From an optimization exercise on the open Yosys and OpenROAD flow, aimed at a short achievable clock period and few clock cycles; shortcuts taken in it are not production practice. At most, simulation tests tie the RTL to the original design; equivalence was not proved. Some runs may be left out. An edit can pass the tests and still lose a function that they never use. Only the layout flow was run in runs 2, 4, 10 and 11; the RTL was not checked for function there. The flow treats the clock pin as an ideal source, which a real chip does not have. Power is estimated from default activity; no workload was simulated.

==> flow/design.v <==
 module ALU(
	input [1:0] ALUOp,
	input [31:0] SrcA,
	input [31:0] SrcB,	
	output signed [31:0] ALUout,
	output flag
 );
   reg signed [32:0] tout;
	always @(*)begin  
		case(ALUOp)
			2'b00: tout <= SrcA + SrcB;
			2'b01: tout <= SrcA - SrcB;
			2'b10: tout <= SrcA & SrcB;
			2'b11: tout <= SrcA | SrcB;
		endcase
	end
    assign flag = tout[32];  
    assign ALUout = tout[31:0];  
endmodule
 module DECODER(
	input [31:0] INST,
	output [4:0] rs,
	output [4:0] rt,
	output [4:0] rd,
	output [1:0] ALUOp,
	output InstType,
	output RegWrite,
	output MemWrite,
	output MemRegWriteSelect,
	output BranchEnable
 );
	wire [31:0] opcode;
	wire [5:0]  funct;
	assign opcode = INST[31:26];
	assign rs = INST[25:21];
	assign funct = INST[5:0];
	assign rt = INST[20:16];
	assign rd = INST[15:11];
	reg [1:0]ALUOp_temp;
	assign ALUOp = ALUOp_temp;
	reg InstType_temp;
	assign InstType = InstType_temp;
	reg RegWrite_temp;
	assign RegWrite = RegWrite_temp;
	reg MemWrite_temp;
	assign MemWrite = MemWrite_temp;
	reg MemRegWriteSelect_temp;
	assign MemRegWriteSelect = MemRegWriteSelect_temp;
	reg BranchEnable_temp;
	assign BranchEnable = BranchEnable_temp;
	always @(*)begin
		if(opcode == 6'b0)begin  
			InstType_temp = 0;
			BranchEnable_temp = 0;
			case(funct)
				6'b100000 : begin ALUOp_temp = 2'b00; 
									RegWrite_temp = 1;
									MemWrite_temp = 0;
									MemRegWriteSelect_temp = 0;
								end
				6'b101011 : begin ALUOp_temp = 2'b01; 
									RegWrite_temp = 1;
									MemWrite_temp = 0;
									MemRegWriteSelect_temp = 0;
								end
				6'b100100 : begin ALUOp_temp = 2'b01; 
									RegWrite_temp = 1;
									MemWrite_temp = 0;
									MemRegWriteSelect_temp = 0;
								end
				6'b100101 : begin ALUOp_temp = 2'b11; 
									RegWrite_temp = 1;
									MemWrite_temp = 0;
									MemRegWriteSelect_temp = 0;
								end
				default   : begin ALUOp_temp = 2'b00; 
									RegWrite_temp = 1;
									MemWrite_temp = 0;
									MemRegWriteSelect_temp = 0;
							   end
			endcase
		end
		else begin  
			InstType_temp = 1;
			case(opcode)
				6'b001000 : begin ALUOp_temp = 2'b00; 
									RegWrite_temp = 1;
									MemWrite_temp = 0;
									MemRegWriteSelect_temp = 0;
									BranchEnable_temp = 0;
								end
				6'b101011 : begin ALUOp_temp = 2'b00; 
									RegWrite_temp = 0;
									MemWrite_temp = 1;
									MemRegWriteSelect_temp = 0;
									BranchEnable_temp = 0;
								end
				6'b100011 : begin ALUOp_temp = 2'b00; 
									RegWrite_temp = 1;
									MemWrite_temp = 0;
									MemRegWriteSelect_temp = 1;
									BranchEnable_temp = 0;
								end
				6'b000111 : begin ALUOp_temp = 2'b00; 
									RegWrite_temp = 0;
									MemWrite_temp = 0;
									MemRegWriteSelect_temp = 1;
									BranchEnable_temp = 1;
								end
				default :   begin ALUOp_temp = 2'b00; 
									RegWrite_temp = 1;
									MemWrite_temp = 0;
									MemRegWriteSelect_temp = 0;
									BranchEnable_temp = 0;
								end
			endcase
		end
	end
 endmodule
	 module REGISTER(
	input CLK,
	input RST,
	input [4:0] REGNUM0,REGNUM1,REGNUM2,  
	input [31:0] data_in,
	input WE0,  
	output [31:0] DOUT0,DOUT1
	);
	reg[31:0] r[15:0];  
	assign DOUT0 = (REGNUM0==0 || REGNUM0[4]) ? 0 : r[REGNUM0[3:0]];
	assign DOUT1 = (REGNUM1==0 || REGNUM1[4]) ? 0 : r[REGNUM1[3:0]];
	integer i;
	always @(posedge CLK) begin
		if(WE0 && !REGNUM2[4]) r[REGNUM2[3:0]] <= data_in;
		if(RST)begin
			for(i=0;i<16;i=i+1)
				r[i] <= 0;
		end
	end
endmodule
	 module RAM(
	input CLK,
	input RST,
	input [5:0] ADDR,
	input [31:0] data_in,
	input WE0,
	output [31:0] ReadData,
	output [9:0]M0
	);
	reg[31:0] m[31:0];  
	assign ReadData = m[ADDR[4:0]];
	assign M0 = m[5'b0][9:0];
	integer i;
	always @(posedge CLK) begin
		if(WE0) m[ADDR[4:0]] <= data_in;
		if(RST)begin
			for(i=0;i<32;i=i+1)
				m[i] <= 0;
		end
	end
endmodule
 module PC(
	input CLK,
	input RST,
	output [4:0] IADDR,  
	input [31:0] IDATA,  
	output[31:0] INST,  
	input BranchTrue,
	input [31:0] SrcB
);
	wire [4:0] addr;
	assign IADDR = addr;
	assign INST = IDATA;  
	COUNTER5b COUNTER(.CLK(CLK),
							.RST(RST),
							.addr(addr),
							.BranchTrue(BranchTrue),
							.SrcB(SrcB)
							);
endmodule
module COUNTER5b(
	input CLK,
	input RST,
	output [4:0] addr,
	input BranchTrue,
	input [31:0] SrcB
);
	reg[4:0] count;
	always @(posedge CLK) begin
		if(RST == 1 ) begin
			count <= 5'b0;
		end
		else if(BranchTrue == 1) begin
			count <= count + SrcB[4:0];
		end
		else begin
			count <= count + 5'b1;
		end
	end
	assign addr = count;
endmodule
module MY32CPU_top(
	input CLK,
	input RST,
	output [4:0] imem_addr,    
	input [31:0] imem_data,    
	output reg_we,             
	output [4:0] reg_waddr,
	output [31:0] reg_wdata,
	output mem_we,             
	output [4:0] mem_addr,
	output [31:0] mem_wdata,
	output [9:0] LEDR
);
	wire [31:0] INST;
	wire [4:0] rs;
	wire [4:0] rt;
	wire [4:0] rd;
	reg [4:0] A0;  
	reg [4:0] A1;
	reg [4:0] A2;
	wire InstType;
	wire [1:0] ALUOp;
	wire signed [31:0] ALUout;
	wire [31:0] SrcA;  
	reg [31:0] SrcB;
	wire[31:0] RD0;  
	wire[31:0] RD1;
	wire WriteEnable;
	wire MemWriteEnable;
	wire[31:0] ReadData;
	wire flag;
	assign SrcA = RD0;
	wire MemRegWriteSelect;  
	reg [31:0]REG_DIN;
	wire BranchEnable;
	reg BranchTrue;
	always @(*)begin
		A0 = rs;
		if(InstType == 0)begin 
			A1 <= rt;
			A2 <= rd;
			SrcB <= RD1;
		end
		else begin  
			A1 <= rt;
			A2 <= rt;
			SrcB <= INST[5:0];  
		end
		if(MemRegWriteSelect == 0)begin
			REG_DIN <= ALUout;
		end
		else begin
			REG_DIN <= ReadData;
		end
		if(BranchEnable)begin  
			if(SrcA >0)begin
				BranchTrue <= 1;
			end
			else begin
				BranchTrue <= 0;
			end
		end
		else begin
			BranchTrue <= 0;
		end
	end
	assign reg_we = WriteEnable;
	assign reg_waddr = A2;
	assign reg_wdata = REG_DIN;
	assign mem_we = MemWriteEnable;
	assign mem_addr = ALUout[4:0];
	assign mem_wdata = RD1;
	DECODER DEC(.INST(INST),
					.rs(rs),
					.rt(rt),
					.rd(rd),
					.ALUOp(ALUOp),
					.InstType(InstType),
					.RegWrite(WriteEnable),
					.MemWrite(MemWriteEnable),
					.MemRegWriteSelect(MemRegWriteSelect),
					.BranchEnable(BranchEnable)
					);
	REGISTER REG(.REGNUM0(A0),
					 .REGNUM1(A1),
					 .REGNUM2(A2),
					 .data_in(REG_DIN),
					 .DOUT0(RD0),  
					 .DOUT1(RD1),  
					 .CLK(CLK),
					 .RST(RST),
					 .WE0(WriteEnable)
					 );
	PC PC(.CLK(CLK),  
			.RST(RST),
			.IADDR(imem_addr),
			.IDATA(imem_data),
			.INST(INST),
			.BranchTrue(BranchTrue),
			.SrcB(SrcB)
			);
	ALU ALU(.ALUOp(ALUOp),
			  .SrcA(SrcA),
			  .SrcB(SrcB),
			  .ALUout(ALUout),
			  .flag(flag));
	RAM RAM(.CLK(CLK),
			  .RST(RST),
			  .ADDR(ALUout[5:0]),
			  .data_in(RD1),
			  .WE0(MemWriteEnable),
			  .ReadData(ReadData),
			  .M0(LEDR)
			  );
endmodule
==> flow/run.sh <==
#!/bin/bash
# synth_recipe.tcl (not shown) runs the flow's synth.tcl, then flattens the netlist and writes it again
# the make line also repeats each setting of config.mk as NAME=value (left out here)
make -C /OpenROAD-flow-scripts/flow DESIGN_CONFIG=/design/flow/config.mk WORK_HOME=/design/flow/orfs CLKGATE_MAP_FILE= SYNTH_SCRIPT=/design/flow/synth_recipe.tcl finish
==> flow/config.mk <==
export PLATFORM = sky130hd
export DESIGN_NAME = MY32CPU_top
export DESIGN_NICKNAME = MY32CPU_top
export VERILOG_FILES = /design/flow/design.v
export SDC_FILE = /design/flow/constraint.sdc
export NUM_CORES = 4
export LEC_CHECK = 0
export CAP_MARGIN = 20
export CORE_MARGIN = 2
export CORE_UTILIZATION = 40
export PLACE_DENSITY = 0.6
export SLEW_MARGIN = 20
==> flow/constraint.sdc <==
create_clock -name core_clock -period 11.0 [get_ports {CLK}]
set_input_delay 2.2000 -clock core_clock [delete_from_list [all_inputs] [get_ports {CLK}]]
set_output_delay 2.2000 -clock core_clock [all_outputs]
set_load 0.01 [all_outputs]
==> results.yml, run 1 <==
status:
  status: "finished clean"
setup_path:
  start_kind: "input pin"
  worst-path-max-fanout: 28
  worstSetupPathType: "in -> out"
global_routing:
  antenna_found_initial: 14
  grt_pass1_wl_um: 435000
  grt_max_degree: 288
layout:
  regArea_sq_um: 30800
  post_route_cells_drive_above_1_share_pct: 17.0
  multiInputGateArea_sq_um: 40000
  final_cell_mix: "2,150 x nand2_1, 1,541 x dfxtp_1, 1,048 x a21oi_1"
power_and_ir_drop:
  p_comb_share_pct: 10.3
  switchingPower_mw: 3.35
  leakage_nw: 27.8
  power_density_nw_per_um2: 148
  maxPowerGroup: "clock"
  fin_total_pwr_mw: 12.5
synthesis:
  synth-compound-area-share_pct: 15.9
  synthSimpleGateAreaFrac_pct: 19.0
  synth_fa_ha_area_share_pct: 0.681
  synth_cell_type_count: 94
  yosysSeqAreaShare_pct: 41.8
  synth_area_sq_um: 73900
  async_reset_ff_share_pct: 0
  syn_inst: 8297
  syn_nets: 8370
  synth_top_family_by_area: "simple AND/OR/NAND/NOR gates"
cts:
  cts_buffer_depth: 3
  clk_pin_slew_ns: 0.06
  cts_tree: "done"
  htree_levels: 4
  cts_resized: 2
route:
  wirelength_um: 301000
  first_pass_iters: 6
  drt_iter0_markers: 9033
  wire_per_inst_um: 27.9
  vias: 66887
die:
  die_area_sq_um: 188000
  rows: 157
  die_x_um: 434
  die-height_um: 434
  initial_core_util_pct: 40.3
place:
  detailed_place_hpwl_um: 189000
  gp_congestion: 0.987
timing:
  hold_ws_ns: 0.448
  tns_ns: 0
Testbench counts for the RTL of run 1, summed over its fixed seeds: cycles 19,041.
## run 1: synth_stat cells, types with 25 or more instances
library cell     n  share of area [%]
a22oi_1        129                1.3
o31ai_1         31               0.31
nor4_1          28               0.24
nand2b_1       207                1.8
nor2_1         291                1.5
nand2_1       2152                 11
o21ai_1         25               0.17
nand3_1         30               0.20
mux4_2         518                 16
o21ai_0        217                1.5
clkbuf_1       587                3.0
nand4_1         27               0.23
dfxtp_1       1541                 42
a21oi_1       1052                7.1
mux2_2          38               0.58
inv_1           47               0.24
buf_1           39               0.20
a21o_1          26               0.26
o211ai_1        34               0.35
a211oi_1       137                1.4
mux2i_1         49               0.66
nand3b_1       214                2.2
and2_1          56               0.47
ha_1            37               0.63
buf_2          180                1.2
o22ai_1        184                1.6
nor3_1          45               0.30
buf_4           30               0.30
## run 1: layer usage
metal	share of wire [%]	track usage (%)	vias up	routed length, um
met3	12	7.72	842	35300
li1	-	-	29089	-
met5	0.023	0	-	70
met2	43	46.1	4048	130000
met4	6.5	18.0	12	19700
met1	38	41.4	32896	116000
## run 1: sequential cells by signal (all words and copies together) (netlist names)
register,flops
RAM.m,1024
REG.r,512
PC.COUNTER.count,5
## run 1: path summary, 6_finish.rpt
path	slack, ns	depth (start not counted)	end
max	0.16	25	reg_wdata[17]
min	0.45	2	RAM.m[24][23]$_SDFFE_PP0P_
max reg2reg	4.35	28	REG.r[8][28]$_SDFFE_PP0P_
min reg2reg	0.45	2	RAM.m[24][23]$_SDFFE_PP0P_
## run 1: critical path, cell delays in order
cell and delay [ns]:
buf_6 0.13, buf_4 0.18, buf_8 0.25, mux4_2 0.60
mux4_2 0.54, buf_4 0.17, a22oi_1 0.31, xor2_1 0.12
ha_1 0.38, a21o_1 0.20, a21oi_1 0.17, xor2_1 0.24
nor2_1 0.12, a21oi_4 0.30, buf_4 0.34, and2_1 0.25
buf_12 0.25, a22oi_1 0.14, buf_4 0.19, nand4_1 0.12
buf_4 0.19, nor2_2 0.04, buf_4 0.18, nor2_1 0.31
clkdlybuf4s50_1 0.61
## run 1: cell type report
cell class | count | share of cell area [%]
multi-input combinational | 5859 | 47.2
sequential | 1541 | 36.4
timing repair buffer | 571 | 6.18
clock buffer | 251 | 5.72
tap | 2464 | 3.64
clock inverter | 46 | 0.635
inverter | 53 | 0.248
antenna | 6 | 0.0177
timing repair inverter | 1 | 0.00590
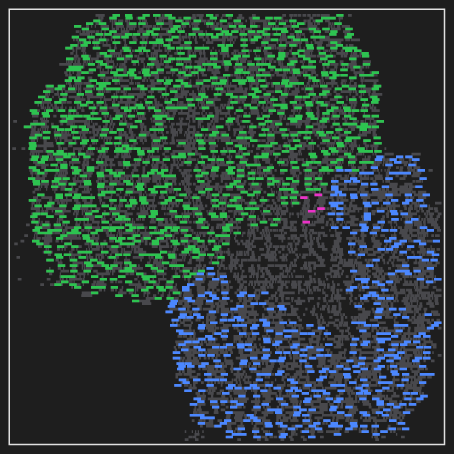
*Flops by top-level scope, run 1*
(1 px per um)
REG -> blue  # placed flops 512
PC -> magenta  # placed flops 5
RAM -> green  # placed flops 1,024

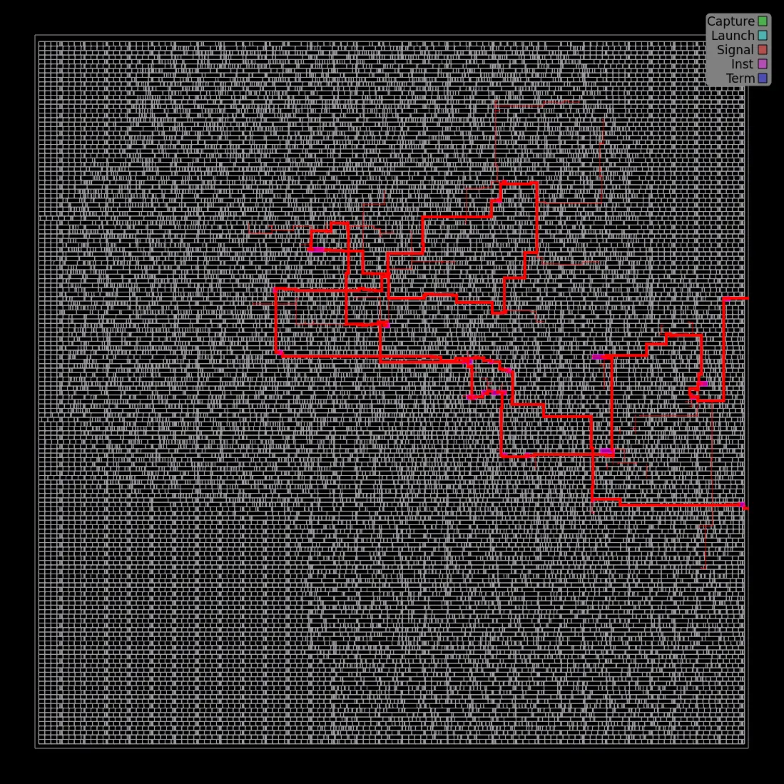
*Worst path highlighted, run 1*
Post-Route Utilization: 46.3%
min cycle time layout: 10.84 ns

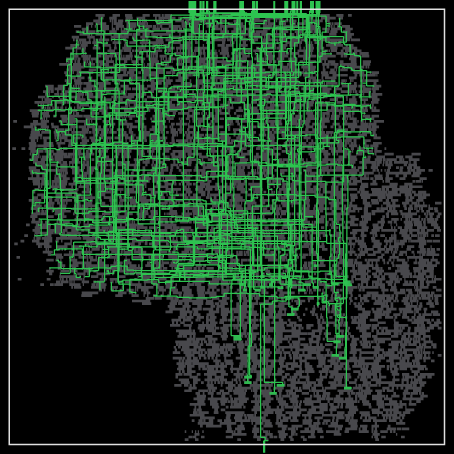
*I/O nets highlighted, run 1*
(1 px per um)
mem_wdata -> green  # bits 32, direction output, edge 31 north, 1 south, end cells 32, buffers 60, wire 28.6 mm

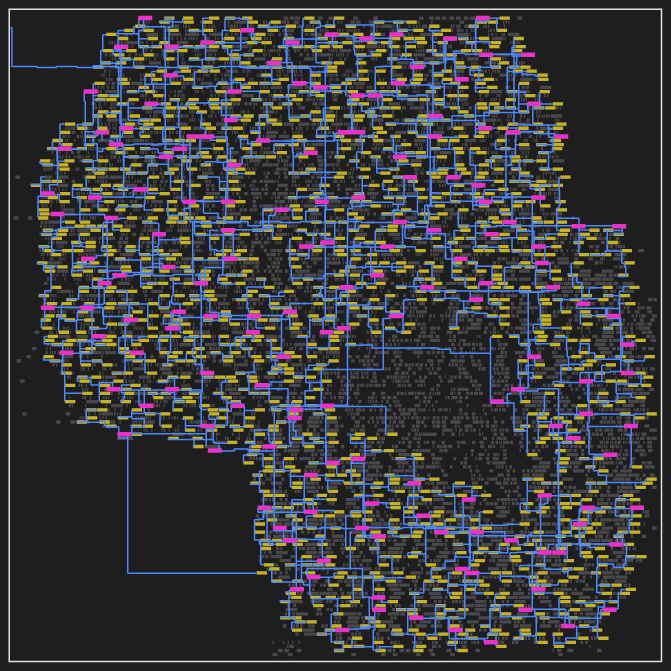
*Clock distribution, run 1*
(1.5 px per um)
clock wires -> blue  # length 20.2 mm
clock-net drivers -> magenta  # count 167
flip-flops -> yellow  # count 1,541
routed clock nets = 168

--- run 2 (changed files replaced; the others as in run 1) ---
removed: flow/run.sh
==> flow/design.v <==
module MY32CPU_top(
	input CLK,
	input RST,
	output [4:0] imem_addr,
	input [31:0] imem_data,
	output reg_we,
	output [4:0] reg_waddr,
	output [31:0] reg_wdata,
	output mem_we,
	output [4:0] mem_addr,
	output [31:0] mem_wdata,
	output [9:0] LEDR
);
	integer i;
	reg [31:0] R [1:15];    
	reg [31:0] M [0:31];    
	reg [15:0] nz;          
	reg [31:0] Mnz;         
	reg [31:0] C  [0:31];   
	reg [4:0]  T  [0:31];   
	reg [31:0] V;           
	reg [31:0] BR;          
	reg [31:0] PT;          
	reg        fp_v;
	reg [4:0]  fp_pc;
	reg [31:0] fp_inst;
	reg [4:0] pc;
	assign imem_addr = pc;
	wire [4:0] pc1 = pc + 5'd1;
	wire [4:0] pc2 = pc + 5'd2;
	wire [4:0] pc3 = pc + 5'd3;
	wire        h0  = V[pc];
	wire        br0 = BR[pc];
	wire        h1  = V[pc1];
	wire        br1 = BR[pc1];
	wire        h2  = V[pc2];
	wire        br2 = BR[pc2];
	wire [31:0] c0  = C[pc];
	wire [4:0]  rs0 = c0[25:21];
	wire [4:0]  rs1 = C[pc1][25:21];
	wire [4:0]  rs2 = C[pc2][25:21];
	wire [4:0]  t0  = T[pc];
	wire [4:0]  t1  = T[pc1];
	wire [4:0]  t2  = T[pc2];
	wire        fp0 = PT[pc]  & nz[rs0[3:0]];
	wire        fp1 = PT[pc1] & nz[rs1[3:0]];
	wire        fp2 = PT[pc2] & nz[rs2[3:0]];
	wire [31:0] i0 = h0 ? c0 : imem_data;
	wire fbub  = h0 & br0;                        
	wire fold1 = h0 & ~br0 & h1 & br1;            
	wire fold2 = fold1 & ~fp1 & h2 & br2;         
	wire [4:0] f_next = fbub  ? (fp0 ? t0 : pc1) :
	                    fold2 ? (fp2 ? t2 : pc3) :
	                    fold1 ? (fp1 ? t1 : pc2) : pc1;
	wire       f_hasbr = fbub | fold1;
	wire [4:0] f_brs1  = fbub ? rs0 : rs1;
	wire       f_pred1 = fbub ? fp0 : fp1;
	wire [4:0] f_alt1  = fbub ? (fp0 ? pc1 : t0) : (fp1 ? pc2 : t1);
	wire [4:0] f_alt2  = fp2 ? pc3 : t2;
	reg        d_valid;
	reg [31:0] d_inst;
	reg [4:0]  d_pc;
	reg        d_fbr, d_pred1, d_br2, d_pred2;
	reg [4:0]  d_brs1, d_alt1, d_brs2, d_alt2;
	wire [5:0] d_op = d_inst[31:26];
	wire [4:0] d_rs = d_inst[25:21];
	wire [4:0] d_rt = d_inst[20:16];
	wire [4:0] d_rd = d_inst[15:11];
	wire [5:0] d_fn = d_inst[5:0];
	wire d_isbr = (d_op == 6'b000111);
	wire d_isr  = (d_op == 6'b000000);
	wire d_issw = (d_op == 6'b101011);
	wire d_islw = (d_op == 6'b100011);
	wire d_rsok = (d_rs != 5'd0) & ~d_rs[4];
	wire d_rtok = (d_rt != 5'd0) & ~d_rt[4];
	wire [4:0] d_tgt = d_pc + d_inst[4:0];
	wire d_mbr   = d_isbr & ~d_fbr;
	wire d_bpred = d_rsok & nz[d_rs[3:0]];
	wire [4:0] d_dest = d_isr ? d_rd : d_rt;
	wire d_wr   = ~d_isbr & ~d_issw;
	wire d_wreg = d_wr & (d_dest != 5'd0) & ~d_dest[4];
	wire d_hasbr = d_isbr | d_fbr;
	wire [4:0] d_b1s  = d_mbr ? d_rs : d_brs1;
	wire d_b1p = d_mbr ? d_bpred : d_pred1;
	wire [4:0] d_b1a = d_mbr ? (d_bpred ? d_pc + 5'd1 : d_tgt) : d_alt1;
	wire d_sub = d_isr & ((d_fn == 6'b101011) | (d_fn == 6'b100100));
	wire d_or  = d_isr & (d_fn == 6'b100101);
	reg        e_valid;
	reg [31:0] e_a, e_b, e_sd;
	reg        e_sub, e_or, e_lw, e_sw, e_wr, e_wreg;
	reg [4:0]  e_dest;
	reg [15:0] e_wsel;
	reg [4:0]  e_maddr;
	reg        e_br1, e_pred1, e_dep1, e_br2, e_pred2, e_dep2;
	reg [4:0]  e_brs1, e_alt1, e_brs2, e_alt2;
	wire [31:0] e_bx  = e_b ^ {32{e_sub}};
	wire [31:0] e_sum = e_a + e_bx + {31'd0, e_sub};
	wire [31:0] e_ld  = M[e_maddr];
	wire [31:0] e_res = e_lw ? e_ld : e_or ? (e_a | e_b) : e_sum;
	wire [31:0] e_k     = {e_a[30:0] | e_bx[30:0], e_sub};
	wire        e_zadd  = ~|(e_a ^ e_bx ^ e_k);
	wire        e_resnz = e_lw ? Mnz[e_maddr] : e_or ? |(e_a | e_b) : ~e_zadd;
	wire e_c1 = e_dep1 ? e_resnz : ((e_brs1[4] | (e_brs1 == 5'd0)) ? 1'b0 : nz[e_brs1[3:0]]);
	wire e_c2 = e_dep2 ? e_resnz : ((e_brs2[4] | (e_brs2 == 5'd0)) ? 1'b0 : nz[e_brs2[3:0]]);
	wire e_mis1 = e_br1 & (e_c1 != e_pred1);
	wire e_mis2 = e_br2 & (e_c2 != e_pred2);
	wire squash = e_valid & (e_mis1 | e_mis2);
	wire [4:0] e_alt = e_mis1 ? e_alt1 : e_alt2;
	wire d_redir = d_valid & d_mbr & d_bpred & ~squash;
	wire [31:0] rf_a = (~d_rsok) ? 32'd0 : R[d_rs[3:0]];
	wire [31:0] rf_b = (~d_rtok) ? 32'd0 : R[d_rt[3:0]];
	wire byp_a = e_valid & e_wreg & (e_dest == d_rs);
	wire byp_b = e_valid & e_wreg & (e_dest == d_rt);
	wire [31:0] d_a  = byp_a ? e_res : rf_a;
	wire [31:0] d_bv = byp_b ? e_res : rf_b;
	wire [31:0] d_imm = {26'd0, d_inst[5:0]};
	reg        o_reg_we, o_mem_we;
	reg [4:0]  o_waddr, o_maddr;
	reg [31:0] o_wdata, o_mwdata;
	assign reg_we    = o_reg_we;
	assign reg_waddr = o_waddr;
	assign reg_wdata = o_wdata;
	assign mem_we    = o_mem_we;
	assign mem_addr  = o_maddr;
	assign mem_wdata = o_mwdata;
	assign LEDR      = M[0][9:0];
	always @(posedge CLK) begin
		if (RST) begin
			pc <= 5'd0;
			V <= 32'd0;
			fp_v <= 1'b0;
			d_valid <= 1'b0;
			e_valid <= 1'b0;
			o_reg_we <= 1'b0;
			o_mem_we <= 1'b0;
			nz <= 16'd0;
			Mnz <= 32'd0;
			for (i = 1; i < 16; i = i + 1) R[i] <= 32'd0;
			for (i = 0; i < 32; i = i + 1) M[i] <= 32'd0;
		end else begin
			fp_v <= ~h0;
			fp_pc <= pc;
			fp_inst <= imem_data;
			if (fp_v) begin
				V[fp_pc] <= 1'b1;
				C[fp_pc] <= fp_inst;
				BR[fp_pc] <= (fp_inst[31:26] == 6'b000111);
				PT[fp_pc] <= (fp_inst[25:21] != 5'd0) & ~fp_inst[25];
				T[fp_pc] <= fp_pc + fp_inst[4:0];
			end
			pc <= squash ? e_alt : d_redir ? d_tgt : f_next;
			d_valid <= ~squash & ~d_redir;
			d_inst <= i0;
			d_pc <= pc;
			d_fbr <= f_hasbr;
			d_brs1 <= f_brs1;
			d_pred1 <= f_pred1;
			d_alt1 <= f_alt1;
			d_br2 <= fold2;
			d_brs2 <= rs2;
			d_pred2 <= fp2;
			d_alt2 <= f_alt2;
			e_valid <= d_valid & ~squash;
			e_a <= d_a;
			e_b <= d_isr ? d_bv : d_imm;
			e_sd <= d_bv;
			e_sub <= d_sub;
			e_or <= d_or;
			e_lw <= d_islw;
			e_sw <= d_issw;
			e_wr <= d_wr;
			e_wreg <= d_wreg;
			e_dest <= d_dest;
			for (i = 0; i < 16; i = i + 1) e_wsel[i] <= d_wreg & (d_dest[3:0] == i);
			e_maddr <= d_a[4:0] + d_inst[4:0];
			e_br1 <= d_hasbr;
			e_pred1 <= d_b1p;
			e_brs1 <= d_b1s;
			e_alt1 <= d_b1a;
			e_dep1 <= d_wreg & (d_dest == d_b1s);
			e_br2 <= d_br2;
			e_pred2 <= d_pred2;
			e_brs2 <= d_brs2;
			e_alt2 <= d_alt2;
			e_dep2 <= d_wreg & (d_dest == d_brs2);
			for (i = 1; i < 16; i = i + 1)
				if (e_valid & e_wsel[i]) begin
					R[i] <= e_res;
					nz[i] <= e_resnz;
				end
			if (e_valid & e_sw) begin
				M[e_maddr] <= e_sd;
				Mnz[e_maddr] <= |e_sd;
			end
			o_reg_we <= e_valid & e_wr;
			o_mem_we <= e_valid & e_sw;
			o_waddr <= e_dest;
			o_wdata <= e_res;
			o_maddr <= e_maddr;
			o_mwdata <= e_sd;
		end
	end
endmodule
==> flow/flow/run.sh <==
#!/bin/bash
# Standard ORFS layout, with timing repair aiming at a setup slack margin well above the
# default so that the layout is optimised for a short achieved period. The SDC is the standard flow's.
set -euo pipefail
MARGIN=${MARGIN:-7.5}
bash standard.sh SETUP_SLACK_MARGIN=$MARGIN finish > make_finish.log 2>&1
==> flow/standard.sh <==
#!/bin/bash
# synth_recipe.tcl (not shown) runs the flow's synth.tcl, then flattens the netlist and writes it again
# the make line also repeats each setting of config.mk as NAME=value (left out here)
make -C /OpenROAD-flow-scripts/flow DESIGN_CONFIG=/design/flow/config.mk WORK_HOME=/design/flow/orfs CLKGATE_MAP_FILE= SYNTH_SCRIPT=/design/flow/synth_recipe.tcl "${@:-finish}"
==> flow/config.mk <==
export PLATFORM = sky130hd
export DESIGN_NAME = MY32CPU_top
export DESIGN_NICKNAME = MY32CPU_top
export VERILOG_FILES = /design/flow/design.v
export SDC_FILE = /design/flow/constraint.sdc
export NUM_CORES = 4
export LEC_CHECK = 0
export ABC_CLOCK_PERIOD_IN_PS = 3000
export CAP_MARGIN = 20
export CORE_MARGIN = 2
export CORE_UTILIZATION = 40
export PLACE_DENSITY = 0.6
export SLEW_MARGIN = 20
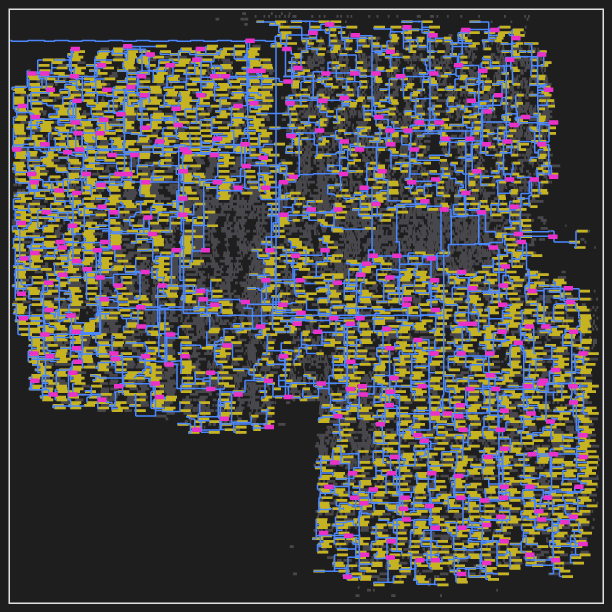
*Clock distribution, run 2*
(1 px per um)
flip-flops -> yellow  # count 2,996
clock-net drivers -> magenta  # count 325
clock wires -> blue  # length 37.4 mm
routed clock nets = 326
flops lie = widely spread

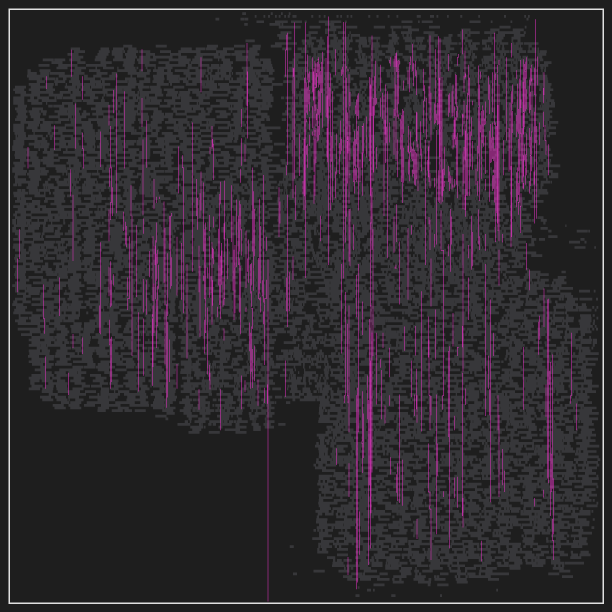
*Met4 routing, run 2*
(1 px per um)
longest straight run = 342 um
wire length on this layer = 28.8 mm
share of all routed wire = 6.0%
main direction = vertical
nets with wire on the layer = 349

==> results.yml, run 2 <==
status:
  status: "finished clean"
route:
  wl_met1_um: 177000
  wl_met3_um: 53900
  drt_iter0_markers: 14417
  wirelength_um: 479000
  vias: 94343
  route.met2.wl_um: 220000
  first_pass_iters: 7
worst_hold_path:
  hold_path_end: "e_pred2$_DFFE_PN_"
global_routing:
  grt_pass1_wl_um: 669000
  grtUsageMet3_pct: 5.42
  antenna_found_initial: 15
  grt.busiest_layer: "met2"
synthesis:
  async_reset_ff_share_pct: 0
  ys_top_cells_by_area: "edfxtp_1 53%, mux4_2 13%, dfxtp_1 8.3%"
  syn_inst: 9897
  yosys.area.top_type: "edfxtp_1"
  yosysTopAreaCellShare_pct: 52.5
  synth_cell_type_count: 107
power_and_ir_drop:
  power_density_nw_per_um2: 188
  p_comb_share_pct: 23.2
place:
  detailed_place_hpwl_um: 258000
  gp_congestion: 0.930
die:
  die_area_sq_um: 351000
  initial_core_util_pct: 40.1
cts:
  cts_tree: "done"
layout:
  largest_register: "M"
  final_core_util_pct: 47.8
  largest_reg_flops: 1024
setup_path:
  worst-path-max-fanout: 7
  r2r-end: "pc[2]$_SDFF_PP0_"
timing:
  period_minus_slack_ns: 4.16
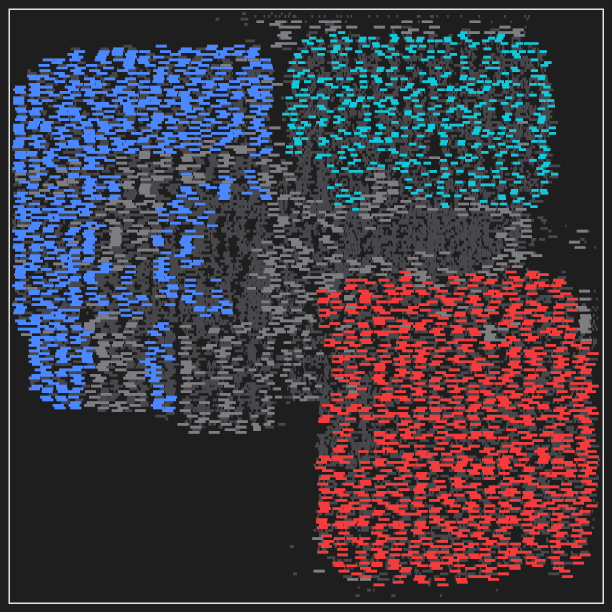
*Where the registers sit, run 2*
(1 px per um)
M -> red  # placed flops 1,024
R -> cyan  # placed flops 480
C -> blue  # placed flops 864
not coloured = 628

-- run 2: through the flow --
| step | power [mW] | setup slack [ns] | cell area [sq um] |
|---|---|---|---|
| 2_1_floorplan | 17.0 | 6.63 | 139000 |
| 3_3_place_gp | 18.8 | 4.39 | 145000 |
| 3_5_place_dp | 18.9 | 4.38 | 145000 |
| 4_1_cts | 30.5 | 6.93 | 162000 |
| 5_1_grt | 31.8 | 6.75 | 165000 |
| 6_report | 31.0 | 6.84 | 165000 |
-- run 2: cell type report --
class | instances | area [sq um]
well taps | 4578 | 5730
flip-flops and latches | 2996 | 84300
fillers | 29343 | 180000
diodes | 9 | 22.5
clock inverters | 143 | 1220
inverters | 135 | 581
clock buffers | 435 | 8890
repair buffers | 818 | 9620
multi-input cells | 5902 | 54800
-- run 2: logic make-up (layout without fill, tap and decap cells) --
logic type,after synthesis,count (layout),share of synthesized area [%]
buf+inv,1001,1531,3.03
simple gates,2813,2814,10.2
xor+xnor,136,136,0.860
mux,1137,1137,16.0
compound gates,1723,1724,8.22
other cells,0,9,0
flops,2996,2996,60.8
fa+ha+maj,91,91,0.844
-- run 2: critical path, stage by stage, from the launching register on --
cell and delay [ns]:
edfxtp_1 0.43, buf_8 0.18, buf_16 0.17, xor2_2 0.18
inv_1 0.09, ha_4 0.27, xnor2_1 0.15, nor4_2 0.28
nand4_1 0.26, or4_4 0.65, a31oi_4 0.22, nand3_2 0.13
a221oi_4 0.31, buf_6 0.17, o21ai_1 0.08, nor4b_4 0.15
a41oi_2 0.19, o211ai_1 0.13
-- run 2: how the worst max path moves through the flow --
stage	depth (start not counted)	end	startpoint
floorplan	6	M[0][0]$_SDFFCE_PN0P_	RST
global placement	14	pc[3]$_SDFF_PP0_	pc[0]$_SDFFE_PP0P_
detailed placement	14	pc[0]$_SDFFE_PP0P_	pc[0]$_SDFFE_PP0P_
CTS	15	pc[2]$_SDFF_PP0_	pc[2]$_SDFF_PP0_
global route	17	pc[2]$_SDFF_PP0_	e_sub$_DFFE_PN_
finish	17	pc[2]$_SDFF_PP0_	e_sub$_DFFE_PN_
-- run 2: repair_timing --
action,CTS,global route
cloned,50,14
endpoints found under the setup margin,2997,1477
setup buffers,243,93
gates resized for setup,1130,375
pin swaps,164,109
## Run 3: files that changed since run 2, shown whole
==> flow/design.v <==
module MY32CPU_top(
	input CLK,
	input RST,
	output [4:0] imem_addr,
	input [31:0] imem_data,
	output reg_we,
	output [4:0] reg_waddr,
	output [31:0] reg_wdata,
	output mem_we,
	output [4:0] mem_addr,
	output [31:0] mem_wdata,
	output [9:0] LEDR
);
	integer i, j;
	reg rst_q;
	reg [31:0] R [1:15];    
	reg [31:0] M [0:31];    
	reg [15:0] nz;          
	reg [31:0] Mnz;         
	reg [9:0]  led;         
	reg [31:0] C  [0:31];   
	reg [4:0]  T  [0:31];   
	reg [31:0] V;           
	reg [31:0] BR;          
	reg [31:0] PT;          
	reg [4:0]  NX [0:31];   
	reg [31:0] QB;          
	reg [31:0] Q1;          
	reg [31:0] Q2;          
	reg [31:0] QP1;         
	reg [31:0] QP2;         
	reg        fp_v;
	reg [4:0]  fp_pc;
	reg [31:0] fp_inst;
	reg [31:0] P;           
	reg [4:0]  n_nx [0:31];
	reg [31:0] n_qb, n_q1, n_q2, n_qp1, n_qp2;
	reg [4:0]  k1, k2;
	always @(*) begin
		for (i = 0; i < 32; i = i + 1)
			P[i] = PT[i] & nz[C[i][24:21]];
		for (i = 0; i < 32; i = i + 1) begin
			k1 = i + 1;
			k2 = i + 2;
			n_qb[i] = V[i] & BR[i];
			n_q1[i] = V[i] & ~BR[i] & V[k1] & BR[k1];
			n_q2[i] = n_q1[i] & ~P[k1] & V[k2] & BR[k2];
			n_qp1[i] = BR[i] ? P[i] : P[k1];
			n_qp2[i] = P[k2];
			if (n_qb[i])
				n_nx[i] = P[i] ? T[i] : i + 1;
			else if (n_q2[i])
				n_nx[i] = P[k2] ? T[k2] : i + 3;
			else if (n_q1[i])
				n_nx[i] = P[k1] ? T[k1] : i + 2;
			else
				n_nx[i] = i + 1;
		end
	end
	reg [4:0] pc;
	assign imem_addr = pc;
	wire [4:0] pc1 = pc + 5'd1;
	wire [4:0] pc2 = pc + 5'd2;
	wire [4:0] pc3 = pc + 5'd3;
	wire        h0  = V[pc];
	wire [31:0] c0  = C[pc];
	wire [4:0]  rs0 = c0[25:21];
	wire [4:0]  rs1 = C[pc1][25:21];
	wire [4:0]  rs2 = C[pc2][25:21];
	wire [4:0]  t0  = T[pc];
	wire [4:0]  t1  = T[pc1];
	wire [4:0]  t2  = T[pc2];
	wire [31:0] i0 = h0 ? c0 : imem_data;
	reg  [15:0] f_rsoh, f_rtoh;
	always @(*)
		for (i = 0; i < 16; i = i + 1) begin
			f_rsoh[i] = (i0[25:21] == i) & (i != 0);
			f_rtoh[i] = (i0[20:16] == i) & (i != 0);
		end
	wire       fbub  = h0 & QB[pc];
	wire       fold1 = h0 & Q1[pc];
	wire       fold2 = h0 & Q2[pc];
	wire       fp1   = QP1[pc];
	wire       fp2   = QP2[pc];
	wire [4:0] f_next = h0 ? NX[pc] : pc1;
	wire       f_hasbr = fbub | fold1;
	wire [4:0] f_brs1  = fbub ? rs0 : rs1;
	wire [4:0] f_alt1  = fbub ? (fp1 ? pc1 : t0) : (fp1 ? pc2 : t1);
	wire [4:0] f_alt2  = fp2 ? pc3 : t2;
	reg        d_valid;
	reg [31:0] d_inst;
	reg [4:0]  d_pc;
	reg        d_fbr, d_pred1, d_br2, d_pred2;
	reg [15:0] d_rsoh, d_rtoh;
	reg [4:0]  d_brs1, d_alt1, d_brs2, d_alt2;
	wire [5:0] d_op = d_inst[31:26];
	wire [4:0] d_rs = d_inst[25:21];
	wire [4:0] d_rt = d_inst[20:16];
	wire [4:0] d_rd = d_inst[15:11];
	wire [5:0] d_fn = d_inst[5:0];
	wire d_isbr = (d_op == 6'b000111);
	wire d_isr  = (d_op == 6'b000000);
	wire d_issw = (d_op == 6'b101011);
	wire d_islw = (d_op == 6'b100011);
	wire d_rsok = (d_rs != 5'd0) & ~d_rs[4];
	wire d_rtok = (d_rt != 5'd0) & ~d_rt[4];
	wire [4:0] d_tgt = d_pc + d_inst[4:0];
	wire d_mbr   = d_isbr & ~d_fbr;
	wire d_bpred = d_rsok & nz[d_rs[3:0]];
	wire [4:0] d_dest = d_isr ? d_rd : d_rt;
	wire d_wr   = ~d_isbr & ~d_issw;
	wire d_wreg = d_wr & (d_dest != 5'd0) & ~d_dest[4];
	wire d_hasbr = d_isbr | d_fbr;
	wire [4:0] d_b1s  = d_mbr ? d_rs : d_brs1;
	wire d_b1p = d_mbr ? d_bpred : d_pred1;
	wire [4:0] d_b1a = d_mbr ? (d_bpred ? d_pc + 5'd1 : d_tgt) : d_alt1;
	wire d_sub = d_isr & ((d_fn == 6'b101011) | (d_fn == 6'b100100));
	wire d_or  = d_isr & (d_fn == 6'b100101);
	reg        e_valid;
	reg [31:0] e_a, e_bx, e_sd;
	reg        e_sub, e_or, e_lw, e_sw, e_wr, e_wreg;
	reg [4:0]  e_dest;
	reg [15:0] e_wsel;
	reg [4:0]  e_maddr;
	reg        e_br1, e_pred1, e_dep1, e_br2, e_pred2, e_dep2;
	reg [4:0]  e_brs1, e_alt1, e_brs2, e_alt2;
	wire [31:0] e_sum = e_a + e_bx + {31'd0, e_sub};
	wire [31:0] e_ld  = M[e_maddr];
	wire [31:0] e_res = e_lw ? e_ld : e_or ? (e_a | e_bx) : e_sum;
	wire [31:0] e_k     = {e_a[30:0] | e_bx[30:0], e_sub};
	wire        e_zadd  = ~|(e_a ^ e_bx ^ e_k);
	wire        e_resnz = e_lw ? Mnz[e_maddr] : e_or ? |(e_a | e_bx) : ~e_zadd;
	wire e_c1 = e_dep1 ? e_resnz : ((e_brs1[4] | (e_brs1 == 5'd0)) ? 1'b0 : nz[e_brs1[3:0]]);
	wire e_c2 = e_dep2 ? e_resnz : ((e_brs2[4] | (e_brs2 == 5'd0)) ? 1'b0 : nz[e_brs2[3:0]]);
	wire e_mis1 = e_br1 & (e_c1 != e_pred1);
	wire e_mis2 = e_br2 & (e_c2 != e_pred2);
	reg        mis_q;
	reg [4:0]  alt_q;
	wire e_live = e_valid & ~mis_q;
	wire squash = e_live & (e_mis1 | e_mis2);
	wire [4:0] e_alt = e_mis1 ? e_alt1 : e_alt2;
	wire d_redir = d_valid & ~mis_q & d_mbr & d_bpred;
	reg        w_we;
	reg [4:0]  w_dest;
	reg [14:0] w_sel;
	reg [31:0] w_res;
	reg [31:0] rf_a, rf_b;
	always @(*) begin
		rf_a = 32'd0;
		rf_b = 32'd0;
		for (i = 1; i < 16; i = i + 1) begin
			rf_a = rf_a | (R[i] & {32{d_rsoh[i]}});
			rf_b = rf_b | (R[i] & {32{d_rtoh[i]}});
		end
	end
	wire bype_a = e_valid & e_wreg & (e_dest == d_rs);
	wire bype_b = e_valid & e_wreg & (e_dest == d_rt);
	wire bypw_a = w_we & (w_dest == d_rs);
	wire bypw_b = w_we & (w_dest == d_rt);
	wire [31:0] d_a  = bype_a ? e_res : bypw_a ? w_res : rf_a;
	wire [31:0] d_bv = bype_b ? e_res : bypw_b ? w_res : rf_b;
	wire [31:0] d_imm = {26'd0, d_inst[5:0]};
	reg        o_reg_we, o_mem_we;
	reg [4:0]  o_waddr, o_maddr;
	reg [31:0] o_wdata, o_mwdata;
	assign reg_we    = o_reg_we;
	assign reg_waddr = o_waddr;
	assign reg_wdata = o_wdata;
	assign mem_we    = o_mem_we;
	assign mem_addr  = o_maddr;
	assign mem_wdata = o_mwdata;
	assign LEDR      = led;
	always @(posedge CLK) begin
		rst_q <= RST;
		if (RST) begin
			pc <= 5'd0;
			V <= 32'd0;
			fp_v <= 1'b0;
			d_valid <= 1'b0;
			e_valid <= 1'b0;
			mis_q <= 1'b0;
			o_reg_we <= 1'b0;
			o_mem_we <= 1'b0;
			led <= 10'd0;
		end else begin
			fp_v <= ~h0;
			if (fp_v) V[fp_pc] <= 1'b1;
			pc <= mis_q ? alt_q : d_redir ? d_tgt : f_next;
			d_valid <= ~mis_q & ~d_redir;
			e_valid <= d_valid & ~mis_q;
			mis_q <= squash;
			o_reg_we <= e_live & e_wr;
			o_mem_we <= e_live & e_sw;
			if (e_live & e_sw & (e_maddr == 5'd0)) led <= e_sd[9:0];
		end
	end
	always @(posedge CLK) begin
		if (rst_q) begin
			nz <= 16'd0;
			Mnz <= 32'd0;
			for (i = 1; i < 16; i = i + 1) R[i] <= 32'd0;
			for (i = 0; i < 32; i = i + 1) M[i] <= 32'd0;
		end else begin
			for (i = 1; i < 16; i = i + 1) begin
				if (e_live & e_wsel[i]) nz[i] <= e_resnz;
				if (w_we & w_sel[i - 1]) R[i] <= w_res;
			end
			if (e_live & e_sw) begin
				M[e_maddr] <= e_sd;
				Mnz[e_maddr] <= |e_sd;
			end
		end
	end
	always @(posedge CLK) begin
		fp_pc <= pc;
		fp_inst <= imem_data;
		if (fp_v) begin
			C[fp_pc] <= fp_inst;
			BR[fp_pc] <= (fp_inst[31:26] == 6'b000111);
			PT[fp_pc] <= (fp_inst[25:21] != 5'd0) & ~fp_inst[25];
			T[fp_pc] <= fp_pc + fp_inst[4:0];
		end
		for (i = 0; i < 32; i = i + 1) NX[i] <= n_nx[i];
		QB <= n_qb;
		Q1 <= n_q1;
		Q2 <= n_q2;
		QP1 <= n_qp1;
		QP2 <= n_qp2;
		d_inst <= i0;
		d_pc <= pc;
		d_fbr <= f_hasbr;
		d_brs1 <= f_brs1;
		d_pred1 <= fp1;
		d_alt1 <= f_alt1;
		d_br2 <= fold2;
		d_brs2 <= rs2;
		d_pred2 <= fp2;
		d_alt2 <= f_alt2;
		d_rsoh <= f_rsoh;
		d_rtoh <= f_rtoh;
		e_a <= d_a;
		e_bx <= d_isr ? (d_bv ^ {32{d_sub}}) : d_imm;
		e_sd <= d_bv;
		e_sub <= d_sub;
		e_or <= d_or;
		e_lw <= d_islw;
		e_sw <= d_issw;
		e_wr <= d_wr;
		e_wreg <= d_wreg;
		e_dest <= d_dest;
		for (i = 0; i < 16; i = i + 1) e_wsel[i] <= d_wreg & (d_dest[3:0] == i);
		e_maddr <= d_a[4:0] + d_inst[4:0];
		e_br1 <= d_hasbr;
		e_pred1 <= d_b1p;
		e_brs1 <= d_b1s;
		e_alt1 <= d_b1a;
		e_dep1 <= d_wreg & (d_dest == d_b1s);
		e_br2 <= d_br2;
		e_pred2 <= d_pred2;
		e_brs2 <= d_brs2;
		e_alt2 <= d_alt2;
		e_dep2 <= d_wreg & (d_dest == d_brs2);
		alt_q <= e_alt;
		w_we <= e_live & e_wreg;
		w_dest <= e_dest;
		for (i = 1; i < 16; i = i + 1) w_sel[i - 1] <= e_wsel[i];
		if (e_live & e_wreg) w_res <= e_res;
		o_waddr <= e_dest;
		o_wdata <= e_res;
		o_maddr <= e_maddr;
		o_mwdata <= e_sd;
	end
endmodule
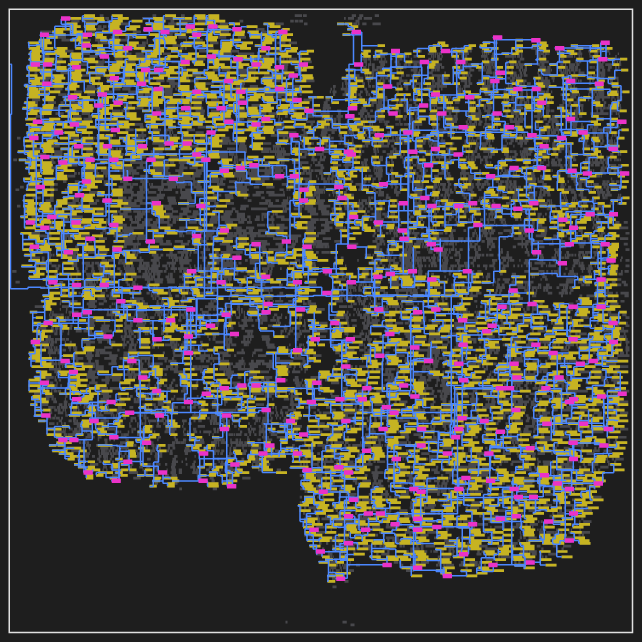
*Clock distribution, run 3*
(1 px per um)
flip-flops -> yellow  # count 3,406
clock-net drivers -> magenta  # count 362
clock wires -> blue  # length 42.1 mm
flops lie = widely spread

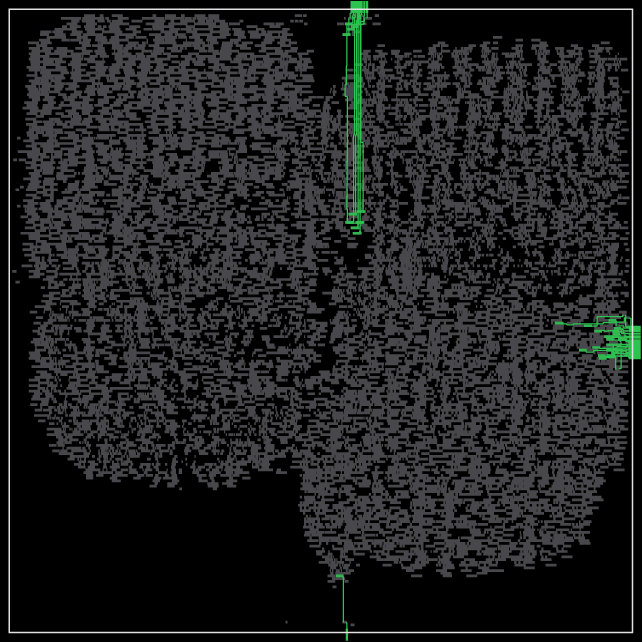
*I/O nets highlighted, run 3*
(1 px per um)
mem_wdata -> green  # bits 32, direction output, edge 21 east, 10 north, 1 south, end cells 32, buffers 32, wire 2,020 um

==> results.yml, run 3 <==
layout:
  largest_register: "M"
  final_cell_mix: "2,144 x edfxtp_1, 1,565 x nand2_1, 1,138 x dfxtp_1"
  fin_area_sq_um: 176000
  post_route_cells_drive_above_1_share_pct: 21.3
  reg_top3: "M (1024), C (864), R (480)"
  final_core_util_pct: 46.3
  largest_reg_flops: 1024
global_routing:
  grt_max_degree: 102
  grt_use_met1_pct: 38.7
  grtUsageMet3_pct: 7.32
  antenna_found_initial: 38
place:
  detailed_place_hpwl_um: 349000
  place_ws_ns: 5.43
  postPlaceCellArea_sq_um: 159000
route:
  wirelength_um: 590000
  first_pass_iters: 12
  drt_iter0_markers: 18102
  vias: 110039
  wire_per_inst_um: 34.1
synthesis:
  synth_area_sq_um: 153000
  syn_nets: 12085
  syn_inst: 11952
  yosysMostFrequentCell: "edfxtp_1"
  yosysSeqAreaShare_pct: 58.7
  yosys-top-cells-count: "2,144 x edfxtp_1, 1,572 x nand2_1, 1,262 x dfxtp_1"
  yosysTopAreaCellShare_pct: 42.2
  synth_cell_type_count: 91
status:
  status: "finished clean"
timing:
  setup_ws_ns: 7.23
  period_minus_slack_ns: 3.77
setup_path:
  path_cells: "buf_16 -> buf_8"
  critPathMaxStageDelay_ns: 0.39
  start_kind: "flop"
die:
  rows: 226
  die_area_sq_um: 387000
  initial_core_util_pct: 40.2
  die_x_um: 622
  die-height_um: 622
cts:
  htree_levels: 5
  cts_buffer_depth: 4
  cts_tree: "done"
power_and_ir_drop:
  power_density_nw_per_um2: 195
Testbench counts for the RTL of run 3, summed over its fixed seeds: cycles 16,612.
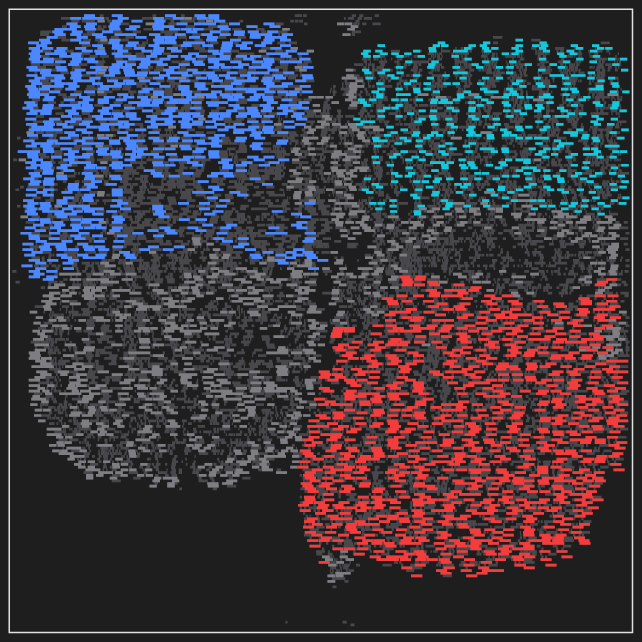
*Where the registers sit, run 3*
(1 px per um)
M -> red  # placed flops 1,024
C -> blue  # placed flops 864, where north-west
R -> cyan  # placed flops 480, where north-east

-- run 3: changes by cell type after synthesis, moves of 129 or more --
cell	previous run	this run
a21oi_1	524	759
a221oi_1	14	143
a22o_1	48	189
clkbuf_1	657	796
dfxtp_1	574	1262
edfxtp_1	2422	2144
nand2_1	851	1572
-- run 3: timing repair --
| action | CTS | global route |
|---|---|---|
| endpoints found under the setup margin | 1445 | 280 |
| resized for setup | 769 | 141 |
| pin swaps | 15 | 22 |
| setup buffers | 72 | 97 |
| gates cloned | 23 | 10 |
-- run 3: path summary, 6_finish.rpt --
kind | startpoint | to | slack [ns] | cells past startpoint
max reg2reg | e_maddr[3]$_DFF_P_ | e_maddr[4]$_DFF_P_ | 7.31 | 15
min | d_alt2[0]$_DFF_P_ | e_alt2[0]$_DFF_P_ | 0.33 | 0
min reg2reg | d_alt2[0]$_DFF_P_ | e_alt2[0]$_DFF_P_ | 0.33 | 0
max | pc[0]$_SDFF_PP0_ | imem_addr[0] | 7.23 | 2
-- run 3: cells by family after synthesis --
logic type | after synthesis | synth area share (%)
xor+xnor | 118 | 0.677
flops | 3406 | 58.7
compound gates | 2200 | 9.57
simple gates | 3647 | 11.5
buf+inv | 1242 | 3.36
fa+ha+maj | 99 | 0.836
mux | 1240 | 15.3
-- run 3: cell type report --
| cell class | count | area [sq um] |
|---|---|---|
| clock inverters | 152 | 1590 |
| repair buffers | 643 | 6840 |
| diodes | 11 | 27.5 |
| multi-input cells | 7305 | 59700 |
| fillers | 33415 | 204000 |
| flip-flops and latches | 3406 | 89900 |
| inverters | 232 | 905 |
| well taps | 5016 | 6280 |
| clock buffers | 520 | 10600 |
-- run 3: worst max-delay path: cells and delay by family (launching register included) --
kind	cells	cell delay (ns)
DFF	1	0.39
buffers and inverters	2	0.26
-- run 3: where the power goes --
| part | total (mW) | switching (mW) | internal [mW] |
|---|---|---|---|
| clock | 12.5 | 5.32 | 7.18 |
| sequential | 14.7 | 0.489 | 14.2 |
| combinational | 7.12 | 4.31 | 2.81 |
-- run 3: per-layer routing --
layer	vias up	wire length [um]	share of wire, %
li1	44773	-	-
met1	55536	218000	37
met2	7987	260000	44
met3	1717	72400	12
met4	26	38900	6.6
met5	-	178	0.030
## Run 4: files that changed since run 3, shown whole
==> flow/design.v <==
module MY32CPU_top(
	input CLK,
	input RST,
	output [4:0] imem_addr,
	input [31:0] imem_data,
	output reg_we,
	output [4:0] reg_waddr,
	output [31:0] reg_wdata,
	output mem_we,
	output [4:0] mem_addr,
	output [31:0] mem_wdata,
	output [9:0] LEDR
);
	integer i, j;
	reg rst_q;
	reg [31:0] R [1:15];    
	reg [31:0] M [0:31];    
	reg [15:0] nz;          
	reg [9:0]  led;         
	reg [31:0] C  [0:31];   
	reg [4:0]  T  [0:31];   
	reg [31:0] V;           
	reg [31:0] BR;          
	reg [31:0] PT;          
	reg [4:0]  NX [0:31];   
	reg [31:0] NH;          
	reg [31:0] QB;          
	reg [31:0] Q1;          
	reg [31:0] Q2;          
	reg [31:0] QP1;         
	reg [31:0] QP2;         
	reg        fp_v;
	reg [4:0]  fp_pc;
	reg [31:0] fp_inst;
	reg [31:0] P;           
	reg [4:0]  n_nx [0:31];
	reg [31:0] n_nh;
	reg [31:0] VT;          
	reg [31:0] n_qb, n_q1, n_q2, n_qp1, n_qp2;
	reg [4:0]  k1, k2;
	always @(*) begin
		for (i = 0; i < 32; i = i + 1) begin
			P[i] = PT[i] & nz[C[i][24:21]];
			VT[i] = V[T[i]];
		end
		for (i = 0; i < 32; i = i + 1) begin
			k1 = i + 1;
			k2 = i + 2;
			n_qb[i] = V[i] & BR[i];
			n_q1[i] = V[i] & ~BR[i] & V[k1] & BR[k1];
			n_q2[i] = n_q1[i] & ~P[k1] & V[k2] & BR[k2];
			n_qp1[i] = BR[i] ? P[i] : P[k1];
			n_qp2[i] = P[k2];
			if (n_qb[i]) begin
				n_nx[i] = P[i] ? T[i] : i + 1;
				n_nh[i] = P[i] ? VT[i] : V[k1];
			end else if (n_q2[i]) begin
				n_nx[i] = P[k2] ? T[k2] : i + 3;
				n_nh[i] = P[k2] ? VT[k2] : V[(i + 3) % 32];
			end else if (n_q1[i]) begin
				n_nx[i] = P[k1] ? T[k1] : i + 2;
				n_nh[i] = P[k1] ? VT[k1] : V[k2];
			end else begin
				n_nx[i] = i + 1;
				n_nh[i] = V[k1];
			end
		end
	end
	reg [4:0] pc;
	reg [4:0] ia;
	assign imem_addr = ia;
	wire [4:0] pc1 = pc + 5'd1;
	wire [4:0] pc2 = pc + 5'd2;
	wire [4:0] pc3 = pc + 5'd3;
	reg         hq;
	wire        h0  = hq;
	wire [31:0] c0  = C[pc];
	wire [4:0]  rs0 = c0[25:21];
	wire [4:0]  rs1 = C[pc1][25:21];
	wire [4:0]  rs2 = C[pc2][25:21];
	wire [4:0]  t0  = T[pc];
	wire [4:0]  t1  = T[pc1];
	wire [4:0]  t2  = T[pc2];
	wire [31:0] i0 = h0 ? c0 : imem_data;
	reg  [15:0] f_rsoh, f_rtoh;
	always @(*)
		for (i = 0; i < 16; i = i + 1) begin
			f_rsoh[i] = (i0[25:21] == i) & (i != 0);
			f_rtoh[i] = (i0[20:16] == i) & (i != 0);
		end
	wire       fbub  = h0 & QB[pc];
	wire       fold1 = h0 & Q1[pc];
	wire       fold2 = h0 & Q2[pc];
	wire       fp1   = QP1[pc];
	wire       fp2   = QP2[pc];
	wire [4:0] f_next = h0 ? NX[pc] : pc1;
	wire       f_hasbr = fbub | fold1;
	wire [4:0] f_brs1  = fbub ? rs0 : rs1;
	wire [4:0] f_alt1  = fbub ? (fp1 ? pc1 : t0) : (fp1 ? pc2 : t1);
	wire [4:0] f_alt2  = fp2 ? pc3 : t2;
	reg        d_valid;
	reg [31:0] d_inst;
	reg [4:0]  d_pc;
	reg        d_fbr, d_pred1, d_br2, d_pred2;
	reg [15:0] d_rsoh, d_rtoh;
	reg [4:0]  d_brs1, d_alt1, d_brs2, d_alt2;
	wire [5:0] d_op = d_inst[31:26];
	wire [4:0] d_rs = d_inst[25:21];
	wire [4:0] d_rt = d_inst[20:16];
	wire [4:0] d_rd = d_inst[15:11];
	wire [5:0] d_fn = d_inst[5:0];
	wire d_isbr = (d_op == 6'b000111);
	wire d_isr  = (d_op == 6'b000000);
	wire d_issw = (d_op == 6'b101011);
	wire d_islw = (d_op == 6'b100011);
	wire d_rsok = (d_rs != 5'd0) & ~d_rs[4];
	wire d_rtok = (d_rt != 5'd0) & ~d_rt[4];
	wire [4:0] d_tgt = d_pc + d_inst[4:0];
	wire d_mbr   = d_isbr & ~d_fbr;
	wire [4:0] d_dest = d_isr ? d_rd : d_rt;
	wire d_wr   = ~d_isbr & ~d_issw;
	wire d_wreg = d_wr & (d_dest != 5'd0) & ~d_dest[4];
	wire d_hasbr = d_isbr | d_fbr;
	wire [4:0] d_b1s  = d_mbr ? d_rs : d_brs1;
	wire d_dep1 = d_wreg & (d_dest == d_b1s);
	wire d_dep2 = d_wreg & (d_dest == d_brs2);
	wire d_sub = d_isr & ((d_fn == 6'b101011) | (d_fn == 6'b100100));
	wire d_or  = d_isr & (d_fn == 6'b100101);
	reg        e_valid;
	reg [31:0] e_a, e_bx, e_sd;
	reg        e_sub, e_or, e_lw, e_sw, e_wr, e_wreg;
	reg [4:0]  e_dest;
	reg [15:0] e_wsel;
	reg [4:0]  e_maddr;
	reg [31:0] e_moh;       
	reg        e_br1, e_pred1, e_dep1, e_br2, e_pred2, e_dep2;
	reg [4:0]  e_brs1, e_alt1, e_brs2, e_alt2;
	wire [31:0] e_sum = e_a + e_bx + {31'd0, e_sub};
	reg  [31:0] e_ld;
	always @(*) begin
		e_ld = 32'd0;
		for (i = 0; i < 32; i = i + 1)
			e_ld = e_ld | (M[i] & {32{e_moh[i]}});
	end
	wire [31:0] e_res = e_lw ? e_ld : e_or ? (e_a | e_bx) : e_sum;
	reg        w_live, w_we;
	reg [4:0]  w_dest;
	reg [14:0] w_sel;
	reg [31:0] w_res;
	reg        w_br1, w_pred1, w_dep1, w_br2, w_pred2, w_dep2;
	reg [4:0]  w_brs1, w_alt1, w_brs2, w_alt2;
	wire w_resnz = |w_res;
	wire w_c1 = w_dep1 ? w_resnz : ((w_brs1[4] | (w_brs1 == 5'd0)) ? 1'b0 : nz[w_brs1[3:0]]);
	wire w_c2 = w_dep2 ? w_resnz : ((w_brs2[4] | (w_brs2 == 5'd0)) ? 1'b0 : nz[w_brs2[3:0]]);
	wire w_mis1 = w_br1 & (w_c1 != w_pred1);
	wire w_mis2 = w_br2 & (w_c2 != w_pred2);
	wire squash = w_live & (w_mis1 | w_mis2);
	wire [4:0] w_alt = w_mis1 ? w_alt1 : w_alt2;
	wire e_live = e_valid & ~squash;
	wire e_wlive = e_valid & e_wreg;
	wire d_cur1 = ~d_b1s[4] & (d_b1s != 5'd0) &
	              ((w_we & (w_dest == d_b1s)) ? w_resnz : nz[d_b1s[3:0]]);
	wire d_cur2 = ~d_brs2[4] & (d_brs2 != 5'd0) &
	              ((w_we & (w_dest == d_brs2)) ? w_resnz : nz[d_brs2[3:0]]);
	wire d_p1   = d_mbr ? 1'b0 : d_pred1;
	wire d_chk1 = d_hasbr & ~d_dep1 & ~(e_wlive & (e_dest == d_b1s));
	wire d_chk2 = d_br2 & ~d_dep2 & ~(e_wlive & (e_dest == d_brs2));
	wire d_mis1 = d_chk1 & (d_cur1 != d_p1);
	wire d_mis2 = d_chk2 & (d_cur2 != d_pred2);
	wire [4:0] d_a1 = d_mbr ? d_tgt : d_alt1;
	wire d_redir = d_valid & ~squash & (d_mis1 | d_mis2);
	wire [4:0] d_rtgt = d_mis1 ? d_a1 : d_alt2;
	wire d_b1p = d_chk1 ? d_cur1 : d_p1;
	wire d_b2p = d_chk2 ? d_cur2 : d_pred2;
	wire [4:0] d_b1a = d_mbr ? ((d_chk1 & d_cur1) ? d_pc + 5'd1 : d_tgt) : d_alt1;
	wire d_b2v = d_br2 & ~d_mis1;
	reg [31:0] rf_a, rf_b;
	always @(*) begin
		rf_a = 32'd0;
		rf_b = 32'd0;
		for (i = 1; i < 16; i = i + 1) begin
			rf_a = rf_a | (R[i] & {32{d_rsoh[i]}});
			rf_b = rf_b | (R[i] & {32{d_rtoh[i]}});
		end
	end
	wire bype_a = e_valid & e_wreg & (e_dest == d_rs);
	wire bype_b = e_valid & e_wreg & (e_dest == d_rt);
	wire bypw_a = w_we & (w_dest == d_rs);
	wire bypw_b = w_we & (w_dest == d_rt);
	wire [31:0] d_a  = bype_a ? e_res : bypw_a ? w_res : rf_a;
	wire [31:0] d_bv = bype_b ? e_res : bypw_b ? w_res : rf_b;
	wire [31:0] d_imm = {26'd0, d_inst[5:0]};
	wire [4:0]  d_maddr = d_a[4:0] + d_inst[4:0];
	reg        o_reg_we, o_mem_we;
	reg [4:0]  o_waddr, o_maddr;
	reg [31:0] o_wdata, o_mwdata;
	assign reg_we    = o_reg_we;
	assign reg_waddr = o_waddr;
	assign reg_wdata = o_wdata;
	assign mem_we    = o_mem_we;
	assign mem_addr  = o_maddr;
	assign mem_wdata = o_mwdata;
	assign LEDR      = led;
	always @(posedge CLK) begin
		rst_q <= RST;
		if (RST) begin
			pc <= 5'd0;
			ia <= 5'd0;
			hq <= 1'b0;
			V <= 32'd0;
			fp_v <= 1'b0;
			d_valid <= 1'b0;
			e_valid <= 1'b0;
			w_live <= 1'b0;
			w_we <= 1'b0;
			o_reg_we <= 1'b0;
			o_mem_we <= 1'b0;
			led <= 10'd0;
		end else begin
			fp_v <= ~h0;
			if (fp_v) V[fp_pc] <= 1'b1;
			pc <= squash ? w_alt : d_redir ? d_rtgt : f_next;
			ia <= (d_redir & ~squash) ? d_rtgt : squash ? w_alt : f_next;
			hq <= squash ? (w_mis1 ? V[w_alt1] : V[w_alt2]) :
			      d_redir ? (d_mis1 ? V[d_a1] : V[d_alt2]) : hq ? NH[pc] : V[pc1];
			d_valid <= ~squash & ~d_redir;
			e_valid <= d_valid & ~squash;
			w_live <= e_live;
			w_we <= e_live & e_wreg;
			o_reg_we <= e_live & e_wr;
			o_mem_we <= e_live & e_sw;
			if (e_live & e_sw & e_moh[0]) led <= e_sd[9:0];
		end
	end
	always @(posedge CLK) begin
		if (rst_q) begin
			nz <= 16'd0;
			for (i = 1; i < 16; i = i + 1) R[i] <= 32'd0;
			for (i = 0; i < 32; i = i + 1) M[i] <= 32'd0;
		end else begin
			for (i = 1; i < 16; i = i + 1) begin
				if (w_we & w_sel[i - 1]) nz[i] <= w_resnz;
				if (w_we & w_sel[i - 1]) R[i] <= w_res;
			end
			for (i = 0; i < 32; i = i + 1)
				if (e_live & e_sw & e_moh[i]) M[i] <= e_sd;
		end
	end
	always @(posedge CLK) begin
		fp_pc <= pc;
		fp_inst <= imem_data;
		if (fp_v) begin
			C[fp_pc] <= fp_inst;
			BR[fp_pc] <= (fp_inst[31:26] == 6'b000111);
			PT[fp_pc] <= (fp_inst[25:21] != 5'd0) & ~fp_inst[25];
			T[fp_pc] <= fp_pc + fp_inst[4:0];
		end
		for (i = 0; i < 32; i = i + 1) NX[i] <= n_nx[i];
		NH <= n_nh;
		QB <= n_qb;
		Q1 <= n_q1;
		Q2 <= n_q2;
		QP1 <= n_qp1;
		QP2 <= n_qp2;
		d_inst <= i0;
		d_pc <= pc;
		d_fbr <= f_hasbr;
		d_brs1 <= f_brs1;
		d_pred1 <= fp1;
		d_alt1 <= f_alt1;
		d_br2 <= fold2;
		d_brs2 <= rs2;
		d_pred2 <= fp2;
		d_alt2 <= f_alt2;
		d_rsoh <= f_rsoh;
		d_rtoh <= f_rtoh;
		e_a <= d_a;
		e_bx <= d_isr ? (d_bv ^ {32{d_sub}}) : d_imm;
		e_sd <= d_bv;
		e_sub <= d_sub;
		e_or <= d_or;
		e_lw <= d_islw;
		e_sw <= d_issw;
		e_wr <= d_wr;
		e_wreg <= d_wreg;
		e_dest <= d_dest;
		for (i = 0; i < 16; i = i + 1) e_wsel[i] <= d_wreg & (d_dest[3:0] == i);
		e_maddr <= d_maddr;
		for (i = 0; i < 32; i = i + 1) e_moh[i] <= (d_maddr == i);
		e_br1 <= d_hasbr;
		e_pred1 <= d_b1p;
		e_brs1 <= d_b1s;
		e_alt1 <= d_b1a;
		e_dep1 <= d_dep1;
		e_br2 <= d_b2v;
		e_pred2 <= d_b2p;
		e_brs2 <= d_brs2;
		e_alt2 <= d_alt2;
		e_dep2 <= d_dep2;
		w_br1 <= e_br1;
		w_pred1 <= e_pred1;
		w_dep1 <= e_dep1;
		w_brs1 <= e_brs1;
		w_alt1 <= e_alt1;
		w_br2 <= e_br2;
		w_pred2 <= e_pred2;
		w_dep2 <= e_dep2;
		w_brs2 <= e_brs2;
		w_alt2 <= e_alt2;
		w_dest <= e_dest;
		for (i = 1; i < 16; i = i + 1) w_sel[i - 1] <= e_wsel[i];
		if (e_live & e_wreg) w_res <= e_res;
		o_waddr <= e_dest;
		o_wdata <= e_res;
		o_maddr <= e_maddr;
		o_mwdata <= e_sd;
	end
endmodule
==> flow/flow/run.sh <==
#!/bin/bash
# Standard ORFS layout, with timing repair aiming at a setup slack margin well above the
# default so that the layout is optimised for a short achieved period. The SDC is the standard flow's.
set -euo pipefail
MARGIN=${MARGIN:-7.35}
bash standard.sh SETUP_SLACK_MARGIN=$MARGIN finish > make_finish.log 2>&1
==> flow/config.mk <==
export PLATFORM = sky130hd
export DESIGN_NAME = MY32CPU_top
export DESIGN_NICKNAME = MY32CPU_top
export VERILOG_FILES = /design/flow/design.v
export SDC_FILE = /design/flow/constraint.sdc
export NUM_CORES = 4
export LEC_CHECK = 0
export ABC_CLOCK_PERIOD_IN_PS = 1500
export CAP_MARGIN = 20
export CORE_MARGIN = 2
export CORE_UTILIZATION = 40
export PLACE_DENSITY = 0.6
export SLEW_MARGIN = 20
==> results.yml, run 4 <==
synthesis:
  async_reset_ff_share_pct: 0
  syn_inst: 15292
  yosysSeqAreaShare_pct: 51.0
  synth_area_sq_um: 158000
  yosysMostFrequentCell: "nand2_1"
  yosys.area.top_type: "dfxtp_1"
  yosys-top-cells-count: "3,742 x nand2_1, 2,345 x dfxtp_1, 1,762 x a21oi_1"
  synth_cell_type_count: 93
  ys_top_cells_by_area: "dfxtp_1 30%, edfxtp_1 21%, mux4_2 14%"
  ys.flop_type: "dfxtp_1"
  yosysTopAreaCellShare_pct: 29.7
  syn_nets: 15420
  postSynthAreaPerCell_sq_um: 10.3
  ys_seq_elements: 3465
  ys.warnings.count: 5
die:
  io-pin-count: 125
  die_x_um: 632
  initial_core_util_pct: 40.2
  die-height_um: 632
  rows: 230
status:
  haltStage: "global routing (5_1_grt)"
  status: "aborted with a tool error"
  tool.error: "[ERROR GRT-0232] Routing congestion too high. Check the congestion heatmap in the GUI."
cts:
  htree_levels: 5
  hold_buffers: 0
  cts_buffer_depth: 4
place:
  detailed_place_hpwl_um: 383000
  gp_congestion: 1.00
  port_buffers: 119
global_routing:
  grtUsageTotal_pct: 36.0
  grt_max_degree: 217
run 4: cell count changes after synthesis, moves of 158 or more:
cell	delta
nand2_1	+2170
dfxtp_1	+1083
edfxtp_1	-1024
and2_1	-1004
a21oi_1	+1003
clkbuf_1	+511
a22oi_1	+158
run 4: worst max path at each step:
stage                                    from               endpoint  slack (ns)
after floorplan            d_inst[28]$_DFF_P_          hq$_SDFF_PP0_        7.16
after global placement    w_res[17]$_DFFE_PP_  M[8][16]$_SDFFE_PP0P_        4.54
after detailed placement  w_res[16]$_DFFE_PP_  M[8][11]$_SDFFE_PP0P_        4.55
after CTS                  d_inst[28]$_DFF_P_          hq$_SDFF_PP0_        7.02
run 4: cells by family after synthesis:
logic type,share of synthesized area [%]
simple gates,13.0
compound gates,14.4
flops,51.0
buf+inv,4.16
mux,16.1
xor+xnor,0.605
fa+ha+maj,0.769
run 4: per-stage QoR:
stage	area (sq um)	util [%]	std cells	power, mW	setup slack, ns
CTS	180000	45.9	20390	31.8	7.02
detailed placement	164000	41.7	19543	18.8	4.55
global placement	164000	41.7	19542	18.8	4.54
floorplan	158000	-	15292	17.2	7.16
run 4: power by group through the flow:
stage / combinational [mW] / clock, mW / sequential [mW]
global placement: 4.35 / 0 / 14.5
detailed placement: 4.37 / 0 / 14.5
CTS: 4.74 / 12.9 / 14.1
floorplan: 3.05 / 0 / 14.2
run 4: layer usage:
layer,GRT usage [%],GRT overflow
met2,47.9,1
met5,4.82,0
met3,18.5,0
met1,43.5,0
met4,27.0,0
run 4: timing repair:
action                      CTS
gates cloned                 19
setup buffers               172
setup endpoints to repair  1373
pin swaps                    91
gates resized for setup    1022
==> run 5: changes to the inputs <==
--- a/flow/design.v
+++ b/flow/design.v
@@ -99,4 +99,17 @@
 	wire [4:0] f_alt1  = fbub ? (fp1 ? pc1 : t0) : (fp1 ? pc2 : t1);
 	wire [4:0] f_alt2  = fp2 ? pc3 : t2;
+	wire [5:0] f_op   = i0[31:26];
+	wire [5:0] f_fn   = i0[5:0];
+	wire f_isbr = (f_op == 6'b000111);
+	wire f_isr  = (f_op == 6'b000000);
+	wire f_issw = (f_op == 6'b101011);
+	wire f_islw = (f_op == 6'b100011);
+	wire [4:0] f_dest = f_isr ? i0[15:11] : i0[20:16];
+	wire f_wr   = ~f_isbr & ~f_issw;
+	wire f_wreg = f_wr & (f_dest != 5'd0) & ~f_dest[4];
+	wire f_mbr  = f_isbr & ~f_hasbr;          
+	wire [4:0] f_b1s = f_mbr ? i0[25:21] : f_brs1;
+	wire f_sub  = f_isr & ((f_fn == 6'b101011) | (f_fn == 6'b100100));
+	wire f_or   = f_isr & (f_fn == 6'b100101);
 	reg        d_valid;
 	reg [31:0] d_inst;
@@ -105,4 +118,13 @@
 	reg [15:0] d_rsoh, d_rtoh;
 	reg [4:0]  d_brs1, d_alt1, d_brs2, d_alt2;
+	reg        d_isbr, d_isr, d_issw, d_islw, d_wr, d_wreg, d_mbr, d_sub, d_or;
+	reg [4:0]  d_dest, d_b1s;
+	wire d_dep1  = d_wreg & (d_dest == d_b1s);
+	wire d_dep2  = d_wreg & (d_dest == d_brs2);
+	wire d_edep1 = e_valid & e_wreg & (e_dest == d_b1s);
+	wire d_edep2 = e_valid & e_wreg & (e_dest == d_brs2);
+	wire d_wdep1 = w_we & (w_dest == d_b1s);
+	wire d_wdep2 = w_we & (w_dest == d_brs2);
+	reg        bype_a, bype_b, bypw_a, bypw_b;
 	wire [5:0] d_op = d_inst[31:26];
 	wire [4:0] d_rs = d_inst[25:21];
@@ -110,21 +132,8 @@
 	wire [4:0] d_rd = d_inst[15:11];
 	wire [5:0] d_fn = d_inst[5:0];
-	wire d_isbr = (d_op == 6'b000111);
-	wire d_isr  = (d_op == 6'b000000);
-	wire d_issw = (d_op == 6'b101011);
-	wire d_islw = (d_op == 6'b100011);
 	wire d_rsok = (d_rs != 5'd0) & ~d_rs[4];
 	wire d_rtok = (d_rt != 5'd0) & ~d_rt[4];
 	wire [4:0] d_tgt = d_pc + d_inst[4:0];
-	wire d_mbr   = d_isbr & ~d_fbr;
-	wire [4:0] d_dest = d_isr ? d_rd : d_rt;
-	wire d_wr   = ~d_isbr & ~d_issw;
-	wire d_wreg = d_wr & (d_dest != 5'd0) & ~d_dest[4];
 	wire d_hasbr = d_isbr | d_fbr;
-	wire [4:0] d_b1s  = d_mbr ? d_rs : d_brs1;
-	wire d_dep1 = d_wreg & (d_dest == d_b1s);
-	wire d_dep2 = d_wreg & (d_dest == d_brs2);
-	wire d_sub = d_isr & ((d_fn == 6'b101011) | (d_fn == 6'b100100));
-	wire d_or  = d_isr & (d_fn == 6'b100101);
 	reg        e_valid;
 	reg [31:0] e_a, e_bx, e_sd;
@@ -158,12 +167,9 @@
 	wire [4:0] w_alt = w_mis1 ? w_alt1 : w_alt2;
 	wire e_live = e_valid & ~squash;
-	wire e_wlive = e_valid & e_wreg;
-	wire d_cur1 = ~d_b1s[4] & (d_b1s != 5'd0) &
-	              ((w_we & (w_dest == d_b1s)) ? w_resnz : nz[d_b1s[3:0]]);
-	wire d_cur2 = ~d_brs2[4] & (d_brs2 != 5'd0) &
-	              ((w_we & (w_dest == d_brs2)) ? w_resnz : nz[d_brs2[3:0]]);
+	wire d_cur1 = ~d_b1s[4] & (d_b1s != 5'd0) & (d_wdep1 ? w_resnz : nz[d_b1s[3:0]]);
+	wire d_cur2 = ~d_brs2[4] & (d_brs2 != 5'd0) & (d_wdep2 ? w_resnz : nz[d_brs2[3:0]]);
 	wire d_p1   = d_mbr ? 1'b0 : d_pred1;
-	wire d_chk1 = d_hasbr & ~d_dep1 & ~(e_wlive & (e_dest == d_b1s));
-	wire d_chk2 = d_br2 & ~d_dep2 & ~(e_wlive & (e_dest == d_brs2));
+	wire d_chk1 = d_hasbr & ~d_dep1 & ~d_edep1;
+	wire d_chk2 = d_br2 & ~d_dep2 & ~d_edep2;
 	wire d_mis1 = d_chk1 & (d_cur1 != d_p1);
 	wire d_mis2 = d_chk2 & (d_cur2 != d_pred2);
@@ -184,8 +190,4 @@
 		end
 	end
-	wire bype_a = e_valid & e_wreg & (e_dest == d_rs);
-	wire bype_b = e_valid & e_wreg & (e_dest == d_rt);
-	wire bypw_a = w_we & (w_dest == d_rs);
-	wire bypw_b = w_we & (w_dest == d_rt);
 	wire [31:0] d_a  = bype_a ? e_res : bypw_a ? w_res : rf_a;
 	wire [31:0] d_bv = bype_b ? e_res : bypw_b ? w_res : rf_b;
@@ -275,4 +277,19 @@
 		d_rsoh <= f_rsoh;
 		d_rtoh <= f_rtoh;
+		d_isbr <= f_isbr;
+		d_isr <= f_isr;
+		d_issw <= f_issw;
+		d_islw <= f_islw;
+		d_wr <= f_wr;
+		d_wreg <= f_wreg;
+		d_mbr <= f_mbr;
+		d_sub <= f_sub;
+		d_or <= f_or;
+		d_dest <= f_dest;
+		d_b1s <= f_b1s;
+		bype_a <= d_valid & d_wreg & (d_dest == i0[25:21]);
+		bype_b <= d_valid & d_wreg & (d_dest == i0[20:16]);
+		bypw_a <= e_valid & e_wreg & (e_dest == i0[25:21]);
+		bypw_b <= e_valid & e_wreg & (e_dest == i0[20:16]);
 		e_a <= d_a;
 		e_bx <= d_isr ? (d_bv ^ {32{d_sub}}) : d_imm;
@@ -310,7 +327,7 @@
 		w_dest <= e_dest;
 		for (i = 1; i < 16; i = i + 1) w_sel[i - 1] <= e_wsel[i];
-		if (e_live & e_wreg) w_res <= e_res;
-		o_waddr <= e_dest;
-		o_wdata <= e_res;
+		w_res <= e_res;
+		o_waddr <= e_wr ? e_dest : 5'd0;
+		o_wdata <= e_wr ? e_res : 32'd0;
 		o_maddr <= e_maddr;
 		o_mwdata <= e_sd;
--- a/flow/flow/run.sh
+++ b/flow/flow/run.sh
@@ -3,4 +3,4 @@
 # default so that the layout is optimised for a short achieved period. The SDC is the standard flow's.
 set -euo pipefail
-MARGIN=${MARGIN:-7.35}
+MARGIN=${MARGIN:-7.5}
 bash standard.sh SETUP_SLACK_MARGIN=$MARGIN finish > make_finish.log 2>&1
--- a/flow/config.mk
+++ b/flow/config.mk
@@ -6,8 +6,8 @@
 export NUM_CORES = 4
 export LEC_CHECK = 0
-export ABC_CLOCK_PERIOD_IN_PS = 1500
+export ABC_CLOCK_PERIOD_IN_PS = 3000
 export CAP_MARGIN = 20
 export CORE_MARGIN = 2
-export CORE_UTILIZATION = 40
-export PLACE_DENSITY = 0.6
+export CORE_UTILIZATION = 33
+export PLACE_DENSITY = 0.55
 export SLEW_MARGIN = 20
==> results.yml, run 5 <==
place:
  gp_congestion: 0.966
  place_ws_ns: 5.28
  detailed_place_hpwl_um: 403000
  port_buffers: 119
cts:
  hold_buffers: 0
  cts_made_buffers: 374
  clock_sinks: 3467
  cts_buffer_depth: 4
  htree_levels: 5
  root_buffer: "clkbuf_16"
synthesis:
  synth_mux_area_share_pct: 15.7
  synthSimpleGateAreaFrac_pct: 12.7
  ys.flop_type: "dfxtp_1"
  async_reset_ff_share_pct: 0
  synth_cell_type_count: 83
  yosys-top-cells-count: "3,734 x nand2_1, 2,379 x dfxtp_1, 1,848 x a21oi_1"
  synth_edf_count: 1088
  synth-compound-area-share_pct: 14.6
  synth_top_family_by_area: "multiplexers"
  syn_nets: 15477
  syn_inst: 15349
  ys_seq_elements: 3467
  ys.warnings.count: 5
  yosysTopAreaCellShare_pct: 30.2
  yosys.area.top_type: "dfxtp_1"
  synth_area_sq_um: 157000
  yosysSeqAreaShare_pct: 51.0
  yosysMostFrequentCell: "nand2_1"
  synth_fa_ha_area_share_pct: 0.771
  postSynthAreaPerCell_sq_um: 10.3
  synth_xor_area_share_pct: 0.640
  ys_top_cells_by_area: "dfxtp_1 30%, edfxtp_1 21%, mux4_2 13%"
global_routing:
  antenna_found_initial: 89
  overflow: 0
  grt_pass1_vias: 130702
  grt_max_degree: 184
  grt_pass1_wl_um: 1070000
  grtUsageTotal_pct: 31.5
status:
  tool.error: "[ERROR DRT-0218] Guide is not connected to design for net M\\[6\\]\\[14\\]"
  status: "aborted with a tool error"
  haltStage: "detailed routing (5_2_route)"
die:
  io-pin-count: 125
  die_x_um: 695
  die-height_um: 695
  rows: 253
  initial_core_util_pct: 33.2
timing:
  worstEpCategory: "register data pin"
  crit_endpoint: "e_moh[26]$_DFF_P_/D"
Testbench counts for the RTL of run 5, summed over its fixed seeds: cycles 16,519.
-- run 5: cell count changes after synthesis, sizes merged, moves of 57 or more --
cell,change
a21oi,+86
a221oi,-72
a222oi,-57
a22oi,+176
and3,-57
buf,+277
clkbuf,-274
mux2i,+150
mux4,-98
nor2,-64
o22ai,+90
-- run 5: stage by stage --
stage	area [sq um]	hold WS, ns	cells	power (mW)
4_1_cts	193000	0.301	21907	33.6
3_5_place_dp	164000	0.312	20624	20.0
3_3_place_gp	164000	0.310	20624	19.9
5_1_grt	206000	0.322	22308	35.0
2_1_floorplan	158000	0.310	15349	17.9
-- run 5: power by group through the flow --
stage | Sequential (mW) | Clock (mW) | Combinational, mW
5_1_grt | 14.4 | 13.9 | 6.77
2_1_floorplan | 14.2 | 0 | 3.66
3_3_place_gp | 14.6 | 0 | 5.34
3_5_place_dp | 14.6 | 0 | 5.36
4_1_cts | 14.3 | 13.2 | 6.06
-- run 5: how the worst min path moves through the flow --
stage / endpoint / slack [ns] / depth (start not counted)
5_1_grt: e_sw$_DFF_P_ / 0.32 / 0
4_1_cts: e_sw$_DFF_P_ / 0.30 / 0
3_5_place_dp: e_or$_DFF_P_ / 0.31 / 0
3_3_place_gp: w_alt2[2]$_DFF_P_ / 0.31 / 0
2_1_floorplan: e_lw$_DFF_P_ / 0.31 / 0
-- run 5: repair_timing --
| item | CTS | global route |
|---|---|---|
| gates resized for setup | 2559 | 2438 |
| pin swaps | 790 | 1054 |
| endpoints found under the setup margin | 1389 | 1387 |
| setup buffers | 422 | 283 |
| gates cloned | 168 | 40 |
-- run 5: logic make-up after synthesis --
| kind of cell | Yosys count |
|---|---|
| AOI/OAI and AO/OA | 3679 |
| xor gates and xnor gates | 115 |
| adders and majority gates | 94 |
| buffers and inverters | 1733 |
| DFF | 3467 |
| muxes | 1321 |
| and+or+nand+nor | 4940 |
-- run 5: routing by layer --
metal  track usage, %
met3             14.8
met1             38.8
met2             42.9
met4             22.0
met5             3.21
==> run 6: changes to the inputs <==
--- a/flow/config.mk
+++ b/flow/config.mk
@@ -9,5 +9,5 @@
 export CAP_MARGIN = 20
 export CORE_MARGIN = 2
-export CORE_UTILIZATION = 33
-export PLACE_DENSITY = 0.55
+export CORE_UTILIZATION = 40
+export PLACE_DENSITY = 0.6
 export SLEW_MARGIN = 20
==> results.yml, run 6 <==
status:
  status: "aborted with a tool error"
  haltStage: "global routing (5_1_grt)"
  tool.error: "[ERROR GRT-0232] Routing congestion too high. Check the congestion heatmap in the GUI."
synthesis:
  async_reset_ff_share_pct: 0
  yosysMostFrequentCell: "nand2_1"
  syn_nets: 15477
  yosysSeqAreaShare_pct: 51.0
  ys.flop_type: "dfxtp_1"
  synth_edf_count: 1088
  yosys.area.top_type: "dfxtp_1"
  synth_cell_type_count: 83
  synth_area_sq_um: 157000
  syn_inst: 15349
  ys_seq_elements: 3467
  postSynthAreaPerCell_sq_um: 10.3
  yosys-top-cells-count: "3,734 x nand2_1, 2,379 x dfxtp_1, 1,848 x a21oi_1"
  ys.warnings.count: 5
  ys_top_cells_by_area: "dfxtp_1 30%, edfxtp_1 21%, mux4_2 13%"
  yosysTopAreaCellShare_pct: 30.2
global_routing:
  grt_max_degree: 209
  overflow: 1
  grtUsageTotal_pct: 47.3
die:
  die-height_um: 631
  initial_core_util_pct: 40.1
  io-pin-count: 125
  die_x_um: 631
  rows: 230
cts:
  cts_buffer_depth: 4
  clock_sinks: 3467
  htree_levels: 5
  root_buffer: "clkbuf_16"
  cts_made_buffers: 374
  hold_buffers: 0
place:
  gp_congestion: 0.990
  postPlaceCellArea_sq_um: 163000
  port_buffers: 119
  place_ws_ns: 5.36
  dp_cells: 19593
  detailed_place_hpwl_um: 393000
[run 6: cell counts after synthesis]
Identical to the previous run, type by type.
[run 6: cells by family after synthesis]
group / share of synthesized area [%]
AO/OA/AOI/OAI: 14.6
XOR/XNOR: 0.640
adder cells (fa/ha/maj): 0.771
buffers and inverters: 4.59
flip-flops: 51.0
multiplexers: 15.7
AND/OR/NAND/NOR: 12.7
[run 6: routing by layer]
metal  global-route usage [%]  GRT overflow
met1                     49.4             0
met2                     58.5             0
met3                     35.4             0
met4                     42.0             0
met5                     24.8             1
[run 6: how the worst max path moves through the flow]
stage | to | from | slack, ns | depth (start not counted)
2_1_floorplan | d_b1s[2]$_DFF_P_ | pc[0]$_SDFF_PP0_ | 6.94 | 21
3_3_place_gp | d_alt1[1]$_DFF_P_ | pc[1]$_SDFF_PP0_ | 5.35 | 9
3_5_place_dp | d_alt1[1]$_DFF_P_ | pc[1]$_SDFF_PP0_ | 5.36 | 9
4_1_cts | M[4][22]$_SDFFE_PP0P_ | nz[12]$_SDFFE_PP0P_ | 7.27 | 16
[run 6: timing repair]
item / CTS
cloned: 174
setup buffers: 366
gates resized for setup: 2500
pin swaps: 571
endpoints found under the setup margin: 1421
[run 6: power groups by stage]
stage,clock [mW],sequential (mW),combinational (mW)
floorplan,0,14.2,3.66
global placement,0,14.6,5.29
detailed placement,0,14.6,5.31
CTS,13.1,14.3,6.14
==> run 7: changes to the inputs <==
--- a/flow/flow/run.sh
+++ b/flow/flow/run.sh
@@ -3,4 +3,4 @@
 # default so that the layout is optimised for a short achieved period. The SDC is the standard flow's.
 set -euo pipefail
-MARGIN=${MARGIN:-7.5}
+MARGIN=${MARGIN:-7.4}
 bash standard.sh SETUP_SLACK_MARGIN=$MARGIN finish > make_finish.log 2>&1
==> results.yml, run 7 <==
synthesis:
  synth_fa_ha_area_share_pct: 0.771
  synth_area_sq_um: 157000
  yosys-top-cells-count: "3,734 x nand2_1, 2,379 x dfxtp_1, 1,848 x a21oi_1"
  yosysSeqAreaShare_pct: 51.0
  synth_xor_area_share_pct: 0.640
  synth_top_family_by_area: "multiplexers"
  yosys.area.top_type: "dfxtp_1"
  syn_inst: 15349
  postSynthAreaPerCell_sq_um: 10.3
  synth_edf_count: 1088
  yosysMostFrequentCell: "nand2_1"
  synth_cell_type_count: 83
  ys.flop_type: "dfxtp_1"
  yosysTopAreaCellShare_pct: 30.2
  ys_top_cells_by_area: "dfxtp_1 30%, edfxtp_1 21%, mux4_2 13%"
  synthSimpleGateAreaFrac_pct: 12.7
  synth-compound-area-share_pct: 14.6
  synth_mux_area_share_pct: 15.7
  async_reset_ff_share_pct: 0
  ys_seq_elements: 3467
  ys.warnings.count: 5
  syn_nets: 15477
status:
  haltStage: "global routing (5_1_grt)"
  tool.error: "[ERROR GRT-0232] Routing congestion too high. Check the congestion heatmap in the GUI."
  status: "aborted with a tool error"
cts:
  cts_buffer_depth: 4
  htree_levels: 5
  root_buffer: "clkbuf_16"
  clock_sinks: 3467
  cts_made_buffers: 376
global_routing:
  grt_max_degree: 231
  grtUsageTotal_pct: 47.3
  overflow: 12
place:
  port_buffers: 119
  postPlaceCellArea_sq_um: 163000
  gp_congestion: 0.995
  detailed_place_hpwl_um: 393000
die:
  die_x_um: 631
  initial_core_util_pct: 40.1
  io-pin-count: 125
  die-height_um: 631
  rows: 230
-- run 7: cell counts after synthesis --
No cell type changed its count.
-- run 7: cell families after synthesis --
| kind of cell | count (synthesis) |
|---|---|
| AND/OR/NAND/NOR | 4940 |
| flip-flops | 3467 |
| AO/OA/AOI/OAI | 3679 |
| adder cells (fa/ha/maj) | 94 |
| multiplexers | 1321 |
| buffers and inverters | 1733 |
| XOR/XNOR | 115 |
-- run 7: per-layer routing --
| layer | track usage [%] | GRT overflow |
|---|---|---|
| met1 | 49.5 | 4 |
| met2 | 58.7 | 0 |
| met4 | 40.3 | 1 |
| met5 | 22.8 | 0 |
| met3 | 36.7 | 7 |
-- run 7: what timing repair did --
| action | in CTS |
|---|---|
| gates resized for setup | 2089 |
| setup endpoints to repair | 1512 |
| buffers inserted | 316 |
| pin swaps | 487 |
| hold buffers | 0 |
| cloned | 136 |
-- run 7: power groups by stage --
stage / logic, mW / registers, mW / clock network (mW)
floorplan: 3.65 / 14.2 / 0
global placement: 5.26 / 14.6 / 0
detailed placement: 5.28 / 14.6 / 0
CTS: 5.87 / 14.3 / 13.2
-- run 7: worst max path at each step --
stage,start,to,slack [ns],depth (start not counted)
3_3_place_gp,pc[0]$_SDFF_PP0_,d_wreg$_DFF_P_,5.31,13
4_1_cts,nz[15]$_SDFFE_PP0P_,M[15][25]$_SDFFE_PP0P_,7.17,16
3_5_place_dp,pc[0]$_SDFF_PP0_,d_wreg$_DFF_P_,5.36,13
2_1_floorplan,pc[0]$_SDFF_PP0_,d_b1s[2]$_DFF_P_,6.94,21
-- run 7: through the flow --
step                power, mW  worst slack (ns)  instances
floorplan                17.9              6.94      15349
global placement         19.9              5.31      19590
detailed placement       19.9              5.36      19591
CTS                      33.4              7.17      20728
==> run 8: changes to the inputs <==
==> flow/flow/run.sh (replaced) <==
#!/bin/bash
# Standard ORFS layout (standard.sh), with timing repair aiming at a setup slack
# margin well above the default so that the layout is optimised for a short achieved period,
# and more global-routing congestion iterations. The SDC is the standard flow's.
set -euo pipefail
MARGIN=${MARGIN:-7.5}
bash standard.sh SETUP_SLACK_MARGIN=$MARGIN \
  "GLOBAL_ROUTE_ARGS=-congestion_iterations 100 -congestion_report_iter_step 5 -verbose" \
  finish > make_finish.log 2>&1
==> results.yml, run 8 <==
status:
  status: "aborted with a tool error"
  haltStage: "global routing (5_1_grt)"
  tool.error: "[ERROR GRT-0232] Routing congestion too high. Check the congestion heatmap in the GUI."
cts:
  cts_made_buffers: 374
  cts_buffer_depth: 4
  root_buffer: "clkbuf_16"
  htree_levels: 5
  clock_sinks: 3467
  hold_buffers: 0
synthesis:
  ys.flop_type: "dfxtp_1"
  synth_area_sq_um: 157000
  yosysMostFrequentCell: "nand2_1"
  async_reset_ff_share_pct: 0
  ys_seq_elements: 3467
  yosysTopAreaCellShare_pct: 30.2
  ys_top_cells_by_area: "dfxtp_1 30%, edfxtp_1 21%, mux4_2 13%"
  yosys.area.top_type: "dfxtp_1"
  synth_edf_count: 1088
  ys.warnings.count: 5
  postSynthAreaPerCell_sq_um: 10.3
  yosysSeqAreaShare_pct: 51.0
  synth_cell_type_count: 83
  syn_inst: 15349
  yosys-top-cells-count: "3,734 x nand2_1, 2,379 x dfxtp_1, 1,848 x a21oi_1"
  syn_nets: 15477
place:
  port_buffers: 119
  detailed_place_hpwl_um: 393000
  dp_cells: 19593
  gp_congestion: 0.990
  postPlaceCellArea_sq_um: 163000
  place_ws_ns: 5.36
global_routing:
  grt_max_degree: 209
  overflow: 10
  grtUsageTotal_pct: 49.5
die:
  rows: 230
  die-height_um: 631
  io-pin-count: 125
  die_x_um: 631
  initial_core_util_pct: 40.1
## run 8: cell counts after synthesis
No cell type changed its count.
## run 8: power by group through the flow
stage	sequential, mW	clock (mW)	combinational, mW
after floorplan	14.2	0	3.66
after global placement	14.6	0	5.29
after detailed placement	14.6	0	5.31
after CTS	14.3	13.1	6.14
## run 8: worst max-delay path by stage
stage	startpoint	to	cells past startpoint
4_1_cts	nz[12]$_SDFFE_PP0P_	M[4][22]$_SDFFE_PP0P_	16
3_5_place_dp	pc[1]$_SDFF_PP0_	d_alt1[1]$_DFF_P_	9
3_3_place_gp	pc[1]$_SDFF_PP0_	d_alt1[1]$_DFF_P_	9
2_1_floorplan	pc[0]$_SDFF_PP0_	d_b1s[2]$_DFF_P_	21
## run 8: cell families after synthesis
group | synth area share, %
AO/OA/AOI/OAI | 14.6
buffers and inverters | 4.59
XOR/XNOR | 0.640
multiplexers | 15.7
flip-flops | 51.0
adder cells (fa/ha/maj) | 0.771
AND/OR/NAND/NOR | 12.7
## run 8: timing repair
action | 4_1_cts
pin swaps | 571
gates resized for setup | 2500
setup endpoints to repair | 1421
gates cloned | 174
buffers inserted | 366
## run 8: stage by stage
stage	hold WS [ns]	power [mW]	utilization, %
floorplan	0.310	17.9	-
global placement	0.310	19.9	41.5
detailed placement	0.312	19.9	41.5
CTS	0.290	33.6	48.7
## run 8: metal layers
| layer | global-route usage, % | overflow |
|---|---|---|
| met5 | 22.0 | 0 |
| met4 | 41.1 | 5 |
| met3 | 39.1 | 5 |
| met2 | 60.7 | 0 |
| met1 | 52.5 | 0 |
==> run 9: changes to the inputs <==
==> flow/flow/run.sh (replaced) <==
#!/bin/bash
# Standard ORFS layout (standard.sh), with timing repair aiming at a setup slack
# margin well above the default so that the layout is optimised for a short achieved period,
# and extra repair passes after CTS (flow/post_cts.tcl). The SDC is the standard flow's.
set -euo pipefail
MARGIN=${MARGIN:-7.35}
bash standard.sh SETUP_SLACK_MARGIN=$MARGIN POST_CTS_TCL=$PWD/flow/post_cts.tcl finish > make_finish.log 2>&1
==> flow/flow/post_cts.tcl (new file) <==
# Extra setup repair passes after CTS, with rising margins: a single pass tends to stop at
# the first endpoint it cannot improve. The SDC is the standard flow's; only the repair targets change.
foreach m {7.2 7.3 7.4 7.45} {
  repair_timing -setup -setup_margin $m -repair_tns 100 -skip_last_gasp -match_cell_footprint
}
detailed_placement
check_placement -verbose
--- a/flow/config.mk
+++ b/flow/config.mk
@@ -6,5 +6,5 @@
 export NUM_CORES = 4
 export LEC_CHECK = 0
-export ABC_CLOCK_PERIOD_IN_PS = 3000
+export ABC_CLOCK_PERIOD_IN_PS = 1500
 export CAP_MARGIN = 20
 export CORE_MARGIN = 2
==> results.yml, run 9 <==
synthesis:
  ys.flop_type: "dfxtp_1"
  synth_cell_type_count: 83
  synth_area_sq_um: 157000
  async_reset_ff_share_pct: 0
  yosysSeqAreaShare_pct: 51.0
  postSynthAreaPerCell_sq_um: 10.3
  ys_seq_elements: 3467
  yosys.area.top_type: "dfxtp_1"
  synth_edf_count: 1088
  yosysMostFrequentCell: "nand2_1"
  syn_inst: 15349
  ys_top_cells_by_area: "dfxtp_1 30%, edfxtp_1 21%, mux4_2 13%"
  yosys-top-cells-count: "3,734 x nand2_1, 2,379 x dfxtp_1, 1,848 x a21oi_1"
  yosysTopAreaCellShare_pct: 30.2
  ys.warnings.count: 5
place:
  port_buffers: 119
  gp_congestion: 1.01
  dp_cells: 19591
  detailed_place_hpwl_um: 387000
global_routing:
  overflow: 23
  grtUsageTotal_pct: 51.2
  grt_max_degree: 250
die:
  rows: 230
  die_x_um: 631
  io-pin-count: 125
  die-height_um: 631
  initial_core_util_pct: 40.1
status:
  tool.error: "[ERROR GRT-0232] Routing congestion too high. Check the congestion heatmap in the GUI."
  haltStage: "global routing (5_1_grt)"
  status: "aborted with a tool error"
cts:
  clock_sinks: 3467
-- run 9: cell counts after synthesis --
Identical to the previous run, type by type.
-- run 9: through the flow --
step	worst slack (ns)	utilization (%)	power [mW]	hold slack [ns]	cell area, sq um
2_1_floorplan	6.92	-	17.9	0.310	158000
3_5_place_dp	5.45	41.5	19.9	0.312	163000
3_3_place_gp	5.45	41.5	19.8	0.310	163000
-- run 9: worst max-delay path by stage --
stage	from	cells after the start	slack (ns)	endpoint
after floorplan	pc[0]$_SDFF_PP0_	21	6.92	hq$_SDFF_PP0_
after detailed placement	pc[0]$_SDFF_PP0_	11	5.45	d_wreg$_DFF_P_
after global placement	pc[0]$_SDFF_PP0_	11	5.45	d_wreg$_DFF_P_
-- run 9: metal layers --
layer	track usage (%)	overflow
met2	61.1	6
met1	52.9	5
met3	41.9	2
met5	32.1	2
met4	44.5	8
-- run 9: logic make-up after synthesis --
kind of cell	synth area share, %
AOI/OAI and AO/OA	14.6
xor gates and xnor gates	0.640
adders and majority gates	0.771
buffers and inverters	4.59
DFF	51.0
muxes	15.7
and+or+nand+nor	12.7
-- run 9: power by group through the flow --
stage | Combinational, mW | Sequential [mW] | Clock, mW
3_5_place_dp | 5.24 | 14.6 | 0
3_3_place_gp | 5.21 | 14.6 | 0
2_1_floorplan | 3.64 | 14.2 | 0
==> run 10: changes to the inputs <==
--- a/flow/design.v
+++ b/flow/design.v
@@ -327,7 +327,7 @@
 		w_dest <= e_dest;
 		for (i = 1; i < 16; i = i + 1) w_sel[i - 1] <= e_wsel[i];
-		w_res <= e_res;
-		o_waddr <= e_wr ? e_dest : 5'd0;
-		o_wdata <= e_wr ? e_res : 32'd0;
+		if (e_live & e_wreg) w_res <= e_res;
+		if (e_live & e_wr) o_waddr <= e_dest;
+		o_wdata <= e_res;
 		o_maddr <= e_maddr;
 		o_mwdata <= e_sd;
==> results.yml, run 10 <==
place:
  postPlaceCellArea_sq_um: 164000
  detailed_place_hpwl_um: 384000
  port_buffers: 119
  dp_cells: 19421
  place_ws_ns: 4.98
  gp_congestion: 1.03
global_routing:
  grtUsageTotal_pct: 44.3
  grt_max_degree: 192
status:
  status: "aborted with a tool error"
  tool.error: "[ERROR GRT-0232] Routing congestion too high. Check the congestion heatmap in the GUI."
  haltStage: "global routing (5_1_grt)"
synthesis:
  syn_inst: 15138
  synth_top_family_by_area: "multiplexers"
  postSynthAreaPerCell_sq_um: 10.5
  synth_area_sq_um: 158000
  synth-compound-area-share_pct: 14.1
  synth_cell_type_count: 103
  yosys.area.top_type: "dfxtp_1"
  synth_fa_ha_area_share_pct: 0.767
  yosysSeqAreaShare_pct: 51.0
  synth_mux_area_share_pct: 16.5
  synth_edf_count: 1125
  synth_xor_area_share_pct: 0.603
  synthSimpleGateAreaFrac_pct: 12.5
  ys_seq_elements: 3467
  yosysMostFrequentCell: "nand2_1"
  ys.flop_type: "dfxtp_1"
  yosys-top-cells-count: "3,668 x nand2_1, 2,342 x dfxtp_1, 1,838 x a21oi_1"
  ys_top_cells_by_area: "dfxtp_1 30%, edfxtp_1 21%, mux4_2 15%"
die:
  die_x_um: 633
  initial_core_util_pct: 40.1
  io-pin-count: 125
  die-height_um: 633
  rows: 231
cts:
  clock_sinks: 3467
run 10: cell count changes after synthesis, moves of 37 or more:
| cell | previous run | this run |
|---|---|---|
| dfxtp_1 | 2379 | 2342 |
| nor2_1 | 513 | 466 |
| buf_1 | 133 | 176 |
| mux2i_1 | 299 | 185 |
| mux4_2 | 909 | 1020 |
| edfxtp_1 | 1088 | 1125 |
| clkbuf_1 | 1027 | 965 |
| nand2_1 | 3734 | 3668 |
run 10: metal layers:
metal | GRT usage (%) | overflow
met1 | 48.5 | 1
met2 | 54.4 | 0
met3 | 32.3 | 4
met4 | 36.8 | 0
met5 | 20.0 | 0
run 10: worst min path at each step:
| stage | to | cells past startpoint | slack (ns) | start |
|---|---|---|---|---|
| 2_1_floorplan | e_lw$_DFF_P_ | 0 | 0.31 | d_islw$_DFF_P_ |
| 3_3_place_gp | w_pred2$_DFF_P_ | 0 | 0.31 | e_pred2$_DFF_P_ |
| 3_5_place_dp | e_sw$_DFF_P_ | 0 | 0.31 | d_issw$_DFF_P_ |
run 10: cell families after synthesis:
logic type,after synthesis
mux,1319
xor+xnor,109
buf+inv,1712
fa+ha+maj,94
simple gates,4845
compound gates,3592
flops,3467
run 10: power by group through the flow:
| stage | logic [mW] | clock network, mW | registers, mW |
|---|---|---|---|
| 2_1_floorplan | 1.84 | 0 | 13.9 |
| 3_3_place_gp | 2.55 | 0 | 14.1 |
| 3_5_place_dp | 2.57 | 0 | 14.1 |
run 10: per-stage QoR:
step	power [mW]	hold WS (ns)
detailed placement	16.7	0.312
global placement	16.7	0.311
floorplan	15.7	0.310
==> run 11: changes to the inputs <==
--- a/flow/design.v
+++ b/flow/design.v
@@ -19,4 +19,21 @@
 	reg [9:0]  led;         
 	reg [31:0] C  [0:31];   
+	reg [12:0] PD [0:31];   
+	function [12:0] predecode(input [31:0] w);
+		reg isbr, isr, issw, islw, wr;
+		reg [4:0] dest;
+		begin
+			isbr = (w[31:26] == 6'b000111);
+			isr  = (w[31:26] == 6'b000000);
+			issw = (w[31:26] == 6'b101011);
+			islw = (w[31:26] == 6'b100011);
+			dest = isr ? w[15:11] : w[20:16];
+			wr   = ~isbr & ~issw;
+			predecode = {isbr, isr, issw, islw,
+			             isr & ((w[5:0] == 6'b101011) | (w[5:0] == 6'b100100)),
+			             isr & (w[5:0] == 6'b100101),
+			             wr, wr & (dest != 5'd0) & ~dest[4], dest};
+		end
+	endfunction
 	reg [4:0]  T  [0:31];   
 	reg [31:0] V;           
@@ -99,17 +116,17 @@
 	wire [4:0] f_alt1  = fbub ? (fp1 ? pc1 : t0) : (fp1 ? pc2 : t1);
 	wire [4:0] f_alt2  = fp2 ? pc3 : t2;
-	wire [5:0] f_op   = i0[31:26];
-	wire [5:0] f_fn   = i0[5:0];
-	wire f_isbr = (f_op == 6'b000111);
-	wire f_isr  = (f_op == 6'b000000);
-	wire f_issw = (f_op == 6'b101011);
-	wire f_islw = (f_op == 6'b100011);
-	wire [4:0] f_dest = f_isr ? i0[15:11] : i0[20:16];
-	wire f_wr   = ~f_isbr & ~f_issw;
-	wire f_wreg = f_wr & (f_dest != 5'd0) & ~f_dest[4];
+	wire [12:0] m_pd = predecode(imem_data);
+	wire [12:0] f_pd = h0 ? PD[pc] : m_pd;
+	wire f_isbr = f_pd[12];
+	wire f_isr  = f_pd[11];
+	wire f_issw = f_pd[10];
+	wire f_islw = f_pd[9];
+	wire f_sub  = f_pd[8];
+	wire f_or   = f_pd[7];
+	wire f_wr   = f_pd[6];
+	wire f_wreg = f_pd[5];
+	wire [4:0] f_dest = f_pd[4:0];
 	wire f_mbr  = f_isbr & ~f_hasbr;          
 	wire [4:0] f_b1s = f_mbr ? i0[25:21] : f_brs1;
-	wire f_sub  = f_isr & ((f_fn == 6'b101011) | (f_fn == 6'b100100));
-	wire f_or   = f_isr & (f_fn == 6'b100101);
 	reg        d_valid;
 	reg [31:0] d_inst;
@@ -254,4 +271,5 @@
 		if (fp_v) begin
 			C[fp_pc] <= fp_inst;
+			PD[fp_pc] <= predecode(fp_inst);
 			BR[fp_pc] <= (fp_inst[31:26] == 6'b000111);
 			PT[fp_pc] <= (fp_inst[25:21] != 5'd0) & ~fp_inst[25];
==> results.yml, run 11 <==
die:
  initial_core_util_pct: 40.2
  io-pin-count: 125
  rows: 232
  die_x_um: 637
  die-height_um: 637
synthesis:
  syn_inst: 15330
  postSynthAreaPerCell_sq_um: 10.5
  ys.flop_type: "dfxtp_1"
  yosysSeqAreaShare_pct: 51.5
  syn_nets: 15458
  ys.warnings.count: 5
  async_reset_ff_share_pct: 0
  yosysMostFrequentCell: "nand2_1"
  synth_area_sq_um: 160000
  ys_seq_elements: 3531
  yosysTopAreaCellShare_pct: 29.2
  ys_top_cells_by_area: "dfxtp_1 29%, edfxtp_1 22%, mux4_2 14%"
place:
  port_buffers: 119
  gp_congestion: 0.987
  postPlaceCellArea_sq_um: 166000
  detailed_place_hpwl_um: 393000
status:
  haltStage: "global routing (5_1_grt)"
  status: "aborted with a tool error"
  tool.error: "[ERROR GRT-0232] Routing congestion too high. Check the congestion heatmap in the GUI."
global_routing:
  overflow: 3
cts:
  clock_sinks: 3531
[run 11: through the flow]
stage	cells	utilization [%]	setup slack, ns
after detailed placement	19625	41.7	4.92
after global placement	19624	41.7	4.94
after floorplan	15330	-	7.18
[run 11: how the worst max path moves through the flow]
stage / from / endpoint / slack (ns) / cells past startpoint
floorplan: pc[0]$_SDFF_PP0_ / d_alt1[1]$_DFF_P_ / 7.18 / 16
global placement: w_res[28]$_DFFE_PP_ / M[0][0]$_SDFFE_PP0P_ / 4.94 / 14
detailed placement: w_res[28]$_DFFE_PP_ / M[0][0]$_SDFFE_PP0P_ / 4.92 / 14
[run 11: kinds of logic after synthesis]
group | Yosys count | synth area share [%]
AND/OR/NAND/NOR | 4930 | 12.5
AO/OA/AOI/OAI | 3576 | 13.8
flip-flops | 3531 | 51.5
buffers and inverters | 1721 | 4.18
multiplexers | 1356 | 16.6
XOR/XNOR | 122 | 0.666
adder cells (fa/ha/maj) | 94 | 0.757
[run 11: power by group through the flow]
stage          clock network (mW)  logic [mW]  registers (mW)
3_3_place_gp                    0        4.69            14.8
2_1_floorplan                   0        3.25            14.5
3_5_place_dp                    0        4.72            14.8
[run 11: layer usage]
layer	GRT usage (%)	overflow
met5	28.6	1
met2	57.8	0
met4	39.3	1
met1	52.6	1
met3	39.2	0

-- port drivers added, routing unchanged --
In the flow no input, the clock included, has a driving cell. The finished layouts below were timed again as built, in two steps.
Step 1 sets driving cells, clkbuf_16 on the clock port and buf_2 on the other inputs (assumed; they add their load-dependent delay and slew).
Step 2 moves the port delays by t, midway between the first and last clock arrival at a register: inputs arrive t later, outputs are due t later. That takes back most of the time a late clock gives input paths.
Slacks: ideal / step 1 / step 2; pairs: ideal / step 1.
run	shift t [ns]	slack for setup (ns)	worst setup path at the end	worst slew at a driven data input, ns
run 1	0.924	0.161 / 0.118 / 0.118	input to output	0.05
run 2	1.004	6.844 / 6.819 / 6.444	input to register	0.27
run 3	1.038	7.232 / 7.126 / 6.892	input to register	0.11
After both steps every run listed still meets setup and hold. The setup slack of run 2, which loses most, moves by -0.025 ns with the drivers and by -0.400 ns with both steps.
